What follows belongs to an exercise in optimizing a design on an open flow for small area; a production flow would make more cautious choices. In this exercise RTL edits were held to simulation tests only and were not proved equivalent to the original. The series may have gaps, and a smaller design here may also do less where the tests do not look.

===== flow/run.sh =====
#!/bin/bash
# synth_recipe.tcl (not shown) runs the flow's synth.tcl, then flattens the netlist and writes it again
# the make line also repeats each setting of config.mk as NAME=value (left out here)
make -C /OpenROAD-flow-scripts/flow DESIGN_CONFIG=/design/flow/config.mk WORK_HOME=/design/flow/orfs CLKGATE_MAP_FILE= SYNTH_SCRIPT=/design/flow/synth_recipe.tcl finish

===== flow/config.mk =====
export PLATFORM = sky130hd
export DESIGN_NAME = mq
export DESIGN_NICKNAME = mq
export VERILOG_FILES = /design/flow/design.v
export SDC_FILE = /design/flow/constraint.sdc
export NUM_CORES = 4
export LEC_CHECK = 0
export CAP_MARGIN = 20
export CORE_MARGIN = 2
export CORE_UTILIZATION = 45
export PLACE_DENSITY = 0.6
export SLEW_MARGIN = 20

===== flow/constraint.sdc =====
create_clock -name core_clock -period 12.0 [get_ports {clk}]
set_input_delay 2.4000 -clock core_clock [delete_from_list [all_inputs] [get_ports {clk}]]
set_output_delay 2.4000 -clock core_clock [all_outputs]
set_load 0.01 [all_outputs]

===== flow/design.v =====
`timescale 1ns/10ps
module mq
     (  
	   MQ_out,
	   word_last_flag,
	   stop,
	   data_valid_pass_reg,
	   flush_over,
	   word_last_valid,
	   bit_enough_to_bpc,
	   one_codeblock_over,
	   PCXD,
	   flush,
	   clk,
	   rst,
	   rst_syn,
	   start_aga,
	   song_require,
	   block_all_bp_over);
output [15:0]MQ_out;  
output word_last_flag;
output stop;
output[1:0] data_valid_pass_reg;
output flush_over;
output[1:0]word_last_valid;
output bit_enough_to_bpc;
output one_codeblock_over;
input[7:0] PCXD;
input flush;           	
input clk,rst;
input rst_syn;
input start_aga;
input [13:0]song_require;
input block_all_bp_over;
reg flush_reg;
always @(posedge clk or negedge rst)
 if(!rst)
   flush_reg<=1'b0;
 else if(rst_syn)
	flush_reg<=1'b0;
 else if(start_aga) 
   flush_reg<=1'b0;
 else
   flush_reg<=flush;
reg[7:0] PCXD_reg;
always @(posedge clk or negedge rst)
 if(!rst)
	PCXD_reg<=8'b0;
  else if(rst_syn)
	PCXD_reg<=8'b0;
 else if(start_aga) begin
   PCXD_reg<=8'b0;
 end
 else
   PCXD_reg<=PCXD;
wire shift_judge_stop_end;
wire D=PCXD_reg[0];
wire[4:0]CX=PCXD_reg[5:1];
wire[1:0]pass=PCXD_reg[7:6];   
wire start_MQ=(pass==2'b00)? shift_judge_stop_end:1;
reg[4:0] cx_delay_for_stop;
reg[1:0] count_stop;
always @(posedge clk or negedge rst) begin
  if(!rst) begin
    cx_delay_for_stop <=5'b0;
  end
  else if(rst_syn)begin
	cx_delay_for_stop <=5'b0;
  end
  else if(start_aga) begin
    cx_delay_for_stop <=5'b0;
  end
  else if( flush_over==1'b1) begin
    cx_delay_for_stop <=5'b0;
  end
  else if(count_stop==1'b1) begin
    cx_delay_for_stop <= CX;
  end
end
parameter ind_cx0=6,
          ind_cx1=8,
		  ind_cx2_17=0,
		  ind_cx18=92;
reg[1:0] fsm_for_out_vlid_n;
reg[1:0] fsm_for_out_vlid;
parameter idle_out=2'b00,
          top_valid_out=2'b01,
		  normal_valid_out=2'b10;
always @(posedge clk or negedge rst) begin
  if(!rst) begin
    fsm_for_out_vlid <=2'b00;
  end
  else if(rst_syn)begin
	 fsm_for_out_vlid <=2'b00;
  end
  else if(start_aga) begin
    fsm_for_out_vlid <=2'b00;
  end
  else begin
    fsm_for_out_vlid <= fsm_for_out_vlid_n;
  end
end
always @(*) begin
  fsm_for_out_vlid_n = fsm_for_out_vlid;
  case(fsm_for_out_vlid)
    idle_out:             begin
	                       if({CX,D}!=6'b0) begin
						     if(pass!=2'b11) begin
							   fsm_for_out_vlid_n = normal_valid_out;
							 end
							 else begin
							   fsm_for_out_vlid_n = top_valid_out;
							 end
						   end
                           else begin
						       fsm_for_out_vlid_n = idle_out;
                           end
                         end	
    top_valid_out:        begin
                            if((pass==2'b10)||(pass==2'b01)) begin
							   fsm_for_out_vlid_n = normal_valid_out;
							end
                            else if(flush_over==1'b1) begin
                               fsm_for_out_vlid_n = idle_out;
                            end
                            else begin
                               fsm_for_out_vlid_n =  top_valid_out;
                            end
                          end	
	normal_valid_out:     begin
                            if(flush_over==1'b1) begin
                              fsm_for_out_vlid_n = idle_out;
                            end
                            else begin
                              fsm_for_out_vlid_n =  normal_valid_out;
                            end
                          end	
	default:			  begin			 
                             fsm_for_out_vlid_n =2'b11;
						  end
  endcase
end
wire top_valid;
wire normal_valid;
assign top_valid = (fsm_for_out_vlid == top_valid_out);
assign normal_valid = (fsm_for_out_vlid == normal_valid_out);
reg stop_delay;
reg flush_over;
reg [15:0]Qe1; 
wire MPS1;
wire D_eq_MPS1;
reg D_eq_MPS1_delay;
reg[4:0] CX1;
wire CX_eq_CX1;
reg[1:0] pass1;
wire pass_eq_pass1;
reg [6:0]NMPS1;
reg [6:0]NLPS1;
reg [6:0]index;
wire[6:0]index_next;  
wire[6:0]index_final;       
reg [6:0]index_cx0_sp,index_cx1_sp,index_cx2_sp,index_cx3_sp,index_cx4_sp,index_cx5_sp,index_cx6_sp;
reg [6:0]index_cx7_sp,index_cx8_sp,index_cx9_sp,index_cx10_sp,index_cx11_sp,index_cx12_sp,index_cx13_sp;
reg [6:0]index_cx14_sp,index_cx15_sp,index_cx16_sp,index_cx17_sp,index_cx18_sp;
reg [6:0]index_cx0_mrp,index_cx1_mrp,index_cx2_mrp,index_cx3_mrp,index_cx4_mrp,index_cx5_mrp,index_cx6_mrp;
reg [6:0]index_cx7_mrp,index_cx8_mrp,index_cx9_mrp,index_cx10_mrp,index_cx11_mrp,index_cx12_mrp,index_cx13_mrp;
reg [6:0]index_cx14_mrp,index_cx15_mrp,index_cx16_mrp,index_cx17_mrp,index_cx18_mrp;
reg [6:0]index_cx0_cp,index_cx1_cp,index_cx2_cp,index_cx3_cp,index_cx4_cp,index_cx5_cp,index_cx6_cp;
reg [6:0]index_cx7_cp,index_cx8_cp,index_cx9_cp,index_cx10_cp,index_cx11_cp,index_cx12_cp,index_cx13_cp;
reg [6:0]index_cx14_cp,index_cx15_cp,index_cx16_cp,index_cx17_cp,index_cx18_cp;
always @(*)
  begin
      case({pass,CX})
    	7'b0100000:   index=index_cx0_sp;
    	7'b0100001:   index=index_cx1_sp;
    	7'b0100010:   index=index_cx2_sp;
    	7'b0100011:   index=index_cx3_sp;
    	7'b0100100:   index=index_cx4_sp;
    	7'b0100101:   index=index_cx5_sp;   
    	7'b0100110:   index=index_cx6_sp;
    	7'b0100111:   index=index_cx7_sp;
    	7'b0101000:   index=index_cx8_sp;
    	7'b0101001:   index=index_cx9_sp;
    	7'b0101010:   index=index_cx10_sp;
    	7'b0101011:   index=index_cx11_sp;
    	7'b0101100:   index=index_cx12_sp;
    	7'b0101101:   index=index_cx13_sp;
    	7'b0101110:   index=index_cx14_sp;
    	7'b0101111:   index=index_cx15_sp;
    	7'b0110000:   index=index_cx16_sp;
    	7'b0110001:   index=index_cx17_sp;
    	7'b0110010:   index=index_cx18_sp;
		7'b1000000:   index=index_cx0_mrp;
    	7'b1000001:   index=index_cx1_mrp;
    	7'b1000010:   index=index_cx2_mrp;
    	7'b1000011:   index=index_cx3_mrp;
    	7'b1000100:   index=index_cx4_mrp;
    	7'b1000101:   index=index_cx5_mrp;   
    	7'b1000110:   index=index_cx6_mrp;
    	7'b1000111:   index=index_cx7_mrp;
    	7'b1001000:   index=index_cx8_mrp;
    	7'b1001001:   index=index_cx9_mrp;
    	7'b1001010:   index=index_cx10_mrp;
    	7'b1001011:   index=index_cx11_mrp;
    	7'b1001100:   index=index_cx12_mrp;
    	7'b1001101:   index=index_cx13_mrp;
    	7'b1001110:   index=index_cx14_mrp;
    	7'b1001111:   index=index_cx15_mrp;
    	7'b1010000:   index=index_cx16_mrp;
    	7'b1010001:   index=index_cx17_mrp;
    	7'b1010010:   index=index_cx18_mrp;
		7'b1100000:   index=index_cx0_cp;
    	7'b1100001:   index=index_cx1_cp;
    	7'b1100010:   index=index_cx2_cp;
    	7'b1100011:   index=index_cx3_cp;
    	7'b1100100:   index=index_cx4_cp;
    	7'b1100101:   index=index_cx5_cp;   
    	7'b1100110:   index=index_cx6_cp;
    	7'b1100111:   index=index_cx7_cp;
    	7'b1101000:   index=index_cx8_cp;
    	7'b1101001:   index=index_cx9_cp;
    	7'b1101010:   index=index_cx10_cp;
    	7'b1101011:   index=index_cx11_cp;
    	7'b1101100:   index=index_cx12_cp;
    	7'b1101101:   index=index_cx13_cp;
    	7'b1101110:   index=index_cx14_cp;
    	7'b1101111:   index=index_cx15_cp;
    	7'b1110000:   index=index_cx16_cp;
    	7'b1110001:   index=index_cx17_cp;
    	7'b1110010:   index=index_cx18_cp;
    	default:      index=7'b0;
      endcase
    end
 assign MPS1=(index_final[0]);
 assign D_eq_MPS1=(D==MPS1);
 always @(posedge clk or negedge rst)
  if(!rst)
	D_eq_MPS1_delay<=0;
   else if(rst_syn)begin
	D_eq_MPS1_delay<=0;
   end
  else if(start_aga) begin
   D_eq_MPS1_delay<=0;
  end
  else if(start_MQ&&(!stop_delay))
   D_eq_MPS1_delay<=D_eq_MPS1;
 always @(posedge clk or negedge rst)
	if(!rst)
		CX1<=0;
	else if(rst_syn)begin
		CX1<=0;
	end
	else if(start_aga) begin
		CX1<=0;
	end	 
	else if(shift_judge_stop_end)
		CX1<= cx_delay_for_stop;
	else if(start_MQ&&(!stop_delay))
		CX1<=CX;
 always @(posedge clk or negedge rst)
   if(!rst)
     pass1<=0;
	else if(rst_syn)begin
		 pass1<=0;
	end
   else if(start_aga) begin
     pass1<=0;
   end
   else if(shift_judge_stop_end)
     pass1<=pass1;
   else if(start_MQ&&(!stop_delay))
     pass1<=pass;
   else if(stop_delay==1'b1)
     pass1<= pass1;   
   else if(start_MQ==0)
     pass1<=0;
assign CX_eq_CX1=(CX1==CX);
assign pass_eq_pass1=(pass1==pass); 
wire renorm;
wire sel_index;
reg[6:0] index_delay;
always @(posedge clk or negedge rst) begin
  if(!rst) begin
    index_delay<=7'b0;
  end
  else if(rst_syn)begin
	index_delay<=7'b0;
  end
  else if(start_aga) begin
    index_delay<=7'b0;
  end
  else if(flush_over) begin
    index_delay<=7'b0;
  end
  else if(count_stop==1'b1) begin
    index_delay<=index_final;
  end
end
assign sel_index=(pass_eq_pass1 && CX_eq_CX1 && renorm);
assign index_final=(shift_judge_stop_end)? index_delay:(sel_index)? index_next:index;
reg[3:0] count_Qe0;
always @(posedge clk or negedge rst)
  if(!rst)
    begin
      Qe1<=16'b0;NMPS1<=0;NLPS1<=0;count_Qe0<=4'b0;
    end
	 else if(rst_syn)begin
		 Qe1<=16'b0;NMPS1<=0;NLPS1<=0;count_Qe0<=4'b0;
	 end
  else if(start_aga)
    begin
      Qe1<=16'b0;NMPS1<=0;NLPS1<=0;count_Qe0<=4'b0;
    end	
  else if(start_MQ&&(!stop_delay))
  case(index_final)
    0:
      begin
        Qe1<=16'h5601;NMPS1<=2;NLPS1<=3; count_Qe0<=1;
      end
    1:
      begin
        Qe1<=16'h5601;NMPS1<=3;NLPS1<=2; count_Qe0<=1;
      end
    2:
      begin
        Qe1<=16'h3401;NMPS1<=4;NLPS1<=12; count_Qe0<=2;
      end
    3:
      begin
        Qe1<=16'h3401;NMPS1<=5;NLPS1<=13; count_Qe0<=2;
      end
    4:
      begin
        Qe1<=16'h1801;NMPS1<=6;NLPS1<=18; count_Qe0<=3;
      end
    5:
      begin
        Qe1<=16'h1801;NMPS1<=7;NLPS1<=19; count_Qe0<=3;
      end
    6:
      begin
        Qe1<=16'h0ac1;NMPS1<=8;NLPS1<=24; count_Qe0<=4;
      end
    7:
      begin
        Qe1<=16'h0ac1;NMPS1<=9;NLPS1<=25; count_Qe0<=4;
      end
    8:
      begin
        Qe1<=16'h0521;NMPS1<=10;NLPS1<=58; count_Qe0<=5;
      end
    9:
      begin
        Qe1<=16'h0521;NMPS1<=11;NLPS1<=59; count_Qe0<=5;
      end
    10:
      begin
        Qe1<=16'h0221;NMPS1<=76;NLPS1<=66; count_Qe0<=6;
      end 
    11:
      begin
        Qe1<=16'h0221;NMPS1<=77;NLPS1<=67; count_Qe0<=6;
      end  
    12:
      begin
        Qe1<=16'h5601;NMPS1<=14;NLPS1<=13; count_Qe0<=1;
      end 
    13:
      begin
        Qe1<=16'h5601;NMPS1<=15;NLPS1<=12; count_Qe0<=1;
      end
    14:
      begin
        Qe1<=16'h5401;NMPS1<=16;NLPS1<=28; count_Qe0<=1;
      end 
    15:
      begin
        Qe1<=16'h5401;NMPS1<=17;NLPS1<=29; count_Qe0<=1;
      end  
    16:
      begin
        Qe1<=16'h4801;NMPS1<=18;NLPS1<=28; count_Qe0<=1;
      end 
    17:
      begin
        Qe1<=16'h4801;NMPS1<=19;NLPS1<=29; count_Qe0<=1;
      end
    18:
      begin
        Qe1<=16'h3801;NMPS1<=20;NLPS1<=28; count_Qe0<=2;
      end 
    19:
      begin
        Qe1<=16'h3801;NMPS1<=21;NLPS1<=29; count_Qe0<=2;
      end  
    20:
      begin
        Qe1<=16'h3001;NMPS1<=22;NLPS1<=34; count_Qe0<=2;
      end 
    21:
      begin
        Qe1<=16'h3001;NMPS1<=23;NLPS1<=35; count_Qe0<=2;
      end
    22:
      begin
        Qe1<=16'h2401;NMPS1<=24;NLPS1<=36; count_Qe0<=2;
      end 
    23:
      begin
        Qe1<=16'h2401;NMPS1<=25;NLPS1<=37; count_Qe0<=2;
      end  
    24:
      begin
        Qe1<=16'h1c01;NMPS1<=26;NLPS1<=40; count_Qe0<=3;
      end 
    25:
      begin
        Qe1<=16'h1c01;NMPS1<=27;NLPS1<=41; count_Qe0<=3;
      end  
    26:
      begin
        Qe1<=16'h1601;NMPS1<=58;NLPS1<=42; count_Qe0<=3;
      end 
    27:
      begin
        Qe1<=16'h1601;NMPS1<=59;NLPS1<=43; count_Qe0<=3;
      end  
    28:
      begin
        Qe1<=16'h5601;NMPS1<=30;NLPS1<=29; count_Qe0<=1;
      end 
    29:
      begin
        Qe1<=16'h5601;NMPS1<=31;NLPS1<=28; count_Qe0<=1;
      end 
    30:
      begin
        Qe1<=16'h5401;NMPS1<=32;NLPS1<=28; count_Qe0<=1;
      end
    31:
      begin
        Qe1<=16'h5401;NMPS1<=33;NLPS1<=29; count_Qe0<=1;
      end
    32:
      begin
        Qe1<=16'h5101;NMPS1<=34;NLPS1<=30; count_Qe0<=1;
      end
    33:
      begin
        Qe1<=16'h5101;NMPS1<=35;NLPS1<=31; count_Qe0<=1;
      end
    34:
      begin
        Qe1<=16'h4801;NMPS1<=36;NLPS1<=32; count_Qe0<=1;
      end
    35:
      begin
        Qe1<=16'h4801;NMPS1<=37;NLPS1<=33; count_Qe0<=1;
      end
    36:
      begin
        Qe1<=16'h3801;NMPS1<=38;NLPS1<=34; count_Qe0<=2;
      end
    37:
      begin
        Qe1<=16'h3801;NMPS1<=39;NLPS1<=35; count_Qe0<=2;
      end
    38:
      begin
        Qe1<=16'h3401;NMPS1<=40;NLPS1<=36; count_Qe0<=2;
      end
    39:
      begin
        Qe1<=16'h3401;NMPS1<=41;NLPS1<=37; count_Qe0<=2;
      end
    40:
      begin
        Qe1<=16'h3001;NMPS1<=42;NLPS1<=38; count_Qe0<=2;
      end 
    41:
      begin
        Qe1<=16'h3001;NMPS1<=43;NLPS1<=39; count_Qe0<=2;
      end  
    42:
      begin
        Qe1<=16'h2801;NMPS1<=44;NLPS1<=38; count_Qe0<=2;
      end 
    43:
      begin
        Qe1<=16'h2801;NMPS1<=45;NLPS1<=39; count_Qe0<=2;
      end
    44:
      begin
        Qe1<=16'h2401;NMPS1<=46;NLPS1<=40; count_Qe0<=2;
      end 
    45:
      begin
        Qe1<=16'h2401;NMPS1<=47;NLPS1<=41; count_Qe0<=2;
      end  
    46:
      begin
        Qe1<=16'h2201;NMPS1<=48;NLPS1<=42; count_Qe0<=2;
      end 
    47:
      begin
        Qe1<=16'h2201;NMPS1<=49;NLPS1<=43; count_Qe0<=2;
      end
    48:
      begin
        Qe1<=16'h1c01;NMPS1<=50;NLPS1<=44; count_Qe0<=3;
      end 
    49:
      begin
        Qe1<=16'h1c01;NMPS1<=51;NLPS1<=45; count_Qe0<=3;
      end  
    50:
      begin
        Qe1<=16'h1801;NMPS1<=52;NLPS1<=46; count_Qe0<=3;
      end 
    51:
      begin
        Qe1<=16'h1801;NMPS1<=53;NLPS1<=47; count_Qe0<=3;
      end
    52:
      begin
        Qe1<=16'h1601;NMPS1<=54;NLPS1<=48; count_Qe0<=3;
      end 
    53:
      begin
        Qe1<=16'h1601;NMPS1<=55;NLPS1<=49; count_Qe0<=3;
      end  
    54:
      begin
        Qe1<=16'h1401;NMPS1<=56;NLPS1<=50; count_Qe0<=3;
      end 
    55:
      begin
        Qe1<=16'h1401;NMPS1<=57;NLPS1<=51; count_Qe0<=3;
      end  
    56:
      begin
        Qe1<=16'h1201;NMPS1<=58;NLPS1<=52; count_Qe0<=3;
      end 
    57:
      begin
        Qe1<=16'h1201;NMPS1<=59;NLPS1<=53; count_Qe0<=3;
      end  
    58:
      begin
        Qe1<=16'h1101;NMPS1<=60;NLPS1<=54; count_Qe0<=3;
      end 
    59:
      begin
        Qe1<=16'h1101;NMPS1<=61;NLPS1<=55; count_Qe0<=3;
      end   
    60:
      begin
        Qe1<=16'h0ac1;NMPS1<=62;NLPS1<=56; count_Qe0<=4;
      end
    61:
      begin
        Qe1<=16'h0ac1;NMPS1<=63;NLPS1<=57; count_Qe0<=4;
      end
    62:
      begin
        Qe1<=16'h09c1;NMPS1<=64;NLPS1<=58; count_Qe0<=4;
      end
    63:
      begin
        Qe1<=16'h09c1;NMPS1<=65;NLPS1<=59; count_Qe0<=4;
      end
    64:
      begin
        Qe1<=16'h08a1;NMPS1<=66;NLPS1<=60; count_Qe0<=4;
      end
    65:
      begin
        Qe1<=16'h08a1;NMPS1<=67;NLPS1<=61; count_Qe0<=4;
      end
    66:
      begin
        Qe1<=16'h0521;NMPS1<=68;NLPS1<=62; count_Qe0<=5;
      end
    67:
      begin
        Qe1<=16'h0521;NMPS1<=69;NLPS1<=63; count_Qe0<=5;
      end
    68:
      begin
        Qe1<=16'h0441;NMPS1<=70;NLPS1<=64; count_Qe0<=5;
      end
    69:
      begin
        Qe1<=16'h0441;NMPS1<=71;NLPS1<=65; count_Qe0<=5;
      end
    70:
      begin
        Qe1<=16'h02a1;NMPS1<=72;NLPS1<=66; count_Qe0<=6;
      end 
    71:
      begin
        Qe1<=16'h02a1;NMPS1<=73;NLPS1<=67; count_Qe0<=6;
      end  
    72:
      begin
        Qe1<=16'h0221;NMPS1<=74;NLPS1<=68; count_Qe0<=6;
      end 
    73:
      begin
        Qe1<=16'h0221;NMPS1<=75;NLPS1<=69; count_Qe0<=6;
      end
    74:
      begin
        Qe1<=16'h0141;NMPS1<=76;NLPS1<=70; count_Qe0<=7;
      end 
    75:
      begin
        Qe1<=16'h0141;NMPS1<=77;NLPS1<=71; count_Qe0<=7;
      end  
    76:
      begin
        Qe1<=16'h0111;NMPS1<=78;NLPS1<=72; count_Qe0<=7;
      end 
    77:
      begin
        Qe1<=16'h0111;NMPS1<=79;NLPS1<=73; count_Qe0<=7;
      end
    78:
      begin
        Qe1<=16'h0085;NMPS1<=80;NLPS1<=74; count_Qe0<=8;
      end 
    79:
      begin
        Qe1<=16'h0085;NMPS1<=81;NLPS1<=75; count_Qe0<=8;
      end  
    80:
      begin
        Qe1<=16'h0049;NMPS1<=82;NLPS1<=76; count_Qe0<=9;
      end 
    81:
      begin
        Qe1<=16'h0049;NMPS1<=83;NLPS1<=77; count_Qe0<=9;
      end
    82:
      begin
        Qe1<=16'h0025;NMPS1<=84;NLPS1<=78; count_Qe0<=10;
      end 
    83:
      begin
        Qe1<=16'h0025;NMPS1<=85;NLPS1<=79; count_Qe0<=10;
      end  
    84:
      begin
        Qe1<=16'h0015;NMPS1<=86;NLPS1<=80; count_Qe0<=11;
      end 
    85:
      begin
        Qe1<=16'h0015;NMPS1<=87;NLPS1<=81; count_Qe0<=11;
      end  
    86:
      begin
        Qe1<=16'h0009;NMPS1<=88;NLPS1<=82; count_Qe0<=12;
      end 
    87:
      begin
        Qe1<=16'h0009;NMPS1<=89;NLPS1<=83; count_Qe0<=12;
      end  
    88:
      begin
        Qe1<=16'h0005;NMPS1<=90;NLPS1<=84; count_Qe0<=13;
      end 
    89:
      begin
        Qe1<=16'h0005;NMPS1<=91;NLPS1<=85; count_Qe0<=13;
      end   
    90:
      begin
        Qe1<=16'h0001;NMPS1<=90;NLPS1<=86; count_Qe0<=15;
      end 
    91:
      begin
        Qe1<=16'h0001;NMPS1<=91;NLPS1<=87; count_Qe0<=15;
      end  
    92:
      begin
        Qe1<=16'h5601;NMPS1<=92;NLPS1<=92; count_Qe0<=1;
      end 
    93:
      begin
        Qe1<=16'h5601;NMPS1<=93;NLPS1<=93; count_Qe0<=1;
      end  
    default:
      begin
        Qe1<=16'b0;NMPS1<=7'b0;NLPS1<=7'b0;count_Qe0<=4'b0;
      end    
  endcase
reg[3:0] count_flush_delay0;
parameter  sidle=2'b00;
parameter  s_flush_wait=2'b01;
parameter  s_flush=2'b11;
reg[1:0] state,nxstate;
always @(posedge clk or negedge rst)
  if(!rst)
   state<=sidle;
	else if(rst_syn)begin
		state<=sidle;
	end  
  else if(start_aga) begin
   state<=sidle;
  end   
  else 
   state<=nxstate;
always @(*)
  case(state)
  sidle:            if(flush_reg)
	                  nxstate=s_flush_wait;
			        else
			          nxstate=sidle;
  s_flush_wait:     if(!start_MQ)	
                      nxstate=s_flush;
					else
					  nxstate=s_flush_wait;
  s_flush:          if(count_flush_delay0==10)
	                  nxstate=sidle;
			        else
			          nxstate=s_flush;
  default:          nxstate=sidle;
  endcase	
always @(posedge clk or negedge rst)
  if(!rst)
    count_flush_delay0<=0;
  else if(rst_syn)
	count_flush_delay0<=0;
  else if(start_aga) 
    count_flush_delay0<=0;
  else if(flush_over)
    count_flush_delay0<=0;
  else if(state==s_flush)
    count_flush_delay0<=count_flush_delay0+1;
  else if(count_flush_delay0==11)
    count_flush_delay0<=0;
wire flush_en_delay0_0=(!flush_over)?((state==s_flush)&&(count_flush_delay0==0)):0;
wire flush_en_delay0_1=(!flush_over)?(count_flush_delay0==1):0;
wire flush_en_delay0_2=(!flush_over)?(count_flush_delay0==2):0;
wire flush_en_delay0_3=(!flush_over)?(count_flush_delay0==3):0;
wire flush_en_delay0_4=(!flush_over)?(count_flush_delay0==4):0;
wire flush_en_delay0_5=(!flush_over)?(count_flush_delay0==5):0;
wire flush_en_delay0_6=(!flush_over)?(count_flush_delay0==6):0;
wire flush_en_delay0_7=(!flush_over)?(count_flush_delay0==7):0;
wire flush_en_delay0_8=(!flush_over)?(count_flush_delay0==8):0;
wire flush_en_delay0_9=(!flush_over)?(count_flush_delay0==9):0;
wire flush_en_delay0_10=(!flush_over)?(count_flush_delay0==10):0;
wire flush_en_delay0_11=(!flush_over)?(count_flush_delay0==11):0;
reg start_MQ_delay1;
always @(posedge clk or negedge rst)
  if(!rst)
    start_MQ_delay1<=0;
  else if(rst_syn)
	start_MQ_delay1<=0;
  else if(start_aga)
    start_MQ_delay1<=0;
  else if((!flush_over)&&(!stop_delay))
    start_MQ_delay1<=start_MQ;
reg flush_delay1;
always @(posedge clk or negedge rst)
  if(!rst)
    flush_delay1<=0;
  else if(rst_syn)
	flush_delay1<=0;
  else if(start_aga)
    flush_delay1<=0;	
  else if(flush_over)
    flush_delay1<=0;
  else
    flush_delay1<=((state==s_flush)||(count_flush_delay0==11));
reg flush_en_delay1_sp,flush_en_delay1_mrp,flush_en_delay1_cp;
reg flush_en_delay1_0,flush_en_delay1_1,flush_en_delay1_2,flush_en_delay1_3,flush_en_delay1_4;
reg flush_en_delay1_5,flush_en_delay1_6,flush_en_delay1_7,flush_en_delay1_8;
reg flush_en_delay1_9,flush_en_delay1_10,flush_en_delay1_11;
always @(posedge clk or negedge rst)
  if(!rst)
    flush_en_delay1_0<=0;
  else if(rst_syn)
	flush_en_delay1_0<=0;
  else if(start_aga)
    flush_en_delay1_0<=0;
  else if(flush_over)
    flush_en_delay1_0<=0;
  else
    flush_en_delay1_0<=flush_en_delay0_0;
always @(posedge clk or negedge rst)
  if(!rst)
    flush_en_delay1_1<=0;
  else if(rst_syn)
	flush_en_delay1_1<=0;
  else if(start_aga) 
    flush_en_delay1_1<=0;
  else if(flush_over)
    flush_en_delay1_1<=0;
  else
    flush_en_delay1_1<=flush_en_delay0_1;
always @(posedge clk or negedge rst)
  if(!rst)
    flush_en_delay1_2<=0;
  else if(rst_syn)
	flush_en_delay1_2<=0;
  else if(start_aga) 
    flush_en_delay1_2<=0;		
  else if(flush_over)
    flush_en_delay1_2<=0;
  else
    flush_en_delay1_2<=flush_en_delay0_2;
always @(posedge clk or negedge rst)
  if(!rst)
    flush_en_delay1_3<=0;
  else if(rst_syn)
	flush_en_delay1_3<=0;
  else if(start_aga) 
    flush_en_delay1_3<=0;	
  else if(flush_over)
    flush_en_delay1_3<=0;
  else
    flush_en_delay1_3<=flush_en_delay0_3;
always @(posedge clk or negedge rst)
  if(!rst)
    flush_en_delay1_4<=0;
  else if(rst_syn)
	flush_en_delay1_4<=0;
  else if(start_aga) 
    flush_en_delay1_4<=0;
  else if(flush_over)
    flush_en_delay1_4<=0;
  else
    flush_en_delay1_4<=flush_en_delay0_4;
always @(posedge clk or negedge rst)
  if(!rst)
    flush_en_delay1_5<=0;
  else if(rst_syn)
	flush_en_delay1_5<=0;
  else if(start_aga) 
    flush_en_delay1_5<=0;
  else if(flush_over)
    flush_en_delay1_5<=0;
  else
    flush_en_delay1_5<=flush_en_delay0_5;
always @(posedge clk or negedge rst)
  if(!rst)
    flush_en_delay1_6<=0;
  else if(rst_syn)
	flush_en_delay1_6<=0;
  else if(start_aga) 
    flush_en_delay1_6<=0;
  else if(flush_over)
    flush_en_delay1_6<=0;
  else
    flush_en_delay1_6<=flush_en_delay0_6;
always @(posedge clk or negedge rst)
  if(!rst)
    flush_en_delay1_7<=0;
  else if(rst_syn)
	flush_en_delay1_7<=0;
  else if(start_aga) 
    flush_en_delay1_7<=0;
  else if(flush_over)
    flush_en_delay1_7<=0;
  else
    flush_en_delay1_7<=flush_en_delay0_7;
always @(posedge clk or negedge rst)
  if(!rst)
    flush_en_delay1_8<=0;
  else if(rst_syn)
	flush_en_delay1_8<=0;
  else if(start_aga) 
    flush_en_delay1_8<=0;	
  else if(flush_over)
    flush_en_delay1_8<=0;
  else
    flush_en_delay1_8<=flush_en_delay0_8;
always @(posedge clk or negedge rst)
  if(!rst)
    flush_en_delay1_9<=0;
  else if(rst_syn)
	flush_en_delay1_9<=0;
  else if(start_aga) 
    flush_en_delay1_9<=0;
  else if(flush_over)
    flush_en_delay1_9<=0;
  else
    flush_en_delay1_9<=flush_en_delay0_9;
always @(posedge clk or negedge rst)
  if(!rst)
    flush_en_delay1_10<=0;
  else if(rst_syn)
	flush_en_delay1_10<=0;
  else if(start_aga) 
    flush_en_delay1_10<=0;	
  else if(flush_over)
    flush_en_delay1_10<=0;
  else
    flush_en_delay1_10<=flush_en_delay0_10;
always @(posedge clk or negedge rst)
  if(!rst)
    flush_en_delay1_11<=0;
  else if(rst_syn)
	flush_en_delay1_11<=0;
  else if(start_aga) 
    flush_en_delay1_11<=0;
  else if(flush_over)
    flush_en_delay1_11<=0;
  else
    flush_en_delay1_11<=flush_en_delay0_11;
always @(posedge clk or negedge rst)
  if(!rst)
    flush_en_delay1_sp<=0;
  else if(rst_syn)
	flush_en_delay1_sp<=0;	
  else if(start_aga) 
    flush_en_delay1_sp<=0;
  else if(flush_over)
    flush_en_delay1_sp<=0;
  else
    flush_en_delay1_sp<=(flush_en_delay0_0||flush_en_delay0_2);
always @(posedge clk or negedge rst)
  if(!rst)
    flush_en_delay1_mrp<=0;
  else if(rst_syn)
	flush_en_delay1_mrp<=0;
  else if(start_aga) 
    flush_en_delay1_mrp<=0;
  else if(flush_over)
    flush_en_delay1_mrp<=0;
  else
    flush_en_delay1_mrp<=(flush_en_delay0_4||flush_en_delay0_6);
always @(posedge clk or negedge rst)
  if(!rst)
    flush_en_delay1_cp<=0;
  else if(rst_syn)
	flush_en_delay1_cp<=0;
  else if(start_aga) 
    flush_en_delay1_cp<=0;
  else if(flush_over)
    flush_en_delay1_cp<=0;
  else
    flush_en_delay1_cp<=(flush_en_delay0_8||flush_en_delay0_10);
wire space_judge;
wire[15:0]A_sub_Qe;
wire[15:0]A_sub_Qe_shift_1;
wire[15:0]A_sub_Qe_shift_2;
reg [1:0]count_A0_1;
assign renorm =(space_judge)? 1:(A_sub_Qe<16'h8000);
reg [15:0]A;
wire[15:0] A_temp;
assign index_next=(D_eq_MPS1_delay)?NMPS1:NLPS1;
wire [16:0]Qe1_t2={Qe1,1'b0};
assign space_judge=(D_eq_MPS1_delay)?(A<Qe1_t2):(A>=Qe1_t2);
assign A_sub_Qe=A-Qe1;
assign A_sub_Qe_shift_1={A_sub_Qe[14:0],1'b0};
assign A_sub_Qe_shift_2={A_sub_Qe[13:0],2'b0};
reg[15:0]A_temp_1;
always @(*)
 case(count_A0_1)
     0:  A_temp_1=A_sub_Qe;
     1:  A_temp_1=A_sub_Qe_shift_1;
     2:  A_temp_1=A_sub_Qe_shift_2;
 default:  A_temp_1=15'b0;
 endcase
reg[15:0] A_temp_2;
always @(*)
  case(count_Qe0)
    1:     A_temp_2={Qe1[14:0],1'b0};
	2:     A_temp_2={Qe1[13:0],2'b0};
	3:     A_temp_2={Qe1[12:0],3'b0};
	4:     A_temp_2={Qe1[11:0],4'b0};
	5:     A_temp_2={Qe1[10:0],5'b0};
	6:     A_temp_2={Qe1[9:0],6'b0};
	7:     A_temp_2={Qe1[8:0],7'b0};
	8:     A_temp_2={Qe1[7:0],8'b0};
	9:     A_temp_2={Qe1[6:0],9'b0};
    10:    A_temp_2={Qe1[5:0],10'b0};
	11:    A_temp_2={Qe1[4:0],11'b0};
	12:    A_temp_2={Qe1[3:0],12'b0};
	13:    A_temp_2={Qe1[2:0],13'b0};
	15:    A_temp_2={Qe1[0],15'b0};
default:   A_temp_2=16'b0;
  endcase
assign A_temp=(space_judge)? A_temp_2:A_temp_1;
always @(*)
  begin
    if(A_sub_Qe[15]==1'b1)
      count_A0_1=0;
    else if(A_sub_Qe[14]==1'b1)
      count_A0_1=1;
    else if(A_sub_Qe[13]==1'b1)
      count_A0_1=2;
    else
	  count_A0_1=2'b1;
  end
reg[3:0]count_A0; 
always @(*)
 if(space_judge)
  count_A0=count_Qe0;
 else 
  count_A0=count_A0_1;
 reg[15:0]A_sp,A_mrp,A_cp;
always @(posedge clk or negedge rst)
  begin
    if(!rst)
	  begin
	    A_sp<=16'h8000;
		A_mrp<=16'h8000;
		A_cp<=16'h8000;
	  end
	else if(rst_syn)begin
		A_sp<=16'h8000;
		A_mrp<=16'h8000;
		A_cp<=16'h8000;
	end
	else if(start_aga) begin
        A_sp<=16'h8000;
		A_mrp<=16'h8000;
		A_cp<=16'h8000;
	end
	else if(flush_over)
	  begin
	    A_sp<=16'h8000;
		A_mrp<=16'h8000;
		A_cp<=16'h8000;
	  end
	else if(start_MQ_delay1&&(!stop_delay))
	  begin
	    case(pass1)
	       2'b01:   A_sp<=A_temp;
	       2'b10:   A_mrp<=A_temp;
	       2'b11:   A_cp<=A_temp;
		endcase
	  end
  end
always @(*) 
 begin
   case(pass1)
    2'b01:     A=A_sp;
    2'b10:     A=A_mrp;
    2'b11:     A=A_cp;
    default:   A=16'b0;
   endcase
 end
always @(posedge clk or negedge rst)
  begin
    if(!rst)
	  begin
       index_cx0_sp<=ind_cx0;
       index_cx1_sp<=ind_cx1;
       index_cx2_sp<=ind_cx2_17; 
       index_cx3_sp<=ind_cx2_17;
       index_cx4_sp<=ind_cx2_17;
       index_cx5_sp<=ind_cx2_17; 
       index_cx6_sp<=ind_cx2_17;
       index_cx7_sp<=ind_cx2_17;
       index_cx8_sp<=ind_cx2_17;
       index_cx9_sp<=ind_cx2_17;
       index_cx10_sp<=ind_cx2_17;
       index_cx11_sp<=ind_cx2_17;
       index_cx12_sp<=ind_cx2_17;
       index_cx13_sp<=ind_cx2_17;
       index_cx14_sp<=ind_cx2_17;
       index_cx15_sp<=ind_cx2_17;
       index_cx16_sp<=ind_cx2_17;
       index_cx17_sp<=ind_cx2_17;
       index_cx18_sp<=ind_cx18;
	   index_cx0_mrp<=ind_cx0;
       index_cx1_mrp<=ind_cx1;
       index_cx2_mrp<=ind_cx2_17; 
       index_cx3_mrp<=ind_cx2_17;
       index_cx4_mrp<=ind_cx2_17;
       index_cx5_mrp<=ind_cx2_17; 
       index_cx6_mrp<=ind_cx2_17;
       index_cx7_mrp<=ind_cx2_17;
       index_cx8_mrp<=ind_cx2_17;
       index_cx9_mrp<=ind_cx2_17;
       index_cx10_mrp<=ind_cx2_17;
       index_cx11_mrp<=ind_cx2_17;
       index_cx12_mrp<=ind_cx2_17;
       index_cx13_mrp<=ind_cx2_17;
       index_cx14_mrp<=ind_cx2_17;
       index_cx15_mrp<=ind_cx2_17;
       index_cx16_mrp<=ind_cx2_17;
       index_cx17_mrp<=ind_cx2_17;
       index_cx18_mrp<=ind_cx18;
	   index_cx0_cp<=ind_cx0;
       index_cx1_cp<=ind_cx1;
       index_cx2_cp<=ind_cx2_17; 
       index_cx3_cp<=ind_cx2_17;
       index_cx4_cp<=ind_cx2_17;
       index_cx5_cp<=ind_cx2_17; 
       index_cx6_cp<=ind_cx2_17;
       index_cx7_cp<=ind_cx2_17;
       index_cx8_cp<=ind_cx2_17;
       index_cx9_cp<=ind_cx2_17;
       index_cx10_cp<=ind_cx2_17;
       index_cx11_cp<=ind_cx2_17;
       index_cx12_cp<=ind_cx2_17;
       index_cx13_cp<=ind_cx2_17;
       index_cx14_cp<=ind_cx2_17;
       index_cx15_cp<=ind_cx2_17;
       index_cx16_cp<=ind_cx2_17;
       index_cx17_cp<=ind_cx2_17;
       index_cx18_cp<=ind_cx18;
     end
	 else if(rst_syn)
	 begin
		index_cx0_sp<=ind_cx0;
		index_cx1_sp<=ind_cx1;
		index_cx2_sp<=ind_cx2_17; 
		index_cx3_sp<=ind_cx2_17;
		index_cx4_sp<=ind_cx2_17;
		index_cx5_sp<=ind_cx2_17; 
		index_cx6_sp<=ind_cx2_17;
		index_cx7_sp<=ind_cx2_17;
		index_cx8_sp<=ind_cx2_17;
		index_cx9_sp<=ind_cx2_17;
		index_cx10_sp<=ind_cx2_17;
		index_cx11_sp<=ind_cx2_17;
		index_cx12_sp<=ind_cx2_17;
		index_cx13_sp<=ind_cx2_17;
		index_cx14_sp<=ind_cx2_17;
		index_cx15_sp<=ind_cx2_17;
		index_cx16_sp<=ind_cx2_17;
		index_cx17_sp<=ind_cx2_17;
		index_cx18_sp<=ind_cx18;
		index_cx0_mrp<=ind_cx0;
		index_cx1_mrp<=ind_cx1;
		index_cx2_mrp<=ind_cx2_17;
		index_cx3_mrp<=ind_cx2_17;
		index_cx4_mrp<=ind_cx2_17;
		index_cx5_mrp<=ind_cx2_17;
		index_cx6_mrp<=ind_cx2_17;
		index_cx7_mrp<=ind_cx2_17;
		index_cx8_mrp<=ind_cx2_17;
		index_cx9_mrp<=ind_cx2_17;
		index_cx10_mrp<=ind_cx2_17;
		index_cx11_mrp<=ind_cx2_17;
		index_cx12_mrp<=ind_cx2_17;
		index_cx13_mrp<=ind_cx2_17;
		index_cx14_mrp<=ind_cx2_17;
		index_cx15_mrp<=ind_cx2_17;
		index_cx16_mrp<=ind_cx2_17;
		index_cx17_mrp<=ind_cx2_17;
		index_cx18_mrp<=ind_cx18;
		index_cx0_cp<=ind_cx0;
		index_cx1_cp<=ind_cx1;
		index_cx2_cp<=ind_cx2_17; 
		index_cx3_cp<=ind_cx2_17;
		index_cx4_cp<=ind_cx2_17;
		index_cx5_cp<=ind_cx2_17; 
		index_cx6_cp<=ind_cx2_17;
		index_cx7_cp<=ind_cx2_17;
		index_cx8_cp<=ind_cx2_17;
		index_cx9_cp<=ind_cx2_17;
		index_cx10_cp<=ind_cx2_17;
		index_cx11_cp<=ind_cx2_17;
		index_cx12_cp<=ind_cx2_17;
		index_cx13_cp<=ind_cx2_17;
		index_cx14_cp<=ind_cx2_17;
		index_cx15_cp<=ind_cx2_17;
		index_cx16_cp<=ind_cx2_17;
		index_cx17_cp<=ind_cx2_17;
		index_cx18_cp<=ind_cx18; 
	 end
	 else if(start_aga)
	  begin
       index_cx0_sp<=ind_cx0;
       index_cx1_sp<=ind_cx1;
       index_cx2_sp<=ind_cx2_17; 
       index_cx3_sp<=ind_cx2_17;
       index_cx4_sp<=ind_cx2_17;
       index_cx5_sp<=ind_cx2_17; 
       index_cx6_sp<=ind_cx2_17;
       index_cx7_sp<=ind_cx2_17;
       index_cx8_sp<=ind_cx2_17;
       index_cx9_sp<=ind_cx2_17;
       index_cx10_sp<=ind_cx2_17;
       index_cx11_sp<=ind_cx2_17;
       index_cx12_sp<=ind_cx2_17;
       index_cx13_sp<=ind_cx2_17;
       index_cx14_sp<=ind_cx2_17;
       index_cx15_sp<=ind_cx2_17;
       index_cx16_sp<=ind_cx2_17;
       index_cx17_sp<=ind_cx2_17;
       index_cx18_sp<=ind_cx18;
	   index_cx0_mrp<=ind_cx0;
       index_cx1_mrp<=ind_cx1;
       index_cx2_mrp<=ind_cx2_17; 
       index_cx3_mrp<=ind_cx2_17;
       index_cx4_mrp<=ind_cx2_17;
       index_cx5_mrp<=ind_cx2_17; 
       index_cx6_mrp<=ind_cx2_17;
       index_cx7_mrp<=ind_cx2_17;
       index_cx8_mrp<=ind_cx2_17;
       index_cx9_mrp<=ind_cx2_17;
       index_cx10_mrp<=ind_cx2_17;
       index_cx11_mrp<=ind_cx2_17;
       index_cx12_mrp<=ind_cx2_17;
       index_cx13_mrp<=ind_cx2_17;
       index_cx14_mrp<=ind_cx2_17;
       index_cx15_mrp<=ind_cx2_17;
       index_cx16_mrp<=ind_cx2_17;
       index_cx17_mrp<=ind_cx2_17;
       index_cx18_mrp<=ind_cx18;
	   index_cx0_cp<=ind_cx0;
       index_cx1_cp<=ind_cx1;
       index_cx2_cp<=ind_cx2_17; 
       index_cx3_cp<=ind_cx2_17;
       index_cx4_cp<=ind_cx2_17;
       index_cx5_cp<=ind_cx2_17; 
       index_cx6_cp<=ind_cx2_17;
       index_cx7_cp<=ind_cx2_17;
       index_cx8_cp<=ind_cx2_17;
       index_cx9_cp<=ind_cx2_17;
       index_cx10_cp<=ind_cx2_17;
       index_cx11_cp<=ind_cx2_17;
       index_cx12_cp<=ind_cx2_17;
       index_cx13_cp<=ind_cx2_17;
       index_cx14_cp<=ind_cx2_17;
       index_cx15_cp<=ind_cx2_17;
       index_cx16_cp<=ind_cx2_17;
       index_cx17_cp<=ind_cx2_17;
       index_cx18_cp<=ind_cx18;
     end
    else if(flush_over)
      begin
       index_cx0_sp<=ind_cx0;
       index_cx1_sp<=ind_cx1;
       index_cx2_sp<=ind_cx2_17;
       index_cx3_sp<=ind_cx2_17;
       index_cx4_sp<=ind_cx2_17;
       index_cx5_sp<=ind_cx2_17; 
       index_cx6_sp<=ind_cx2_17;
       index_cx7_sp<=ind_cx2_17;
       index_cx8_sp<=ind_cx2_17;
       index_cx9_sp<=ind_cx2_17;
       index_cx10_sp<=ind_cx2_17;
       index_cx11_sp<=ind_cx2_17;
       index_cx12_sp<=ind_cx2_17;
       index_cx13_sp<=ind_cx2_17;
       index_cx14_sp<=ind_cx2_17;
       index_cx15_sp<=ind_cx2_17;
       index_cx16_sp<=ind_cx2_17;
       index_cx17_sp<=ind_cx2_17;
       index_cx18_sp<=ind_cx18;
	   index_cx0_mrp<=ind_cx0;
       index_cx1_mrp<=ind_cx1;
       index_cx2_mrp<=ind_cx2_17; 
       index_cx3_mrp<=ind_cx2_17;
       index_cx4_mrp<=ind_cx2_17;
       index_cx5_mrp<=ind_cx2_17; 
       index_cx6_mrp<=ind_cx2_17;
       index_cx7_mrp<=ind_cx2_17;
       index_cx8_mrp<=ind_cx2_17;
       index_cx9_mrp<=ind_cx2_17;
       index_cx10_mrp<=ind_cx2_17;
       index_cx11_mrp<=ind_cx2_17;
       index_cx12_mrp<=ind_cx2_17;
       index_cx13_mrp<=ind_cx2_17;
       index_cx14_mrp<=ind_cx2_17;
       index_cx15_mrp<=ind_cx2_17;
       index_cx16_mrp<=ind_cx2_17;
       index_cx17_mrp<=ind_cx2_17;
       index_cx18_mrp<=ind_cx18;
	   index_cx0_cp<=ind_cx0;
       index_cx1_cp<=ind_cx1;
       index_cx2_cp<=ind_cx2_17; 
       index_cx3_cp<=ind_cx2_17;
       index_cx4_cp<=ind_cx2_17;
       index_cx5_cp<=ind_cx2_17; 
       index_cx6_cp<=ind_cx2_17;
       index_cx7_cp<=ind_cx2_17;
       index_cx8_cp<=ind_cx2_17;
       index_cx9_cp<=ind_cx2_17;
       index_cx10_cp<=ind_cx2_17;
       index_cx11_cp<=ind_cx2_17;
       index_cx12_cp<=ind_cx2_17;
       index_cx13_cp<=ind_cx2_17;
       index_cx14_cp<=ind_cx2_17;
       index_cx15_cp<=ind_cx2_17;
       index_cx16_cp<=ind_cx2_17;
       index_cx17_cp<=ind_cx2_17;
       index_cx18_cp<=ind_cx18;
      end
    else if(start_MQ_delay1&&renorm&&(!stop_delay))   
	  begin
       case({pass1,CX1})
           7'b0100000:   index_cx0_sp<=index_next;
           7'b0100001:   index_cx1_sp<=index_next;
           7'b0100010:   index_cx2_sp<=index_next;
           7'b0100011:   index_cx3_sp<=index_next;
           7'b0100100:   index_cx4_sp<=index_next;
           7'b0100101:   index_cx5_sp<=index_next;
           7'b0100110:   index_cx6_sp<=index_next;
           7'b0100111:   index_cx7_sp<=index_next;
           7'b0101000:   index_cx8_sp<=index_next;
           7'b0101001:   index_cx9_sp<=index_next;
           7'b0101010:  index_cx10_sp<=index_next;
           7'b0101011:  index_cx11_sp<=index_next;
           7'b0101100:  index_cx12_sp<=index_next;
           7'b0101101:  index_cx13_sp<=index_next;
           7'b0101110:  index_cx14_sp<=index_next;
           7'b0101111:  index_cx15_sp<=index_next;
           7'b0110000:  index_cx16_sp<=index_next;
           7'b0110001:  index_cx17_sp<=index_next;
           7'b0110010:  index_cx18_sp<=index_next;
		   7'b1000000:   index_cx0_mrp<=index_next;
           7'b1000001:   index_cx1_mrp<=index_next;
           7'b1000010:   index_cx2_mrp<=index_next;
           7'b1000011:   index_cx3_mrp<=index_next;
           7'b1000100:   index_cx4_mrp<=index_next;
           7'b1000101:   index_cx5_mrp<=index_next;
           7'b1000110:   index_cx6_mrp<=index_next;
           7'b1000111:   index_cx7_mrp<=index_next;
           7'b1001000:   index_cx8_mrp<=index_next;
           7'b1001001:   index_cx9_mrp<=index_next;
           7'b1001010:  index_cx10_mrp<=index_next;
           7'b1001011:  index_cx11_mrp<=index_next;
           7'b1001100:  index_cx12_mrp<=index_next;
           7'b1001101:  index_cx13_mrp<=index_next;
           7'b1001110:  index_cx14_mrp<=index_next;
           7'b1001111:  index_cx15_mrp<=index_next;
           7'b1010000:  index_cx16_mrp<=index_next;
           7'b1010001:  index_cx17_mrp<=index_next;
           7'b1010010:  index_cx18_mrp<=index_next;
		   7'b1100000:   index_cx0_cp<=index_next;
           7'b1100001:   index_cx1_cp<=index_next;
           7'b1100010:   index_cx2_cp<=index_next;
           7'b1100011:   index_cx3_cp<=index_next;
           7'b1100100:   index_cx4_cp<=index_next;
           7'b1100101:   index_cx5_cp<=index_next;
           7'b1100110:   index_cx6_cp<=index_next;
           7'b1100111:   index_cx7_cp<=index_next;
           7'b1101000:   index_cx8_cp<=index_next;
           7'b1101001:   index_cx9_cp<=index_next;
           7'b1101010:  index_cx10_cp<=index_next;
           7'b1101011:  index_cx11_cp<=index_next;
           7'b1101100:  index_cx12_cp<=index_next;
           7'b1101101:  index_cx13_cp<=index_next;
           7'b1101110:  index_cx14_cp<=index_next;
           7'b1101111:  index_cx15_cp<=index_next;
           7'b1110000:  index_cx16_cp<=index_next;
           7'b1110001:  index_cx17_cp<=index_next;
           7'b1110010:  index_cx18_cp<=index_next;
          default: 
            begin
              index_cx0_sp<=7'b0;
              index_cx1_sp<=7'b0;
              index_cx2_sp<=7'b0;
              index_cx3_sp<=7'b0;
              index_cx4_sp<=7'b0;
              index_cx5_sp<=7'b0; 
              index_cx6_sp<=7'b0;
              index_cx7_sp<=7'b0;
              index_cx8_sp<=7'b0;
              index_cx9_sp<=7'b0;
              index_cx10_sp<=7'b0;
              index_cx11_sp<=7'b0;
              index_cx12_sp<=7'b0;
              index_cx13_sp<=7'b0;
              index_cx14_sp<=7'b0;
              index_cx15_sp<=7'b0;
              index_cx16_sp<=7'b0;
              index_cx17_sp<=7'b0;
              index_cx18_sp<=7'b0;
			  index_cx0_mrp<=7'b0;
              index_cx1_mrp<=7'b0;
              index_cx2_mrp<=7'b0;
              index_cx3_mrp<=7'b0;
              index_cx4_mrp<=7'b0;
              index_cx5_mrp<=7'b0; 
              index_cx6_mrp<=7'b0;
              index_cx7_mrp<=7'b0;
              index_cx8_mrp<=7'b0;
              index_cx9_mrp<=7'b0;
              index_cx10_mrp<=7'b0;
              index_cx11_mrp<=7'b0;
              index_cx12_mrp<=7'b0;
              index_cx13_mrp<=7'b0;
              index_cx14_mrp<=7'b0;
              index_cx15_mrp<=7'b0;
              index_cx16_mrp<=7'b0;
              index_cx17_mrp<=7'b0;
              index_cx18_mrp<=7'b0;
			  index_cx0_cp<=7'b0;
              index_cx1_cp<=7'b0;
              index_cx2_cp<=7'b0;
              index_cx3_cp<=7'b0;
              index_cx4_cp<=7'b0;
              index_cx5_cp<=7'b0; 
              index_cx6_cp<=7'b0;
              index_cx7_cp<=7'b0;
              index_cx8_cp<=7'b0;
              index_cx9_cp<=7'b0;
              index_cx10_cp<=7'b0;
              index_cx11_cp<=7'b0;
              index_cx12_cp<=7'b0;
              index_cx13_cp<=7'b0;
              index_cx14_cp<=7'b0;
              index_cx15_cp<=7'b0;
              index_cx16_cp<=7'b0;
              index_cx17_cp<=7'b0;
              index_cx18_cp<=7'b0;
            end
          endcase
     end
  end	
 reg start_MQ_delay2;
always @(posedge clk or negedge rst)
  if(!rst)
    start_MQ_delay2<=0;
  else if(rst_syn)
	start_MQ_delay2<=0;
  else if(start_aga) 
    start_MQ_delay2<=0;
  else if((!flush_over)&&(!stop_delay))
    start_MQ_delay2<=start_MQ_delay1;
reg[1:0] pass2;
always @(posedge clk or negedge rst)
  if(!rst)
    pass2<=0;
  else if(rst_syn)
	pass2<=0;
  else if(start_aga)
    pass2<=0;
  else if(start_MQ_delay1&&(!stop_delay))
    pass2<=pass1;
  else if(start_MQ_delay1==0)
    pass2<=0;
reg space_judge_delay;
always @(posedge clk or negedge rst)
  if(!rst)
    space_judge_delay<=0;
  else if(rst_syn)
	space_judge_delay<=0;
  else if(start_aga)
    space_judge_delay<=0;
  else if(start_MQ_delay1&&(!stop_delay))
    space_judge_delay<=space_judge;
reg[15:0] Qe1_delay;
always @(posedge clk or negedge rst)
  if(!rst)
    Qe1_delay<=0;
  else if(rst_syn)
	Qe1_delay<=0;
  else if(start_aga) 
    Qe1_delay<=0;
  else if(start_MQ_delay1&&(!stop_delay))
    Qe1_delay<=Qe1;
reg[3:0] count_A0_delay1;
always @(posedge clk or negedge rst)
 if(!rst)
   count_A0_delay1<=0;
 else if(rst_syn)
	count_A0_delay1<=0;
 else if(start_aga) 
   count_A0_delay1<=0;
 else if(start_MQ_delay1&&(!stop_delay))
   count_A0_delay1<=count_A0;
reg flush_delay2;
always @(posedge clk or negedge rst)
  if(!rst)
    flush_delay2<=0;
  else if(rst_syn)
	flush_delay2<=0;
  else if(start_aga) 
    flush_delay2<=0;
  else if(flush_over)
    flush_delay2<=0;
  else
    flush_delay2<=flush_delay1;
reg flush_en_delay2_sp,flush_en_delay2_mrp,flush_en_delay2_cp;
reg flush_en_delay2_0,flush_en_delay2_3,flush_en_delay2_6;
reg flush_en_delay2_1,flush_en_delay2_4,flush_en_delay2_7;
reg flush_en_delay2_2,flush_en_delay2_5,flush_en_delay2_8;
reg flush_en_delay2_9,flush_en_delay2_10,flush_en_delay2_11;
always @(posedge clk or negedge rst)
  if(!rst)
    flush_en_delay2_0<=0;
  else if(rst_syn)
	flush_en_delay2_0<=0;
  else if(start_aga) 
    flush_en_delay2_0<=0;
  else if(flush_over)
    flush_en_delay2_0<=0;
  else
    flush_en_delay2_0<=flush_en_delay1_0;
always @(posedge clk or negedge rst)
  if(!rst)
    flush_en_delay2_3<=0;
  else if(rst_syn)
	flush_en_delay2_3<=0;
  else if(start_aga) 
    flush_en_delay2_3<=0;
  else if(flush_over)
    flush_en_delay2_3<=0;
  else
    flush_en_delay2_3<=flush_en_delay1_3;
always @(posedge clk or negedge rst)
  if(!rst)
    flush_en_delay2_6<=0;
  else if(rst_syn)
	flush_en_delay2_6<=0;
  else if(start_aga) 
    flush_en_delay2_6<=0;
  else if(flush_over)
    flush_en_delay2_6<=0;
  else
    flush_en_delay2_6<=flush_en_delay1_6;
always @(posedge clk or negedge rst)
  if(!rst)
    flush_en_delay2_1<=0;
  else if(rst_syn)
	flush_en_delay2_1<=0;
  else if(start_aga) 
    flush_en_delay2_1<=0;
  else if(flush_over)
    flush_en_delay2_1<=0;
  else
    flush_en_delay2_1<=flush_en_delay1_1;
always @(posedge clk or negedge rst)
  if(!rst)
    flush_en_delay2_4<=0;
  else if(rst_syn)
	flush_en_delay2_4<=0;
  else if(start_aga) 
    flush_en_delay2_4<=0;
  else if(flush_over)
    flush_en_delay2_4<=0;
  else
    flush_en_delay2_4<=flush_en_delay1_4;
always @(posedge clk or negedge rst)
  if(!rst)
    flush_en_delay2_7<=0;
  else if(rst_syn)
	flush_en_delay2_7<=0;
  else if(start_aga)
    flush_en_delay2_7<=0;
  else if(flush_over)
    flush_en_delay2_7<=0;
  else
    flush_en_delay2_7<=flush_en_delay1_7;
always @(posedge clk or negedge rst)
  if(!rst)
    flush_en_delay2_2<=0;
  else if(rst_syn)
	flush_en_delay2_2<=0;
  else if(start_aga) 
    flush_en_delay2_2<=0;
  else if(flush_over)
    flush_en_delay2_2<=0;
  else
    flush_en_delay2_2<=flush_en_delay1_2;
always @(posedge clk or negedge rst)
  if(!rst)
    flush_en_delay2_5<=0;
  else if(rst_syn)
	flush_en_delay2_5<=0;
  else if(start_aga) 
    flush_en_delay2_5<=0;
  else if(flush_over)
    flush_en_delay2_5<=0;
  else
    flush_en_delay2_5<=flush_en_delay1_5;
always @(posedge clk or negedge rst)
  if(!rst)
    flush_en_delay2_8<=0;
  else if(rst_syn)
	flush_en_delay2_8<=0;
  else if(start_aga)
    flush_en_delay2_8<=0;
  else if(flush_over)
    flush_en_delay2_8<=0;
  else
    flush_en_delay2_8<=flush_en_delay1_8;
always @(posedge clk or negedge rst)
  if(!rst)
    flush_en_delay2_9<=0;
  else if(rst_syn)
	flush_en_delay2_9<=0;
  else if(start_aga) 
    flush_en_delay2_9<=0;
  else if(flush_over)
    flush_en_delay2_9<=0;
  else
    flush_en_delay2_9<=flush_en_delay1_9;
always @(posedge clk or negedge rst)
  if(!rst)
    flush_en_delay2_10<=0;
  else if(rst_syn)
	flush_en_delay2_10<=0;
  else if(start_aga)
    flush_en_delay2_10<=0;
  else if(flush_over)
    flush_en_delay2_10<=0;
  else
    flush_en_delay2_10<=flush_en_delay1_10;
always @(posedge clk or negedge rst)
  if(!rst)
    flush_en_delay2_11<=0;
  else if(rst_syn)
	flush_en_delay2_11<=0;	
  else if(start_aga)
    flush_en_delay2_11<=0;
  else if(flush_over)
    flush_en_delay2_11<=0;
  else
    flush_en_delay2_11<=flush_en_delay1_11;	
always @(posedge clk or negedge rst)
  if(!rst)
    flush_en_delay2_sp<=0;
  else if(rst_syn)
	flush_en_delay2_sp<=0;
  else if(start_aga) 
    flush_en_delay2_sp<=0;
  else if(flush_over)
    flush_en_delay2_sp<=0;
  else
    flush_en_delay2_sp<=flush_en_delay1_sp;
always @(posedge clk or negedge rst)
  if(!rst)
    flush_en_delay2_mrp<=0;
  else if(rst_syn)
	flush_en_delay2_mrp<=0;
  else if(start_aga) 
    flush_en_delay2_mrp<=0;
  else if(flush_over)
    flush_en_delay2_mrp<=0;
  else
    flush_en_delay2_mrp<=flush_en_delay1_mrp;
always @(posedge clk or negedge rst)
  if(!rst)
    flush_en_delay2_cp<=0;
  else if(rst_syn)
	flush_en_delay2_cp<=0;
  else if(start_aga) 
    flush_en_delay2_cp<=0;
  else if(flush_over)
    flush_en_delay2_cp<=0;
  else
    flush_en_delay2_cp<=flush_en_delay1_cp;
reg [15:0]C16,C16_temp,C16_temp_reg;
reg carry_C16,carry_C16_reg; 
always @(*)
  begin
	C16_temp=C16;
	carry_C16=0;
	if(start_MQ_delay2)
		begin
		  if(space_judge_delay)
			begin
			  C16_temp=C16;
			end
		  else if(!space_judge_delay)
			begin
			  {carry_C16,C16_temp}=C16+Qe1_delay;
			end
		end
	else
	  begin
		C16_temp=16'b0;
		carry_C16=1'b0;
	  end
	end
reg[15:0] C16_temp_shift;
always @(*)
  case(count_A0_delay1)
    0:    C16_temp_shift=C16_temp;
	1:    C16_temp_shift={C16_temp[14:0],1'b0};
	2:    C16_temp_shift={C16_temp[13:0],2'b0};
	3:    C16_temp_shift={C16_temp[12:0],3'b0};
	4:    C16_temp_shift={C16_temp[11:0],4'b0};
	5:    C16_temp_shift={C16_temp[10:0],5'b0};
	6:    C16_temp_shift={C16_temp[9:0],6'b0};
	7:    C16_temp_shift={C16_temp[8:0],7'b0};
	8:    C16_temp_shift={C16_temp[7:0],8'b0};
	9:    C16_temp_shift={C16_temp[6:0],9'b0};
    10:   C16_temp_shift={C16_temp[5:0],10'b0};
	11:   C16_temp_shift={C16_temp[4:0],11'b0};
	12:   C16_temp_shift={C16_temp[3:0],12'b0};
	13:   C16_temp_shift={C16_temp[2:0],13'b0};
	15:   C16_temp_shift={C16_temp[0],15'b0};
default:  C16_temp_shift=16'b0;
  endcase  
reg[15:0]C16_sp,C16_mrp,C16_cp;
always @(posedge clk or negedge rst)
  begin
    if(!rst)
	  begin
		C16_sp<=16'h0000;
		C16_mrp<=16'h0000;
		C16_cp<=16'h0000;
	  end
	else if(rst_syn)
	begin
		C16_sp<=16'h0000;
		C16_mrp<=16'h0000;
	    C16_cp<=16'h0000;
	end
	else if(start_aga) begin
	    C16_sp<=16'h0000;
		C16_mrp<=16'h0000;
		C16_cp<=16'h0000;
	end
	else if(flush_over)
	  begin
		C16_sp<=16'h0000;
		C16_mrp<=16'h0000;
		C16_cp<=16'h0000;
	  end
	else if(start_MQ_delay2&&(!stop_delay))
	  begin
	    case(pass2)
	       2'b01:   C16_sp<=C16_temp_shift;
	       2'b10:   C16_mrp<=C16_temp_shift;
	       2'b11:   C16_cp<=C16_temp_shift;
	    endcase
	  end
  end
always @(*)
  begin
   case(pass2)
     2'b01:     C16=C16_sp;
     2'b10:     C16=C16_mrp;
     2'b11:     C16=C16_cp;
     default:   C16=16'b0;
   endcase
  end
always @(posedge clk or negedge rst)
  if(!rst)
    C16_temp_reg<=0;
  else if(rst_syn)
	C16_temp_reg<=0;
  else if(start_aga) 
    C16_temp_reg<=0;
  else if(start_MQ_delay2&&(!stop_delay))
    C16_temp_reg<=C16_temp;
always @(posedge clk or negedge rst)
  begin
    if(!rst)
      carry_C16_reg<=0;
	else if(rst_syn)
	  carry_C16_reg<=0;
	else if(start_aga) 
      carry_C16_reg<=0;
    else if(start_MQ_delay2&&(!stop_delay))
      carry_C16_reg<=carry_C16;
  end
reg[3:0] count_A0_reg;
always @(posedge clk or negedge rst)
 if(!rst)
   count_A0_reg<=0;
 else if(rst_syn)
   count_A0_reg<=0;
 else if(start_aga) 
   count_A0_reg<=0;
 else if(start_MQ_delay2&&(!stop_delay))
   count_A0_reg<=count_A0_delay1;
reg start_MQ_delay3;
always @(posedge clk or negedge rst)
  if(!rst)
    start_MQ_delay3<=0;
  else if(rst_syn)
	start_MQ_delay3<=0;	
  else if(start_aga) 
    start_MQ_delay3<=0;
  else if((!flush_over)&&(!stop_delay))
    start_MQ_delay3<=start_MQ_delay2;
reg[1:0] pass3;
always @(posedge clk or negedge rst)
  if(!rst)
    pass3<=0;
  else if(rst_syn)
	pass3<=0;
  else if(start_aga) 
    pass3<=0;
  else if(start_MQ_delay2&&(!stop_delay))
    pass3<=pass2;
  else if(start_MQ_delay2==0)
    pass3<=0;
reg flush_delay3;
always @(posedge clk or negedge rst)
  if(!rst)
    flush_delay3<=0;
  else if(rst_syn)
	flush_delay3<=0;
  else if(start_aga) 
    flush_delay3<=0;
  else if(flush_over)
    flush_delay3<=0;
  else
    flush_delay3<=flush_delay2;
reg flush_en_delay3_sp,flush_en_delay3_mrp,flush_en_delay3_cp;
reg flush_en_delay3_0,flush_en_delay3_3,flush_en_delay3_6;
reg flush_en_delay3_1,flush_en_delay3_4,flush_en_delay3_7;
reg flush_en_delay3_2,flush_en_delay3_5,flush_en_delay3_8;
reg flush_en_delay3_9,flush_en_delay3_10,flush_en_delay3_11;
always @(posedge clk or negedge rst)
  if(!rst)
    flush_en_delay3_0<=0;
	else if(rst_syn)
		flush_en_delay3_0<=0;
  else if(start_aga) begin
    flush_en_delay3_0<=0;
  end
  else if(flush_over)
    flush_en_delay3_0<=0;
  else
    flush_en_delay3_0<=flush_en_delay2_0;
always @(posedge clk or negedge rst)
  if(!rst)
    flush_en_delay3_3<=0;
	else if(rst_syn)
		flush_en_delay3_3<=0;
  else if(start_aga) begin
    flush_en_delay3_3<=0;
  end	
  else if(flush_over)
    flush_en_delay3_3<=0;
  else
    flush_en_delay3_3<=flush_en_delay2_3;
always @(posedge clk or negedge rst)
  if(!rst)
    flush_en_delay3_6<=0;
  else if(rst_syn)
	flush_en_delay3_6<=0;
  else if(start_aga)
    flush_en_delay3_6<=0;
  else if(flush_over)
    flush_en_delay3_6<=0;
  else
    flush_en_delay3_6<=flush_en_delay2_6;
always @(posedge clk or negedge rst)
  if(!rst)
    flush_en_delay3_1<=0;
  else if(rst_syn)
	flush_en_delay3_1<=0;
  else if(start_aga) 
    flush_en_delay3_1<=0;
  else if(flush_over)
    flush_en_delay3_1<=0;
  else
    flush_en_delay3_1<=flush_en_delay2_1;
always @(posedge clk or negedge rst)
  if(!rst)
    flush_en_delay3_4<=0;
  else if(rst_syn)
	flush_en_delay3_4<=0;
  else if(start_aga) 
    flush_en_delay3_4<=0;	
  else if(flush_over)
    flush_en_delay3_4<=0;
  else
    flush_en_delay3_4<=flush_en_delay2_4;
always @(posedge clk or negedge rst)
  if(!rst)
    flush_en_delay3_7<=0;
  else if(rst_syn)
	flush_en_delay3_7<=0;
  else if(start_aga) 
    flush_en_delay3_7<=0;	
  else if(flush_over)
    flush_en_delay3_7<=0;
  else
    flush_en_delay3_7<=flush_en_delay2_7;
always @(posedge clk or negedge rst)
  if(!rst)
    flush_en_delay3_2<=0;
  else if(rst_syn)
	flush_en_delay3_2<=0;
  else if(start_aga) 
    flush_en_delay3_2<=0;
  else if(flush_over)
    flush_en_delay3_2<=0;
  else
    flush_en_delay3_2<=flush_en_delay2_2;
always @(posedge clk or negedge rst)
  if(!rst)
    flush_en_delay3_5<=0;
  else if(rst_syn)
	flush_en_delay3_5<=0;
  else if(start_aga) 
    flush_en_delay3_5<=0;
  else if(flush_over)
    flush_en_delay3_5<=0;
  else
    flush_en_delay3_5<=flush_en_delay2_5;
always @(posedge clk or negedge rst)
  if(!rst)
    flush_en_delay3_8<=0;
  else if(rst_syn)
	flush_en_delay3_8<=0;
  else if(start_aga) 
    flush_en_delay3_8<=0;
  else if(flush_over)
    flush_en_delay3_8<=0;
  else
    flush_en_delay3_8<=flush_en_delay2_8;
always @(posedge clk or negedge rst)
  if(!rst)
    flush_en_delay3_9<=0;
  else if(rst_syn)
	flush_en_delay3_9<=0;
  else if(start_aga)
    flush_en_delay3_9<=0;
  else if(flush_over)
    flush_en_delay3_9<=0;
  else
    flush_en_delay3_9<=flush_en_delay2_9;
always @(posedge clk or negedge rst)
  if(!rst)
    flush_en_delay3_10<=0;
  else if(rst_syn)
	flush_en_delay3_10<=0;
  else if(start_aga) 
    flush_en_delay3_10<=0;
  else if(flush_over)
    flush_en_delay3_10<=0;
  else
    flush_en_delay3_10<=flush_en_delay2_10;
always @(posedge clk or negedge rst)
  if(!rst)
    flush_en_delay3_11<=0;
  else if(rst_syn)
	flush_en_delay3_11<=0;
  else if(start_aga) 
    flush_en_delay3_11<=0;
  else if(flush_over)
    flush_en_delay3_11<=0;
  else
    flush_en_delay3_11<=flush_en_delay2_11;
always @(posedge clk or negedge rst)
  if(!rst)
    flush_en_delay3_sp<=0;
  else if(rst_syn)
	flush_en_delay3_sp<=0;
  else if(start_aga) 
    flush_en_delay3_sp<=0;
  else if(flush_over)
    flush_en_delay3_sp<=0;
  else
    flush_en_delay3_sp<=flush_en_delay2_sp;
always @(posedge clk or negedge rst)
  if(!rst)
    flush_en_delay3_mrp<=0;
  else if(rst_syn)
	flush_en_delay3_mrp<=0;
  else if(start_aga) 
    flush_en_delay3_mrp<=0;
  else if(flush_over)
    flush_en_delay3_mrp<=0;
  else
    flush_en_delay3_mrp<=flush_en_delay2_mrp;
always @(posedge clk or negedge rst)
  if(!rst)
    flush_en_delay3_cp<=0;
  else if(rst_syn)
	flush_en_delay3_cp<=0;
  else if(start_aga) 
    flush_en_delay3_cp<=0;
  else if(flush_over)
    flush_en_delay3_cp<=0;
  else
    flush_en_delay3_cp<=flush_en_delay2_cp;
reg [27:0]C,C_temp;
reg [7:0]B;
reg [3:0]CT;
wire[11:0]C12_temp;
assign C12_temp=C[27:16]+carry_C16_reg;
reg [16:0]Temp;
always @(*)
   case({flush_en_delay3_0,flush_en_delay3_4,flush_en_delay3_8})
     3'b100:    Temp=C[15:0]+A_sp;
     3'b010:    Temp=C[15:0]+A_mrp;
     3'b001:    Temp=C[15:0]+A_cp;
	 default:   Temp=16'b0;
   endcase
 wire C_lt_Temp=(Temp>17'hffff);
 wire [27:0]C_set1={C[27:16],16'hffff};
 wire [27:0]C_temp_flush=(C_lt_Temp)?C_set1:(C_set1-16'h8000);
 reg[27:0] C_temp_flush_reg;
 always @(posedge clk or negedge rst)
   if(!rst)
     C_temp_flush_reg<=0;
	else if(rst_syn)
		C_temp_flush_reg<=0;
   else if(start_aga) begin
    C_temp_flush_reg<=0;
  end
  else
     C_temp_flush_reg<=C_temp_flush;
wire [3:0]num_shift;
assign num_shift=(flush_delay3)?CT:count_A0_reg;
always @(*)
  if(start_MQ_delay3)
    C_temp={C12_temp,C16_temp_reg};
  else if(flush_en_delay3_1||flush_en_delay3_5||flush_en_delay3_9)
    C_temp=C_temp_flush_reg;
  else if(flush_en_delay3_2||flush_en_delay3_6||flush_en_delay3_10)
    C_temp=C;
  else 
    C_temp=28'b0;
wire B_eq_ff=(B==8'hff);
wire B_eq_fe=(B==8'hfe);
reg [3:0]CT_add_1;
reg [7:0]B1;
reg B_add1;
always@(*)
  begin
    CT_add_1=7;B_add1=0;  
  case(CT)
    1:if(B_eq_ff) 
        begin
          B1=C_temp[26:19]; 
        end
      else if(C_temp[26]==1)
        begin
          B_add1=1;    
          if(B_eq_fe)
            B1={1'b0,C_temp[25:19]};
          else
            begin
              CT_add_1=8;
              B1=C_temp[25:18];
            end
        end
      else
        begin
          CT_add_1=8;
          B1=C_temp[25:18];
        end
    2:if(B_eq_ff) 
        begin
          B1=C_temp[25:18]; 
        end
      else if(C_temp[25]==1)
        begin
          B_add1=1;   
          if(B_eq_fe)
            B1={1'b0,C_temp[24:18]};
          else
            begin
              CT_add_1=8;
              B1=C_temp[24:17];
            end
        end
      else
        begin
          CT_add_1=8;
          B1=C_temp[24:17];
        end
    3:if(B_eq_ff) 
        begin
          B1=C_temp[24:17]; 
        end
      else if(C_temp[24]==1)
        begin
          B_add1=1;   
          if(B_eq_fe)
            B1={1'b0,C_temp[23:17]};
          else
            begin
              CT_add_1=8;
              B1=C_temp[23:16];
            end
        end
      else
        begin
          CT_add_1=8;
          B1=C_temp[23:16];
        end
    4:if(B_eq_ff) 
        begin
          B1=C_temp[23:16]; 
        end
      else if(C_temp[23]==1)
        begin
          B_add1=1;   
          if(B_eq_fe)
            B1={1'b0,C_temp[22:16]};
          else
            begin
              CT_add_1=8;
              B1=C_temp[22:15];
            end
        end
      else
        begin
          CT_add_1=8;
          B1=C_temp[22:15];
        end
    5:if(B_eq_ff) 
        begin
          B1=C_temp[22:15]; 
        end
      else if(C_temp[22]==1)
        begin
          B_add1=1;   
          if(B_eq_fe)
            B1={1'b0,C_temp[21:15]};
          else
            begin
              CT_add_1=8;
              B1=C_temp[21:14];
            end
        end
      else
        begin
          CT_add_1=8;
          B1=C_temp[21:14];
        end
    6:if(B_eq_ff) 
        begin
          B1=C_temp[21:14]; 
        end
      else if(C_temp[21]==1)
        begin
          B_add1=1;   
          if(B_eq_fe)
            B1={1'b0,C_temp[20:14]};
          else
            begin
              CT_add_1=8;
              B1=C_temp[20:13];
            end
        end
      else
        begin
          CT_add_1=8;
          B1=C_temp[20:13];
        end
    7:if(B_eq_ff) 
        begin
          B1=C_temp[20:13]; 
        end
      else if(C_temp[20]==1)
        begin
          B_add1=1;   
          if(B_eq_fe)
            B1={1'b0,C_temp[19:13]};
          else
            begin
              CT_add_1=8;
              B1=C_temp[19:12];
            end
        end
      else
        begin
          CT_add_1=8;
          B1=C_temp[19:12];
        end
    8:if(B_eq_ff) 
        begin
          B1=C_temp[19:12]; 
        end
      else if(C_temp[19]==1)
        begin
          B_add1=1;   
          if(B_eq_fe)
            B1={1'b0,C_temp[18:12]};
          else
            begin
              CT_add_1=8;
              B1=C_temp[18:11];
            end
        end
      else
        begin
          CT_add_1=8;
          B1=C_temp[18:11];
        end
    9:if(B_eq_ff) 
        begin
          B1=C_temp[18:11]; 
        end
      else if(C_temp[18]==1)
        begin
          B_add1=1;   
          if(B_eq_fe)
            B1={1'b0,C_temp[17:11]};
          else
            begin
              CT_add_1=8;
              B1=C_temp[17:10];
            end
        end
      else
        begin
          CT_add_1=8;
          B1=C_temp[17:10];
        end
    10:if(B_eq_ff) 
        begin
          B1=C_temp[17:10]; 
        end
      else if(C_temp[17]==1)
        begin
          B_add1=1;   
          if(B_eq_fe)
            B1={1'b0,C_temp[16:10]};
          else
            begin
              CT_add_1=8;
              B1=C_temp[16:9];
            end
        end
      else
        begin
          CT_add_1=8;
          B1=C_temp[16:9];
        end
    11:if(B_eq_ff) 
        begin
          B1=C_temp[16:9]; 
        end
      else if(C_temp[16]==1)
        begin
          B_add1=1;   
          if(B_eq_fe)
            B1={1'b0,C_temp[15:9]};
          else
            begin
              CT_add_1=8;
              B1=C_temp[15:8];
            end
        end
      else
        begin
          CT_add_1=8;
          B1=C_temp[15:8];
        end
    12:if(B_eq_ff) 
        begin
          B1=C_temp[15:8]; 
        end
      else if(C_temp[15]==1)
        begin
          B_add1=1;   
          if(B_eq_fe)
            B1={1'b0,C_temp[14:8]};
          else
            begin
              CT_add_1=8;
              B1=C_temp[14:7];
            end
        end
      else
        begin
          CT_add_1=8;
          B1=C_temp[14:7];
        end
     default:
        begin
          CT_add_1=4'b0;
          B_add1=1'b0;
          B1=8'b0;
        end 
  endcase
  end
wire [4:0]CT_plus_add_1_7=CT+7;
wire [4:0]CT_plus_add_1_8=CT+8;
wire SA_st_CT=(count_A0_reg<CT);
wire Bout_flag_flush;
assign Bout_flag_flush=(flush_delay3)? 1:0;
reg[1:0] Bout_flag_normal_f;
always @(*)
  if(SA_st_CT)
   Bout_flag_normal_f=0;
  else if(count_A0_reg>=CT+8)
   Bout_flag_normal_f=2;
  else if(count_A0_reg<CT+7)
   Bout_flag_normal_f=1;
  else if(CT_add_1[3])
   Bout_flag_normal_f=1;  
  else 
   Bout_flag_normal_f=2; 
reg fsm_for_first_sp;
reg fsm_for_first_sp_n;
always @(posedge clk or negedge rst) begin
  if(!rst) begin
    fsm_for_first_sp <=1'b0;
  end
  else if(rst_syn)begin
	fsm_for_first_sp <=1'b0;
  end
  else if(start_aga) begin
    fsm_for_first_sp <=1'b0;
  end
  else begin
    fsm_for_first_sp <= fsm_for_first_sp_n;
  end
end
always @(*) begin
  fsm_for_first_sp_n = fsm_for_first_sp;
  case(fsm_for_first_sp)
    0:             begin
	                 if((Bout_flag_normal_f!=0)&&(start_MQ_delay3==1)&&(pass3==2'b01)) begin
					  fsm_for_first_sp_n =1;
					 end
					 else begin
					  fsm_for_first_sp_n =0;
					 end
				   end
    1:             begin
	                if(flush_over==1) begin
					  fsm_for_first_sp_n =0;
					end
					else begin
					  fsm_for_first_sp_n =1;
					end
				   end
  endcase
end
reg fsm_for_first_mrp;
reg fsm_for_first_mrp_n;
always @(posedge clk or negedge rst) begin
  if(!rst) begin
    fsm_for_first_mrp <=1'b0;
  end
  else if(rst_syn)begin
	fsm_for_first_mrp <=1'b0;
  end
  else if(start_aga) begin
    fsm_for_first_mrp <=1'b0;
  end
  else begin
    fsm_for_first_mrp <= fsm_for_first_mrp_n;
  end
end
always @(*) begin
  fsm_for_first_mrp_n = fsm_for_first_mrp;
  case(fsm_for_first_mrp)
    0:             begin
	                 if((Bout_flag_normal_f!=0)&&(start_MQ_delay3==1)&&(pass3==2'b10)) begin
					  fsm_for_first_mrp_n =1;
					 end
					 else begin
					  fsm_for_first_mrp_n =0;
					 end
				   end
    1:             begin
	                if(flush_over==1) begin
					  fsm_for_first_mrp_n =0;
					end
					else begin
					  fsm_for_first_mrp_n =1;
					end
				   end
  endcase
end
reg fsm_for_first_cp;
reg fsm_for_first_cp_n;
always @(posedge clk or negedge rst) begin
  if(!rst) begin
    fsm_for_first_cp <=1'b0;
  end
  else if(rst_syn)begin
	fsm_for_first_cp <=1'b0;
  end
  else if(start_aga) begin
    fsm_for_first_cp <=1'b0;
  end
  else begin
    fsm_for_first_cp <= fsm_for_first_cp_n;
  end
end
always @(*) begin
  fsm_for_first_cp_n = fsm_for_first_cp;
  case(fsm_for_first_cp)
    0:             begin
	                 if((Bout_flag_normal_f!=0)&&(start_MQ_delay3==1)&&(pass3==2'b11)) begin
					  fsm_for_first_cp_n =1;
					 end
					 else begin
					  fsm_for_first_cp_n =0;
					 end
				   end
    1:             begin
	                if(flush_over==1) begin
					  fsm_for_first_cp_n =0;
					end
					else begin
					  fsm_for_first_cp_n =1;
					end
				   end
  endcase
end
reg stop_en;
wire[1:0] Bout_flag_normal;
assign Bout_flag_normal=(((fsm_for_first_sp==0)&&(pass3==2'b01))||((fsm_for_first_mrp==0)&&(pass3==2'b10))||((fsm_for_first_cp==0)&&(pass3==2'b11)))? ((stop_en==1'b1)? 3:0):Bout_flag_normal_f;
 reg[27:0] MASK_1,MASK_2;
 wire[3:0] SA_sub_CT=count_A0_reg-CT;
reg[1:0] sel_mask;
always @(*)begin
 case(CT_add_1)
  4'b0111:    sel_mask=2'b01;
  4'b1000:    sel_mask=2'b10;
  default: sel_mask=2'b00;
 endcase
 end
 always @(*)
   begin
     MASK_1=28'b0000000011111111111111111111;
	 MASK_2=28'b0000000001111111111111111111;
	 if(Bout_flag_flush)
	  begin
	    MASK_1=28'b0000000011111111111111111111;
	    MASK_2=28'b0000000001111111111111111111;
	  end
	 else if(!SA_st_CT)
	   begin
	    MASK_1=MASK_1<<(SA_sub_CT);
		MASK_2=MASK_2<<(SA_sub_CT);
	   end
	 else 
	  begin
	    MASK_1=28'b1;
		MASK_2=28'b1;
	  end	  
   end
reg[27:0] MASK;
always @(*)
 if(sel_mask==2'b01)
	MASK=MASK_1;
 else if(sel_mask==2'b10)
	MASK=MASK_2;
 else 
    MASK=28'b1;
 wire[27:0] C_temp_shift;
 assign C_temp_shift=C_temp<<num_shift;
 wire[27:0] C_temp_shift_fill0;
 assign C_temp_shift_fill0=C_temp_shift&MASK;
 reg[27:0] C_updated_1;
 always @(*)
  if(num_shift==0)
   C_updated_1=C_temp;
  else if(SA_st_CT&&(!flush_delay3)) 
   C_updated_1=C_temp_shift;
  else 
   C_updated_1=C_temp_shift_fill0;
 wire[27:0] C_aux;
 assign C_aux=C_temp<<CT;
wire[3:0] CT_f_1= CT-count_A0_reg; 
wire[3:0] CT_f_2_1= CT_plus_add_1_7-num_shift; 
wire[3:0] CT_f_2_2= CT_plus_add_1_8-num_shift; 
reg[3:0]CT_f;
always @(*)
    begin	   
	  if(SA_st_CT&&(!flush_delay3))  
        CT_f=CT_f_1;
      else if(CT_add_1[3])
        CT_f=CT_f_2_2;
	  else
	    CT_f=CT_f_2_1;
    end
always @(*)
  if(count_A0_reg>=CT+8)
    stop_en=1;
  else if(count_A0_reg<CT+7)
    stop_en=0;
  else if(CT_add_1==7)
    stop_en=1;
  else stop_en=0;
always @(posedge clk or negedge rst)
   if(!rst)
    count_stop<=0;
  else if(rst_syn)
	count_stop<=0;	
  else if(start_aga) 
    count_stop<=0;
  else if(flush_over)
    count_stop<=0;
  else if((count_stop!=0)||((stop_en)&&(count_stop==0)))
    count_stop<=count_stop+1;
wire stop_for_pipline4;
assign stop_for_pipline4=((count_stop==0)&&(stop_en))||(count_stop==1);
wire stop;
assign stop=(((count_stop==0)&&(stop_en))||(count_stop==1)||(count_stop==2));
always @(posedge clk or negedge rst)
  if(!rst)
   stop_delay<=0;
  else if(rst_syn)
   stop_delay<=0;
  else if(start_aga) 
   stop_delay<=0;
  else if(flush_over)
   stop_delay<=0;
  else 
   stop_delay<=stop;
reg stop_delay_delay;   
always @(posedge clk or negedge rst) begin
  if(!rst) begin
   stop_delay_delay <=0;
  end
  else if(rst_syn)begin
	stop_delay_delay <=0;
  end
  else if(start_aga) begin
   stop_delay_delay <=0;
  end
  else if(flush_over) begin
   stop_delay_delay <=0;
  end
  else begin
   stop_delay_delay <=stop_delay;
  end
end
assign shift_judge_stop_end = ((stop_delay_delay==1'b1)&&(stop_delay==1'b0));
reg stop_for_pipline4_delay;
always @(posedge clk or negedge rst)
  if(!rst)
   stop_for_pipline4_delay<=0;
   else if(rst_syn)begin
	stop_for_pipline4_delay<=0;
   end
  else if(start_aga) begin
   stop_for_pipline4_delay<=0;
  end
  else if(flush_over)
   stop_for_pipline4_delay<=0;
  else 
   stop_for_pipline4_delay<=stop_for_pipline4;
reg[1:0] sel_mask_delay;
reg[27:0] C_aux_delay;
reg[3:0] SA_sub_CT_delay;
reg[3:0] CT_add_1_delay;
reg[7:0] B1_delay;
reg[1:0] pass3_delay;
always @(posedge clk or negedge rst)
  if(!rst)
    sel_mask_delay<=0;
  else if(rst_syn)begin
  	sel_mask_delay<=0;
  end
  else if(start_aga) begin
    sel_mask_delay<=0;
  end
  else if(flush)
    sel_mask_delay<=0;
  else if(count_stop==0)
    sel_mask_delay<=sel_mask;
always @(posedge clk or negedge rst)
  if(!rst)
    C_aux_delay<=0;
  else if(rst_syn)
	C_aux_delay<=0;
  else if(start_aga) 
    C_aux_delay<=0;
  else if(flush)
    C_aux_delay<=0;
  else if(count_stop==0)
    C_aux_delay<=C_aux;
always @(posedge clk or negedge rst)
  if(!rst)
    SA_sub_CT_delay<=0;
  else if(rst_syn)
	SA_sub_CT_delay<=0;
  else if(start_aga) 
    SA_sub_CT_delay<=0;
  else if(flush)
    SA_sub_CT_delay<=0;
  else if(count_stop==0)
    SA_sub_CT_delay<=SA_sub_CT;
always @(posedge clk or negedge rst)
  if(!rst)
    CT_add_1_delay<=0;
  else if(rst_syn)
	CT_add_1_delay<=0;
  else if(start_aga) 
    CT_add_1_delay<=0;
  else if(flush)
    CT_add_1_delay<=0;
  else if(count_stop==0)
    CT_add_1_delay<=CT_add_1;
always @(posedge clk or negedge rst)
  if(!rst)
    B1_delay<=0;
  else if(rst_syn)
	B1_delay<=0;
  else if(start_aga) 
    B1_delay<=0;
  else if(flush)
    B1_delay<=0;
  else if(count_stop==0)
    B1_delay<=B1;
always @(posedge clk or negedge rst)
  if(!rst)
    pass3_delay<=0;
  else if(rst_syn)
	pass3_delay<=0;
  else if(start_aga)
    pass3_delay<=0;
  else if(flush)
    pass3_delay<=0;
  else if(count_stop==0)
    pass3_delay<=pass3;
reg [3:0] SA_sub_CT_S_1;
reg [3:0] CT_add_1_S_1;
reg [1:0] sel_mask_S;
reg [27:0] C_aux_S_1;
reg [7:0] B1_S_1;
reg[27:0] MASK_S;
always @(posedge clk or negedge rst)
  if(!rst)
    sel_mask_S<=0;
	else if(rst_syn)
	  sel_mask_S<=0;
  else if(start_aga) 
    sel_mask_S<=0;
  else if((stop_delay)&&(count_stop==1))
    sel_mask_S<=sel_mask_delay;
always @(posedge clk or negedge rst)
  if(!rst)
    C_aux_S_1<=0;
  else if(rst_syn)
	C_aux_S_1<=0;
  else if(start_aga) 
    C_aux_S_1<=0;
  else if((stop_delay)&&(count_stop==1))
    C_aux_S_1<=C_aux_delay;
always @(posedge clk or negedge rst)
  if(!rst)
    SA_sub_CT_S_1<=0;
  else if(rst_syn)
	SA_sub_CT_S_1<=0;
  else if(start_aga) 
    SA_sub_CT_S_1<=0;
  else if((stop_delay)&&(count_stop==1))
    SA_sub_CT_S_1<=SA_sub_CT_delay;
always @(posedge clk or negedge rst)
  if(!rst)
    CT_add_1_S_1<=0;
  else if(rst_syn)
	CT_add_1_S_1<=0;
  else if(start_aga) 
    CT_add_1_S_1<=0;
  else if((stop_delay)&&(count_stop==1))
    CT_add_1_S_1<=CT_add_1_delay;
always @(posedge clk or negedge rst)
  if(!rst)
    B1_S_1<=0;
  else if(rst_syn)
	B1_S_1<=0;
  else if(start_aga) 
    B1_S_1<=0;
  else if((stop_delay)&&(count_stop==1))
    B1_S_1<=B1_delay;
always @(*)
 if(sel_mask_S==2'b01)
	MASK_S=28'b0000000011111111111111111111;
 else if(sel_mask_S==2'b10)
	MASK_S=28'b0000000001111111111111111111;
 else 
    MASK_S=28'b1;
wire[27:0] C_temp_S_1;
assign C_temp_S_1=C_aux_S_1 & MASK_S;
wire[27:0] C_temp_shift_S_1;
assign C_temp_shift_S_1=C_temp_S_1 << CT_add_1_S_1 ;
wire[4:0] Sub_2_S;
assign Sub_2_S=SA_sub_CT_S_1 - CT_add_1_S_1 ;
reg [4:0] Sub_2_S_2;
reg [3:0] CT_add_1_S_2;
reg [3:0] SA_sub_CT_S_2;
reg [27:0] C_temp_shift_S_2;
reg [27:0] C_temp_S_2;
reg [7:0] B1_S_2;
always @(posedge clk or negedge rst)
  if(!rst)
    Sub_2_S_2<=0;
  else if(rst_syn)
	Sub_2_S_2<=0;	
  else if(start_aga) 
    Sub_2_S_2<=0;
  else if((stop_delay)&&(count_stop==2))
    Sub_2_S_2<=Sub_2_S;
always @(posedge clk or negedge rst)
  if(!rst)
    CT_add_1_S_2<=0;
  else if(rst_syn)
	CT_add_1_S_2<=0;
  else if(start_aga) 
    CT_add_1_S_2<=0;
  else if((stop_delay)&&(count_stop==2))
    CT_add_1_S_2<=CT_add_1_S_1;
always @(posedge clk or negedge rst)
  if(!rst)
    SA_sub_CT_S_2<=0;
  else if(rst_syn)
	SA_sub_CT_S_2<=0;
  else if(start_aga) 
    SA_sub_CT_S_2<=0;
  else if((stop_delay)&&(count_stop==2))
    SA_sub_CT_S_2<=SA_sub_CT_S_1;
always @(posedge clk or negedge rst)
  if(!rst)
    C_temp_shift_S_2<=0;
  else if(rst_syn)
	C_temp_shift_S_2<=0;
  else if(start_aga) 
    C_temp_shift_S_2<=0;
  else if((stop_delay)&&(count_stop==2))
    C_temp_shift_S_2<=C_temp_shift_S_1;
always @(posedge clk or negedge rst)
  if(!rst)
    C_temp_S_2<=0;
  else if(rst_syn)
	C_temp_S_2<=0;
  else if(start_aga) 
    C_temp_S_2<=0;
  else if((stop_delay)&&(count_stop==2))
    C_temp_S_2<=C_temp_S_1;
always @(posedge clk or negedge rst)
  if(!rst)
    B1_S_2<=0;
  else if(rst_syn)
    B1_S_2<=0;
  else if(start_aga)
    B1_S_2<=0;
  else if((stop_delay)&&(count_stop==2))
    B1_S_2<=B1_S_1;
reg[27:0] MASK_C2;
reg [3:0]CT_add_2;
wire sel_mask_2=(CT_add_2== 7);
always @(*)
 if(sel_mask_2)
	MASK_C2=28'b0000000011111111111111111111;
 else 
	MASK_C2=28'b0000000001111111111111111111;
wire[27:0] C_updated_2;
assign C_updated_2=((C_temp_shift_S_2 & MASK_C2) << Sub_2_S_2);
wire[27:0] C_mux;
assign C_mux=(count_stop==3)? C_updated_2:C_updated_1;
reg[27:0] C_sp,C_mrp,C_cp;
 always @(posedge clk or negedge rst)
  if(!rst)
    begin
	  C_sp<=28'b0;
	  C_mrp<=28'b0;
	  C_cp<=28'b0;
	end
	else if(rst_syn)
		begin
			C_sp<=28'b0;
			C_mrp<=28'b0;
			C_cp<=28'b0;
		end
  else if(start_aga) begin
      C_sp<=28'b0;
	  C_mrp<=28'b0;
	  C_cp<=28'b0;
  end
  else if(flush_over)
    begin
	  C_sp<=28'b0;
	  C_mrp<=28'b0;
	  C_cp<=28'b0;
	end
  else if((start_MQ_delay3&&(!stop_for_pipline4_delay))||flush_delay3)
    begin 
	  if(count_stop==3)
	   begin
	     if(pass3_delay==2'b01)
		  C_sp<=C_mux;
		 else if(pass3_delay==2'b10)
		  C_mrp<=C_mux;
		 else if(pass3_delay==2'b11)
		  C_cp<=C_mux;
	   end
	  else
       begin
	     if((pass3==2'b01)||(flush_en_delay3_1))
		  C_sp<=C_mux;
		 else if((pass3==2'b10)||(flush_en_delay3_5))
		  C_mrp<=C_mux;
		 else if((pass3==2'b11)||(flush_en_delay3_9))
		  C_cp<=C_mux;
	   end
	end
 always @(*)
 if((pass3==2'b01)||(flush_en_delay3_sp))
   C=C_sp;
  else if((pass3==2'b10)||(flush_en_delay3_mrp))
   C=C_mrp;
  else if((pass3==2'b11)||(flush_en_delay3_cp))
   C=C_cp;
  else 
   C=28'b0;
wire B1_eq_ff=(B1_S_2==8'hff);
wire B1_eq_fe=(B1_S_2==8'hfe);
reg [7:0]B2;
always@(*)
  begin
    CT_add_2=7; 
  case(CT_add_1_S_2)
	7:if(B1_eq_ff) 
        begin
          B2=C_temp_S_2[20:13]; 
        end
      else if(C_temp_S_2[20]==1)
        begin
          if(B1_eq_fe)
            B2={1'b0,C_temp_S_2[19:13]};
          else
            begin
              CT_add_2=8;
              B2=C_temp_S_2[19:12];
            end
        end
      else
        begin
          CT_add_2=8;
          B2=C_temp_S_2[19:12];
        end
    8:if(B1_eq_ff) 
        begin
          B2=C_temp_S_2[19:12]; 
        end
      else if(C_temp_S_2[19]==1)
        begin
          if(B1_eq_fe)
            B2={1'b0,C_temp_S_2[18:12]};
          else
            begin
              CT_add_2=8;
              B2=C_temp_S_2[18:11];
            end
        end
      else
        begin
          CT_add_2=8;
          B2=C_temp_S_2[18:11];
        end
	default:
        begin
          CT_add_2=4'b0;
          B2=8'b0;
        end 
  endcase
  end
wire [3:0] CT_s;
wire [4:0] CT_add_all=CT_add_1_S_2 + CT_add_2; 
assign CT_s=CT_add_all-SA_sub_CT_S_2;
wire[3:0] CT_mux;
wire sel_CT=(count_stop==3);
assign CT_mux=(sel_CT)? CT_s:CT_f;
reg[3:0] CT_sp,CT_mrp,CT_cp;
always @(posedge clk or negedge rst)
  begin
    if(!rst)
	  begin
	    CT_sp<=4'b1100;
		CT_mrp<=4'b1100;
		CT_cp<=4'b1100;
	  end
	else if(rst_syn)
		begin
			CT_sp<=4'b1100;
		    CT_mrp<=4'b1100;
			CT_cp<=4'b1100;
		end
    else if(start_aga) begin
      CT_sp<=4'b1100;
	  CT_mrp<=4'b1100;
	  CT_cp<=4'b1100;
    end
	else if(flush_over)
	  begin
	    CT_sp<=4'b1100;
		CT_mrp<=4'b1100;
		CT_cp<=4'b1100;
	  end
	else if((start_MQ_delay3&&(!stop_for_pipline4_delay))||flush_delay3)
	  begin
	    if(count_stop==3)
		  begin
	        if(pass3_delay==2'b01)
		      CT_sp<=CT_mux;
		    else if(pass3_delay==2'b10)
		      CT_mrp<=CT_mux;
		    else if(pass3_delay==2'b11)
		      CT_cp<=CT_mux;
	      end
		else
		  begin
            if((pass3==2'b01)||(flush_en_delay3_1))
		      CT_sp<=CT_mux;
		    else if((pass3==2'b10)||(flush_en_delay3_5))
		      CT_mrp<=CT_mux;
		    else if((pass3==2'b11)||(flush_en_delay3_9))
		      CT_cp<=CT_mux; 
          end
	  end
	end
 always @(*)
  if((pass3==2'b01)||(flush_en_delay3_1)||(flush_en_delay3_2))
   CT=CT_sp;
  else if((pass3==2'b10)||(flush_en_delay3_5)||(flush_en_delay3_6))
   CT=CT_mrp;
  else if((pass3==2'b11)||(flush_en_delay3_9)||(flush_en_delay3_10))
   CT=CT_cp;
  else
   CT=4'b0;
wire sel_B=(count_stop==3);
wire[7:0] B_mux;
assign B_mux=(sel_B)? B2:B1;
reg[7:0] B_sp,B_mrp,B_cp;
 always @(posedge clk or negedge rst)
  if(!rst)
    begin
	  B_sp<=8'b0;
	  B_mrp<=8'b0;
	  B_cp<=8'b0;
	end
	else if(rst_syn)
		begin
			B_sp<=8'b0;
		    B_mrp<=8'b0;
		    B_cp<=8'b0;
		end
    else if(start_aga) begin
      B_sp<=8'b0;
	  B_mrp<=8'b0;
	  B_cp<=8'b0;
    end
  else if(flush_over)
    begin
	  B_sp<=8'b0;
	  B_mrp<=8'b0;
	  B_cp<=8'b0;
	end
  else if((start_MQ_delay3&&(!stop_for_pipline4_delay))||flush_delay3)
    begin
	  if(count_stop==3)
	    begin
	      if(pass3_delay==2'b01)
		    B_sp<=B_mux;
		  else if(pass3_delay==2'b10)
		    B_mrp<=B_mux;
		  else if(pass3_delay==2'b11)
		    B_cp<=B_mux;
	    end
	  else
	    begin
		  if(((pass3==2'b01)&&(Bout_flag_normal_f[0]==1))||(flush_en_delay3_1)||(flush_en_delay3_2))
		    B_sp<=B_mux;
		  else if(((pass3==2'b10)&&(Bout_flag_normal_f[0]==1))||(flush_en_delay3_5)||(flush_en_delay3_6))
		    B_mrp<=B_mux;
		  else if(((pass3==2'b11)&&(Bout_flag_normal_f[0]==1))||(flush_en_delay3_9)||(flush_en_delay3_10))
		    B_cp<=B_mux;
	    end
	end
 always @(*)
  if((pass3==2'b01)||(flush_en_delay3_1)||(flush_en_delay3_2)||(flush_en_delay3_3))
   B=B_sp;
  else if((pass3==2'b10)||(flush_en_delay3_5)||(flush_en_delay3_6)||(flush_en_delay3_7))
   B=B_mrp;
  else if((pass3==2'b11)||(flush_en_delay3_9)||(flush_en_delay3_10)||(flush_en_delay3_11))
   B=B_cp;
  else
   B=8'b0;
wire work_en=(start_MQ_delay3&&(count_stop==0));
reg work_en_reg;
always @(posedge clk or negedge rst)
 if(!rst)
   work_en_reg<=0;
 else if(rst_syn)
	work_en_reg<=0;
 else work_en_reg<=work_en;
reg [1:0]Bout_flag_reg;
always @(posedge clk or negedge rst)
   if(!rst)
     Bout_flag_reg<=2'b00;
   else if(rst_syn)
	 Bout_flag_reg<=2'b00;
   else if(start_aga) 
     Bout_flag_reg<=2'b00;
   else 
     case({work_en,flush_delay3})
        2'b10:  Bout_flag_reg<=Bout_flag_normal;
        2'b01:	begin
		         if(((flush_en_delay3_1)&&(fsm_for_first_sp==0))||((flush_en_delay3_5)&&(fsm_for_first_mrp==0))||((flush_en_delay3_9)&&(fsm_for_first_cp==0))) begin
		          Bout_flag_reg<=0;
				 end
				 else begin
				  Bout_flag_reg<=Bout_flag_flush;	
				 end
				end	
       default: Bout_flag_reg<=2'b00;
	 endcase
reg[7:0] B_reg;
always @(posedge clk or negedge rst)
   if(!rst)
     B_reg<=8'b0;
   else if(rst_syn)
	 B_reg<=8'b0;
   else if(start_aga) 
     B_reg<=8'b0;
   else if(flush_over)
     B_reg<=8'b0;
   else if(work_en||flush_delay3)
     B_reg<=B;
reg[7:0] B1_reg;
always @(posedge clk or negedge rst)
   if(!rst)
     B1_reg<=8'b0;
   else if(rst_syn)
	 B1_reg<=8'b0;
   else if(start_aga) 
     B1_reg<=8'b0;
   else if(flush_over)
     B1_reg<=8'b0;
   else if(work_en)
     B1_reg<=B1;
reg B_add1_reg;
always @(posedge clk or negedge rst)
  if(!rst)
    begin
      B_add1_reg<=0; 
    end
	else if(rst_syn)begin
		B_add1_reg<=0; 
	end
  else if(start_aga) begin
     B_add1_reg<=0;
   end
  else if(flush_over)
    begin
      B_add1_reg<=0; 
    end
  else if(work_en||flush_en_delay3_1||flush_en_delay3_2||flush_en_delay3_5||flush_en_delay3_6||flush_en_delay3_9||flush_en_delay3_10)
    begin
      B_add1_reg<=B_add1; 
    end
 else  
    begin
      B_add1_reg<=0;
	end
reg flush_delay4;
always @(posedge clk or negedge rst)
  if(!rst)
    flush_delay4<=0;
  else if(rst_syn)begin
	flush_delay4<=0;
  end
  else if(start_aga) begin
    flush_delay4<=0;
  end
  else if(!flush_over)
    flush_delay4<=flush_delay3;
reg flush_en_delay4_1;
always @(posedge clk or negedge rst)
  if(!rst)
    flush_en_delay4_1<=0;
	else if(rst_syn)begin
	  flush_en_delay4_1<=0;
	end
  else if(start_aga) begin
    flush_en_delay4_1<=0;
  end
  else if(!flush_over)
    flush_en_delay4_1<=flush_en_delay3_1;
reg flush_en_delay4_2;
always @(posedge clk or negedge rst)
  if(!rst)
    flush_en_delay4_2<=0;
	else if(rst_syn)begin
		flush_en_delay4_2<=0;
	end
  else if(start_aga) begin
    flush_en_delay4_2<=0;
  end
  else if(!flush_over)
    flush_en_delay4_2<=flush_en_delay3_2;
reg flush_en_delay4_3;
always @(posedge clk or negedge rst)
  if(!rst)
    flush_en_delay4_3<=0;
  else if(rst_syn)
	  flush_en_delay4_3<=0;
  else if(start_aga) begin
    flush_en_delay4_3<=0;
  end
  else if(!flush_over)
    flush_en_delay4_3<=flush_en_delay3_3;
reg flush_en_delay4_5;
always @(posedge clk or negedge rst)
  if(!rst)
    flush_en_delay4_5<=0;
  else if(rst_syn)
    flush_en_delay4_5<=0;
  else if(start_aga) 
    flush_en_delay4_5<=0;
  else if(!flush_over)
    flush_en_delay4_5<=flush_en_delay3_5;
reg flush_en_delay4_6;
always @(posedge clk or negedge rst)
  if(!rst)
    flush_en_delay4_6<=0;
	else if(rst_syn)
	  flush_en_delay4_6<=0;
  else if(start_aga) 
    flush_en_delay4_6<=0;
  else if(!flush_over)
    flush_en_delay4_6<=flush_en_delay3_6;	
reg flush_en_delay4_7;
always @(posedge clk or negedge rst)
  if(!rst)
    flush_en_delay4_7<=0;
   else if(rst_syn)
		flush_en_delay4_7<=0;
  else if(start_aga) 
    flush_en_delay4_7<=0;
  else if(!flush_over)
    flush_en_delay4_7<=flush_en_delay3_7;
reg flush_en_delay4_9;
always @(posedge clk or negedge rst)
  if(!rst)
    flush_en_delay4_9<=0;
	else if(rst_syn)
	  flush_en_delay4_9<=0;
  else if(start_aga)
    flush_en_delay4_9<=0;
  else if(!flush_over)
    flush_en_delay4_9<=flush_en_delay3_9;
reg flush_en_delay4_10;
always @(posedge clk or negedge rst)
  if(!rst)
    flush_en_delay4_10<=0;
	else if(rst_syn)
	  flush_en_delay4_10<=0;
  else if(start_aga)
    flush_en_delay4_10<=0;
  else if(!flush_over)
    flush_en_delay4_10<=flush_en_delay3_10;
reg flush_en_delay4_11;
always @(posedge clk or negedge rst)
  if(!rst)
    flush_en_delay4_11<=0;
  else if(rst_syn)
	flush_en_delay4_11<=0;
  else if(start_aga) 
    flush_en_delay4_11<=0;
  else if(!flush_over)
    flush_en_delay4_11<=flush_en_delay3_11;
reg[1:0] pass4;
always @(posedge clk or negedge rst)
  if(!rst)
    pass4<=0;
  else if(rst_syn)
	pass4<=0;
  else if(start_aga) 
    pass4<=0;
  else if(work_en)
    pass4<=pass3;
  else if(start_MQ_delay3==0)
    pass4<=0;
reg [7:0]cache_sp,cache_mrp,cache_cp;
reg cache_flag_sp,cache_flag_mrp,cache_flag_cp;
wire en_sp,en_mrp,en_cp;
assign en_sp=((pass4==2'b01)||((flush_en_delay4_1)&&(fsm_for_first_sp==1))||flush_en_delay4_2);
assign en_mrp=((pass4==2'b10)||((flush_en_delay4_5)&&(fsm_for_first_mrp==1))||flush_en_delay4_6);
assign en_cp=((pass4==2'b11)||((flush_en_delay4_9)&&(fsm_for_first_cp==1))||flush_en_delay4_10);
wire [7:0]B_to_fifo=B_add1_reg?(B_reg+1):B_reg; 
always @(posedge clk or negedge rst)
  if(!rst)
     begin
      cache_sp<=8'b0;
	  cache_mrp<=8'b0;
	  cache_cp<=8'b0;
      cache_flag_sp<=0;
	  cache_flag_mrp<=0;
	  cache_flag_cp<=0;
     end 
	else if(rst_syn)
		begin
			cache_sp<=8'b0;
		    cache_mrp<=8'b0;
		    cache_cp<=8'b0;
		    cache_flag_sp<=0;
		    cache_flag_mrp<=0;
		    cache_flag_cp<=0;
		end
   else if(start_aga) begin
      cache_sp<=8'b0;
	  cache_mrp<=8'b0;
	  cache_cp<=8'b0;
      cache_flag_sp<=0;
	  cache_flag_mrp<=0;
	  cache_flag_cp<=0;
   end
   else if(flush_over)
     begin
      cache_sp<=8'b0;
	  cache_mrp<=8'b0;
	  cache_cp<=8'b0;
      cache_flag_sp<=0;
	  cache_flag_mrp<=0;
	  cache_flag_cp<=0;    
     end 
   else if(work_en_reg||flush_delay4)
     begin
      if(en_sp) 
	   begin
	     if(Bout_flag_reg==3) begin
		   cache_sp<=B1_reg;
		   cache_flag_sp<=1;
		 end
		 else if(cache_flag_sp==0)
          begin
	       if(Bout_flag_reg==1)
	        begin
	         cache_sp<=B_to_fifo;
	         cache_flag_sp<=1;
            end
	       else if(Bout_flag_reg==2)
		     cache_flag_sp<=0;
          end
         else if(cache_flag_sp==1)
          begin
           if(Bout_flag_reg==1)
              cache_flag_sp<=0;
	       else if(Bout_flag_reg==2)
	          begin
		       cache_sp<=B1_reg;
		       cache_flag_sp<=1;
       	      end   
          end
	   end  
	  else if(en_mrp)
	   begin
	    if(Bout_flag_reg==3) begin
		   cache_mrp<=B1_reg;
		   cache_flag_mrp<=1;
		 end
		else if(cache_flag_mrp==0)
          begin
	       if(Bout_flag_reg==1)
	        begin
	         cache_mrp<=B_to_fifo;
	         cache_flag_mrp<=1;
            end
	       else if(Bout_flag_reg==2)
		     cache_flag_mrp<=0;
          end
         else if(cache_flag_mrp==1)
          begin
           if(Bout_flag_reg==1)
              cache_flag_mrp<=0;
	       else if(Bout_flag_reg==2)
	          begin
		       cache_mrp<=B1_reg;
		       cache_flag_mrp<=1;
       	      end   
          end
	   end  
	  else if(en_cp)
	   begin
	    if(Bout_flag_reg==3) begin
		   cache_cp<=B1_reg;
		   cache_flag_cp<=1;
		 end
		else if(cache_flag_cp==0)
          begin
	       if(Bout_flag_reg==1)
	        begin
	         cache_cp<=B_to_fifo;
	         cache_flag_cp<=1;
            end
	       else if(Bout_flag_reg==2)
		     cache_flag_cp<=0;
          end
         else if(cache_flag_cp==1)
          begin
           if(Bout_flag_reg==1)
              cache_flag_cp<=0;
	       else if(Bout_flag_reg==2)
	          begin
		       cache_cp<=B1_reg;
		       cache_flag_cp<=1;
       	      end   
          end
	   end  
	 end	 
reg [2:0]sel3;
reg [15:0]data_to_fifo;
always @(*)
  if(en_sp||flush_en_delay4_3)
    case(sel3)  
      0:data_to_fifo={B_to_fifo,cache_sp};
      1:data_to_fifo={B1_reg,B_to_fifo};
      2:data_to_fifo={8'b0,cache_sp};
      3:data_to_fifo={8'b0,B_to_fifo};
      default:data_to_fifo=16'b0;
    endcase
  else if(en_mrp||flush_en_delay4_7)
    case(sel3)  
      0:data_to_fifo={B_to_fifo,cache_mrp};
      1:data_to_fifo={B1_reg,B_to_fifo};
      2:data_to_fifo={8'b0,cache_mrp};
      3:data_to_fifo={8'b0,B_to_fifo};
      default:data_to_fifo=16'b0;
    endcase
  else if(en_cp||flush_en_delay4_11)
    case(sel3)  
      0:data_to_fifo={B_to_fifo,cache_cp};
      1:data_to_fifo={B1_reg,B_to_fifo};
      2:data_to_fifo={8'b0,cache_cp};
      3:data_to_fifo={8'b0,B_to_fifo};
      default:data_to_fifo=16'b0;
    endcase
  else 
     data_to_fifo=16'b0;
reg [15:0] MQ_out; 
always @(posedge clk or negedge rst)
  if(!rst)
     MQ_out<=16'b0;
  else if(rst_syn)
	MQ_out<=16'b0;
  else if(start_aga) 
     MQ_out<=16'b0;
  else
     MQ_out<=data_to_fifo;
wire[1:0]  Bout_flag_reg_sp;
wire[1:0]  Bout_flag_reg_mrp;
wire[1:0]  Bout_flag_reg_cp;
assign Bout_flag_reg_sp=((pass4==2'b01)||((flush_en_delay4_1)&&(fsm_for_first_sp==1))||flush_en_delay4_2)? Bout_flag_reg:2'b0;
assign Bout_flag_reg_mrp=((pass4==2'b10)||((flush_en_delay4_5)&&(fsm_for_first_mrp==1))||flush_en_delay4_6)? Bout_flag_reg:2'b0;
assign Bout_flag_reg_cp=((pass4==2'b11)||((flush_en_delay4_9)&&(fsm_for_first_cp==1))||flush_en_delay4_10)? Bout_flag_reg:2'b0;
wire [1:0]sum_flag_sp=(Bout_flag_reg_sp==3)? 1:(cache_flag_sp+Bout_flag_reg_sp); 
wire [1:0]sum_flag_mrp=(Bout_flag_reg_mrp==3)? 1:(cache_flag_mrp+Bout_flag_reg_mrp); 
wire [1:0]sum_flag_cp=(Bout_flag_reg_cp==3)? 1:(cache_flag_cp+Bout_flag_reg_cp); 
reg word_last_flag;   
always @(posedge clk or negedge rst)
  if(!rst)
    word_last_flag<=0;
  else if(rst_syn)
	word_last_flag<=0;
  else if(start_aga) 
    word_last_flag<=0;
  else if(flush_en_delay4_2||flush_en_delay4_6||flush_en_delay4_10)
         case({flush_en_delay4_2,flush_en_delay4_6,flush_en_delay4_10})
		   3'b100:  word_last_flag<=(sum_flag_sp>1)?1:0;
		   3'b010:  word_last_flag<=(sum_flag_mrp>1)?1:0;
		   3'b001:  word_last_flag<=(sum_flag_cp>1)?1:0;
           default: word_last_flag<=1'b0;
         endcase
  else if(flush_en_delay4_3||flush_en_delay4_7||flush_en_delay4_11)  
         case({flush_en_delay4_3,flush_en_delay4_7,flush_en_delay4_11})
		   3'b100:  if(cache_flag_sp==1)
                          begin
                            if(B_to_fifo!=8'hff)
                              word_last_flag<=1;
                            else
                              word_last_flag<=0;
                          end
                    else if(B_to_fifo!=8'hff)
                              word_last_flag<=0; 
		   3'b010:  if(cache_flag_mrp==1)
                          begin
                            if(B_to_fifo!=8'hff)
                              word_last_flag<=1;
                            else
                              word_last_flag<=0;
                          end
                    else if(B_to_fifo!=8'hff)
                              word_last_flag<=0; 
		   3'b001:  if(cache_flag_cp==1)
                          begin
                            if(B_to_fifo!=8'hff)
                              word_last_flag<=1;
                            else
                              word_last_flag<=0;
                          end
                    else if(B_to_fifo!=8'hff)
                              word_last_flag<=0; 
		   default: word_last_flag<=1'b0;
         endcase
reg[1:0]word_last_valid;
always @(posedge clk or negedge rst)
  if(!rst)
    word_last_valid<=2'b00;
	else if(rst_syn)
	  word_last_valid<=2'b00;
  else if(start_aga)
    word_last_valid<=2'b00;
  else if(flush_en_delay4_2||flush_en_delay4_6||flush_en_delay4_10||flush_en_delay4_3||flush_en_delay4_7||flush_en_delay4_11)
    case({(flush_en_delay4_2||flush_en_delay4_3),(flush_en_delay4_6||flush_en_delay4_7),(flush_en_delay4_10||flush_en_delay4_11)})
     3'b100:  word_last_valid<=2'b01;
     3'b010:  word_last_valid<=2'b10;
     3'b001:  word_last_valid<=2'b11;
     default: word_last_valid<=2'b00;
    endcase
  else
    word_last_valid<=2'b00;
always @(*)
  begin
    sel3=7;
    if(flush_en_delay4_3)
	    begin
          if((cache_flag_sp==1)&&(B_to_fifo!=8'hff))
            sel3=0;
          else if((cache_flag_sp==1)&&(B_to_fifo==8'hff))
            sel3=2;
          else if((cache_flag_sp==0)&&(B_to_fifo!=8'hff))
            sel3=3;
        end
	else if(flush_en_delay4_7)
	    begin
          if((cache_flag_mrp==1)&&(B_to_fifo!=8'hff))
            sel3=0;
          else if((cache_flag_mrp==1)&&(B_to_fifo==8'hff))
            sel3=2;
          else if((cache_flag_mrp==0)&&(B_to_fifo!=8'hff))
            sel3=3;
        end
	else if(flush_en_delay4_11)
	    begin
          if((cache_flag_cp==1)&&(B_to_fifo!=8'hff))
            sel3=0;
          else if((cache_flag_cp==1)&&(B_to_fifo==8'hff))
            sel3=2;
          else if((cache_flag_cp==0)&&(B_to_fifo!=8'hff))
            sel3=3;
        end
    else if(((cache_flag_sp==1)&&(Bout_flag_reg)&&en_sp)||((cache_flag_mrp==1)&&(Bout_flag_reg)&&en_mrp)||((cache_flag_cp==1)&&(Bout_flag_reg)&&en_cp))
      sel3=0;
    else if(((cache_flag_sp==0)&&(Bout_flag_reg==2)&&(pass4==2'b01))||((cache_flag_mrp==0)&&(Bout_flag_reg==2)&&(pass4==2'b10))||((cache_flag_cp==0)&&(Bout_flag_reg==2)&&(pass4==2'b11)))
      sel3=1;
  end
wire data_valid_usual=(!flush_over)&&((sum_flag_sp>1)||(sum_flag_mrp>1)||(sum_flag_cp>1))&&((work_en_reg)||flush_delay4);
wire data_valid;
assign data_valid=(flush_en_delay4_3||flush_en_delay4_7||flush_en_delay4_11)?(flush_en_delay4_3&&((cache_flag_sp==1)||(B_to_fifo!=8'hff)))||(flush_en_delay4_7&&((cache_flag_mrp==1)||(B_to_fifo!=8'hff)))||(flush_en_delay4_11&&((cache_flag_cp==1)||(B_to_fifo!=8'hff))):data_valid_usual;
reg[1:0] data_valid_pass;
always @(*) begin
  if(data_valid_usual)
     case({en_sp,en_mrp,en_cp})   
      3'b100:    begin
	              if(normal_valid) begin
				    data_valid_pass=2'b01;
                  end
                  else begin
                    data_valid_pass=2'b00;
                  end
                 end
      3'b010:    begin
	              if(normal_valid) begin
				    data_valid_pass=2'b10;
                  end
                  else begin
                    data_valid_pass=2'b00;
                  end
                 end
      3'b001:    begin
	              if((top_valid)||(normal_valid)) begin
				    data_valid_pass=2'b11;
                  end
                  else begin
                    data_valid_pass=2'b00;
                  end
                 end
     default:    data_valid_pass=2'b00;
    endcase
  else if((flush_en_delay4_3||flush_en_delay4_7||flush_en_delay4_11)&& data_valid)
    case({flush_en_delay4_3,flush_en_delay4_7,flush_en_delay4_11})
      3'b100:   begin
	              if(normal_valid) begin
				    data_valid_pass=2'b01;
                  end
                  else begin
                    data_valid_pass=2'b00;
                  end
                 end
      3'b010:   begin
	              if(normal_valid) begin
				    data_valid_pass=2'b10;
                  end
                  else begin
                    data_valid_pass=2'b00;
                  end
                 end
      3'b001:   begin
	              if((top_valid)||(normal_valid)) begin
				    data_valid_pass=2'b11;
                  end
                  else begin
                    data_valid_pass=2'b00;
                  end
                 end
      default:  data_valid_pass=2'b00;
    endcase
  else 
    data_valid_pass=2'b00;
end
reg[1:0] data_valid_pass_reg;
always @(posedge clk or negedge rst)
  if(!rst)
     data_valid_pass_reg<=2'b00;
  else if(rst_syn)
	data_valid_pass_reg<=2'b00;
  else
     data_valid_pass_reg<=data_valid_pass;
reg flush_delay5_11,flush_delay6_11;
always @(posedge clk or negedge rst)
  if(!rst)
    begin
      flush_delay5_11<=0;
      flush_delay6_11<=0;
      flush_over<=0;
    end
	else if(rst_syn)
		begin
			flush_delay5_11<=0;
			flush_delay6_11<=0;
			flush_over<=0;	
		end
  else if(start_aga) begin
      flush_delay5_11<=0;
      flush_delay6_11<=0;
      flush_over<=0;
  end
  else if(!flush_over)
    begin
      flush_delay5_11<=flush_en_delay4_11;
      flush_delay6_11<=flush_delay5_11;
      flush_over<=flush_delay6_11;
    end
  else
    begin
      flush_delay5_11<=0;
      flush_delay6_11<=0;
      flush_over<=0;
    end
reg [13:0]count_mq_out;
reg flush_delay5;
reg one_codeblock_over;
always @(posedge clk or negedge rst)begin
	if(!rst)begin
		one_codeblock_over<=0;
	end
	else if(rst_syn)begin
		one_codeblock_over<=0;
	end
	else if((block_all_bp_over&&flush_over)||(start_aga==1'b1))begin
		one_codeblock_over<=1;
	end
	else begin
		one_codeblock_over<=0;
	end
end	
always @(posedge clk or negedge rst)begin
	if(!rst)begin
		count_mq_out<=0;
	end
	else if(rst_syn)begin
		count_mq_out<=0;
	end
	else if((block_all_bp_over&&flush_over)||(start_aga==1'b1))begin
		count_mq_out<=0;
	end
	else if(flush_delay5==0)begin
		if(data_valid_pass_reg!=0)begin
			count_mq_out<=count_mq_out+2;
		end
	end
	else if(flush_delay5==1)begin
		if(word_last_valid==0)begin
			if(data_valid_pass_reg!=0)begin
				count_mq_out<=count_mq_out+2;				
			end
		end
		else if(word_last_valid!=0)begin
			if((data_valid_pass_reg!=0)&&(word_last_flag==1'b1))begin
				count_mq_out<=count_mq_out+2;				
			end
			else if((data_valid_pass_reg!=0)&&(word_last_flag==1'b0))begin
				count_mq_out<=count_mq_out+1;
			end
		end
	end
end
reg bit_enough_to_bpc;
always @(posedge clk or negedge rst)begin
	if(!rst)begin
		bit_enough_to_bpc<=0;
	end
	else if(rst_syn)begin
		bit_enough_to_bpc<=0;
	end
	else if(flush_over)begin
		if(count_mq_out>=song_require)begin
			bit_enough_to_bpc<=1;
		end
		else begin
			bit_enough_to_bpc<=0;
		end
	end
	else begin
			bit_enough_to_bpc<=0;
	end	
end	
always @(posedge clk or negedge rst)
  if(!rst)
    flush_delay5<=0;
  else if(rst_syn)begin
	flush_delay5<=0;
  end  
 else if(start_aga) begin
    flush_delay5<=0;
 end
  else if(!flush_over)
    flush_delay5<=flush_delay4;
endmodule

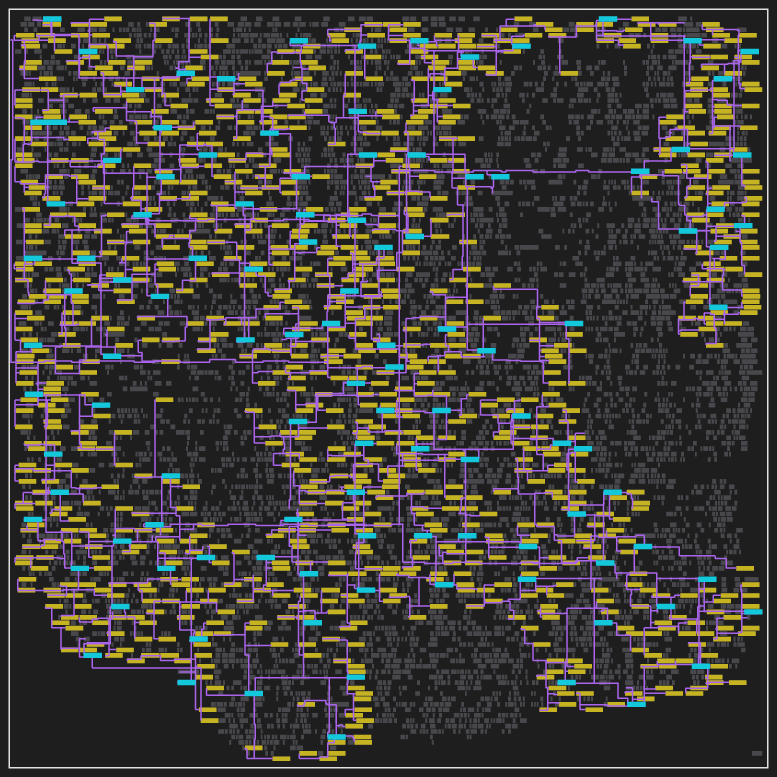
Fig. 1. Clock distribution (run 1).
(2 px per um)
[cyan] clock-net drivers | count: 113
[yellow] flip-flops | count: 1,019
[purple] clock wires | length: 14,600 um
routed clock nets	114
flops lie	spread over the die

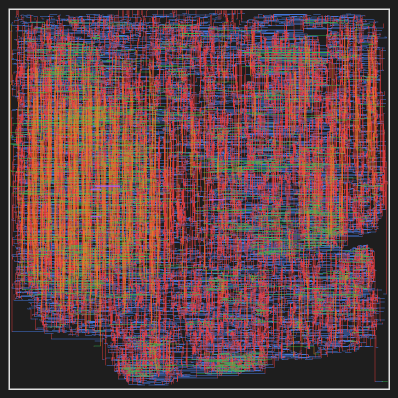
Fig. 2. Signal wires by layer (run 1).
(1 px per um)
color	layer	wire length
green	M3	21.9 mm
red	M2	117 mm
blue	M1	106 mm
purple	M5	55.2 um
orange	M4	19,900 um

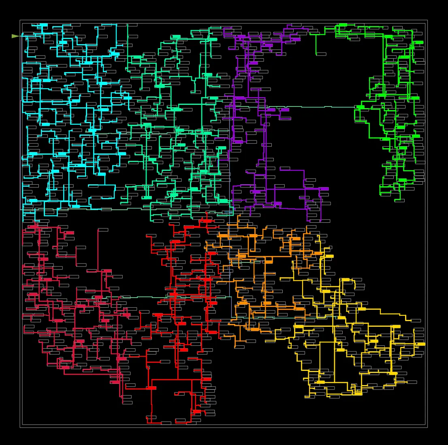
Fig. 3. CTS result over the die (run 1).
Seq cells: 1,019
clock sink total: 1,019
H-tree Lvls: 3
TritonCTS Buffers: 113
CTS root buf: clkbuf_16

-- run 1: worst reg2reg max path, cell delays in order (launching register included) --
cell	delay, ps
dfrtp_1	690
nand2b_1	210
buf_4	290
nand2_1	480
a32oi_1	560
ha_1	270
ha_1	230
o2111a_1	200
a311o_1	160
nand2_1	210
or2_2	410
a211oi_2	180
buf_4	270
nor2_1	80
o21a_1	200
a211oi_4	690
xnor2_1	210
ha_1	170
inv_1	70
fa_1	430
xnor2_1	180
a211oi_1	100
a211oi_1	790
o21ai_0	200
-- run 1: per-layer routing --
layer,share of wire,vias to the layer above,global-route usage
met4,0.075,8,0.236
met3,0.083,826,0.0716
met5,0.00021,-,0
li1,-,26400,-
met2,0.44,3130,0.556
met1,0.40,29400,0.469
==> impl_metrics.json, run 1 <==
{
  "ctsResizeCount": 0,
  "worstSetupEndpoint": "stop",
  "hold_class": "flop to flop",
  "yosysSeqAreaShare": 0.405,
  "synthMuxAreaShare": 0.0803,
  "multi_input_area_share": 0.504,
  "r2r_end": "CT_mrp[2]",
  "async_reset_ff_frac": 1.00,
  "n_antenna_cell": 1,
  "clkLatencyLatePin_ps": 810,
  "crit_cells": 20,
  "drc": 0,
  "cts_tree": "yes",
  "path_max_fanout": 27,
  "clkTransAtPathRegs_ps": 60,
  "grt_max_degree": 154,
  "synth.most_common_cell": "dfrtp_1",
  "period_minus_slack_ps": 9480,
  "critical_path.max_stage_delay_ps": 690,
  "cp.required_ps": 9600,
  "seqCellArea_um2": 25500,
  "overflow": 0,
  "placed_cells": 8914,
  "synth-seq-cells": 1019,
  "synth_xor_xnor_area_share": 0.00999,
  "pin_count": 53,
  "viasPerCell": 6.56,
  "ys.flop_type": "dfrtp_1",
  "slew_headroom": 0.124,
  "crit_buf_inv": 3,
  "cp_slowest_cell": "dfrtp_1",
  "synth_compound_area_frac": 0.252,
  "layout_commonest_cell": "dfrtp_1",
  "inverters": 136,
  "globalplace.congestion": 1.05,
  "antenna_found_initial": 9,
  "status": "complete, no violations",
  "num-multi-input-gates": 5612,
  "grt_pass1_vias": 57300,
  "synth.avg_cell_area_um2": 8.63,
  "largest_cell_class": "multi-input gates",
  "whs_path_depth": 1,
  "grt_pass1_wl_um": 391000,
  "critPathLaunch": "pass3[0]",
  "netlist_top_cells_area": "dfrtp_1 39%, nand2_1 5.7%, nor2_1 4.8%, o21ai_0 4.7%, mux2i_1 4.2%",
  "holdPathEnd": "flush_en_delay2_mrp",
  "nonClkBufAreaFrac": 0.0319,
  "slew_viol_final": 0,
  "port_buffers": 52,
  "drt_iter0_drc": 7455,
  "fin_crit_sh": 0.790,
  "cts_setup_buffers": 0,
  "syn_to_final_growth_pct": 10.6,
  "r2r_cells": 23,
  "rows": 137,
  "fin_setup_tns_ps": 0,
  "arrival_ps": 7080,
  "top_regs": "C_cp: 27 flops, C_mrp: 27 flops, C_sp: 27 flops",
  "dieArea_um2": 143000,
  "multi_input_area_um2": 35200,
  "gr-usage-all-layers": 0.364,
  "final_cell_mix": "984 x dfrtp_1, 958 x nand2_1, 793 x nor2_1",
  "finalHoldViolations": 0,
  "rr_startpoint": "pass3[0]",
  "synth_fp_nets": 7494,
  "placed_cell_area_um2": 65700,
  "sh_seq_area": 0.366,
  "synth_simple_gate_area_frac": 0.180,
  "nets": 7333,
  "drive_gt1_frac": 0.109,
  "syn-cell-area_um2": 63100,
  "clock_path_buffers": 3,
  "fillers": 13300,
  "drv_cap": 0,
  "clockBufferCount": 164,
  "via_count": 59900,
  "die_w_um": 378,
  "synth_top_family_by_area": "compound AO/OA/AOI/OAI gates",
  "final_cell_area_um2": 69800,
  "rrSetupSlack_ps": 4620,
  "clock_area_frac": 0.0573,
  "utilization": 0.501,
  "worstSetupPathType": "flop to primary output",
  "setup.worst_path.end_class": "primary output",
  "max_slew.worst_pin.slew_ps": 1310,
  "synth.distinct_cells": 120,
  "synth_commonest_cells": "989 x dfrtp_1, 960 x nand2_1, 799 x nor2_1",
  "ys_warn_count": 1,
  "initial_core_util": 0.453,
  "fmax_ghz": 0.106,
  "critical-path-top-delay-family": "compound AO/OA/AOI/OAI gates",
  "die_h_um": 378,
  "setup_viol": 0,
  "synth_top_area_cell": "dfrtp_1",
  "setup_slack_ps": 2520,
  "num-nonclk-buffers": 272,
  "rsz0062_at_grt": "false",
  "stdcell_count": 9126,
  "worstHoldStart": "flush_en_delay1_mrp",
  "core_um2": 139000,
  "synth_edf_count": 0,
  "clock_skew_ps": 105,
  "synthesis.instances": 7315,
  "post-dp-hpwl_um": 187000,
  "hold_ws_ps": 445,
  "cts_hold_buf": 0,
  "pre_cts_ws_ps": 3350,
  "dr.pass1.iters": 8,
  "ant_nets": 0,
  "critical_path.most_common_cell": "nand2_1",
  "start_kind": "flop",
  "avgRoutedWirePerCell_um": 29.0,
  "drt-total-wl_um": 264000,
  "synth_top_cell_area_share": 0.392,
  "cp_cell_sequence": "nand2b_1 -> buf_4 -> nand2_1 -> a32oi_1 -> ha_1 -> ha_1 -> o2111a_1 -> a311o_1 -> nand2_1 -> or2_2 -> a211oi_2 -> buf_4 -> nor2_1 -> o21a_1 -> a211oi_4 -> a31oi_1 -> nor2b_1 -> nor2_1 -> nand2_1 -> clkdlybuf4s50_1",
  "synthAdderAreaFrac": 0.0311,
  "tap_cells": 1876
}
==> run 2: too many edits to list; what changed since run 1 <==
flow/design.v: 3616 -> 2551 lines; modules unchanged: 0
  mq: edited, 3615 -> 2550 lines
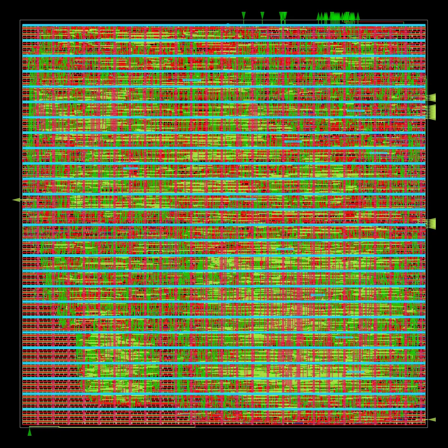
Fig. 4. Final layout (run 2).
Chip Height: 361 um
Core Util, Final: 0.500
full die area: 130,000 um^2
Layout Cells excl Fill: 8,478
DIE WIDTH: 361 um

==> impl_metrics.json, run 2 <==
{
  "start_kind": "flop",
  "synth.most_common_cell": "nand2_1",
  "final_cell_area_um2": 63100,
  "clkLatencyLatePin_ps": 770,
  "via_count": 57500,
  "pre_cts_ws_ps": 2670,
  "inverters": 116,
  "viasPerCell": 6.78,
  "ant_nets": 0,
  "ys_warn_count": 1,
  "tap_cells": 1650,
  "slew_headroom": 0.171,
  "synth_commonest_cells": "987 x nand2_1, 840 x dfrtp_1, 790 x nor2_1",
  "clock_skew_ps": 71.8,
  "top_regs": "C_cp: 27 flops, C_mrp: 27 flops, C_sp: 27 flops",
  "status": "complete, no violations",
  "finalHoldViolations": 0,
  "grt_max_degree": 153,
  "n_antenna_cell": 1,
  "max_slew.worst_pin.slew_ps": 1240,
  "r2r_cells": 22,
  "core_um2": 126000,
  "critical_path.most_common_cell": "buf_4",
  "synth.avg_cell_area_um2": 8.28,
  "num-multi-input-gates": 5402,
  "cts_root_buf": "clkbuf_16",
  "port_buffers": 52,
  "drive_gt1_frac": 0.0962,
  "drt-total-wl_um": 250000,
  "cts_tree": "yes",
  "yosysSeqAreaShare": 0.381,
  "slew_viol_final": 0,
  "grt_pass1_vias": 52200,
  "rows": 130,
  "fillers": 12100,
  "cp_slowest_cell": "a21oi_4",
  "avgRoutedWirePerCell_um": 29.5,
  "globalplace.congestion": 1.03,
  "synth_top_area_cell": "dfrtp_1",
  "hold_ws_ps": 473,
  "drt_iter0_drc": 8937,
  "gr-usage-all-layers": 0.373,
  "synth_fp_nets": 7092,
  "final_cell_mix": "985 x nand2_1, 835 x dfrtp_1, 782 x nor2_1",
  "nets": 6908,
  "initial_core_util": 0.455,
  "period_minus_slack_ps": 10210,
  "antenna_found_initial": 10,
  "crit_buf_inv": 6,
  "cp.required_ps": 9600,
  "critical-path-top-delay-family": "compound AO/OA/AOI/OAI gates",
  "fmax_ghz": 0.0979,
  "num-nonclk-buffers": 250,
  "clock_path_buffers": 3,
  "clkTransAtPathRegs_ps": 60,
  "drc": 0,
  "multi_input_area_share": 0.526,
  "overflow": 0,
  "ys.flop_type": "dfrtp_1",
  "synthesis.instances": 6925,
  "cp_cell_sequence": "buf_4 -> inv_2 -> a21oi_4 -> a31oi_2 -> ha_1 -> inv_1 -> a211oi_2 -> o2111a_1 -> a211o_1 -> a211oi_1 -> buf_4 -> nor2_1 -> a2111oi_2 -> and3_1 -> a31oi_1 -> buf_4 -> nor2b_1 -> nor2_1 -> nand2_1 -> clkdlybuf4s50_1",
  "setup_viol": 0,
  "netlist_top_cells_area": "dfrtp_1 37%, nand2_1 6.5%, o31ai_1 5.2%, nor2_1 5.2%, a21oi_1 4.5%",
  "crit_cells": 20,
  "setup.worst_path.end_class": "primary output",
  "layout_commonest_cell": "nand2_1",
  "dr.pass1.iters": 9,
  "placed_cell_area_um2": 59500,
  "fin_setup_tns_ps": 0,
  "nonClkBufAreaFrac": 0.0327,
  "arrival_ps": 7810
}
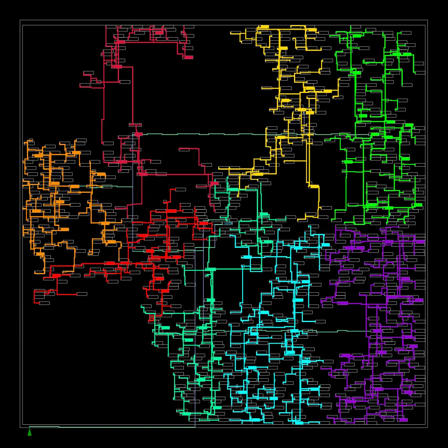
Fig. 5. CTS result over the die (run 2).
Seq cells: 872
clock sink total: 872
TritonCTS Buffers: 99

[run 2: cell types whose count changed in the layout (fill, tap and decap cells not counted), moves of 68 or more]
cell     before  now
dfrtp_1     984  835
mux2_2      189  121
mux2i_1     259  179
a22o_1      228  111
o21ai_0     594  461
o31ai_1      99  400
[run 2: kinds of logic (layout without fill, tap and decap cells)]
group                    after synthesis  count (layout)  synth area share
other                                  0               1                 0
XOR/XNOR                              73              73            0.0113
AND/OR/NAND/NOR                     2433            2433             0.186
buffers and inverters                651             553            0.0439
adder cells (fa/ha/maj)              139             139            0.0314
AO/OA/AOI/OAI                       2436            2436             0.286
multiplexers                         321             321            0.0607
flip-flops                           872             872             0.381
[run 2: worst paths after layout]
path,from,slack (ps),end
worst max register to register,idx1[4],3460,D_eq_MPS1_delay
min in group asynchronous,rst,1600,index_cx9_mrp[6]
worst min-delay path,C_cp[0],470,C_cp[0]
worst min register to register,C_cp[0],470,C_cp[0]
max in group asynchronous,rst,8040,C_sp[22]
worst max-delay path,fe_E3[2],1790,stop
[run 2: per-layer routing]
metal  GRT usage  share of wire  wire length [um]
met1       0.547           0.43            107000
met2       0.529           0.41            103000
met3      0.0981           0.12             29800
met4       0.123          0.040             10000
met5           0        0.00056               141

-- port drivers added, routing unchanged --
How much do the figures lean on ideal ports? The routed layouts below were timed once more, with nothing changed but the port constraints. Step 1 (the two cells are an assumption about what drives the block):
set clk [get_ports {clk}]
set_driving_cell -lib_cell sky130_fd_sc_hd__clkbuf_16 $clk
set_driving_cell -lib_cell sky130_fd_sc_hd__buf_2 [delete_from_list [all_inputs] $clk]
Step 2 moves the port delays by t, midway between the first and last clock arrival at a register: inputs arrive t later, outputs are due t later. That takes back most of the time a late clock gives input paths. Slacks: ideal ports / drivers / drivers and shift; pairs: ideal ports / drivers.
run	shift t [ns]	setup WS [ns]	worst setup path at the end
run 1	0.839	2.522 / 2.442 / 3.280	register to output
run 2	0.805	1.789 / 1.717 / 2.522	register to output
After both steps setup and hold are still met in every run listed.
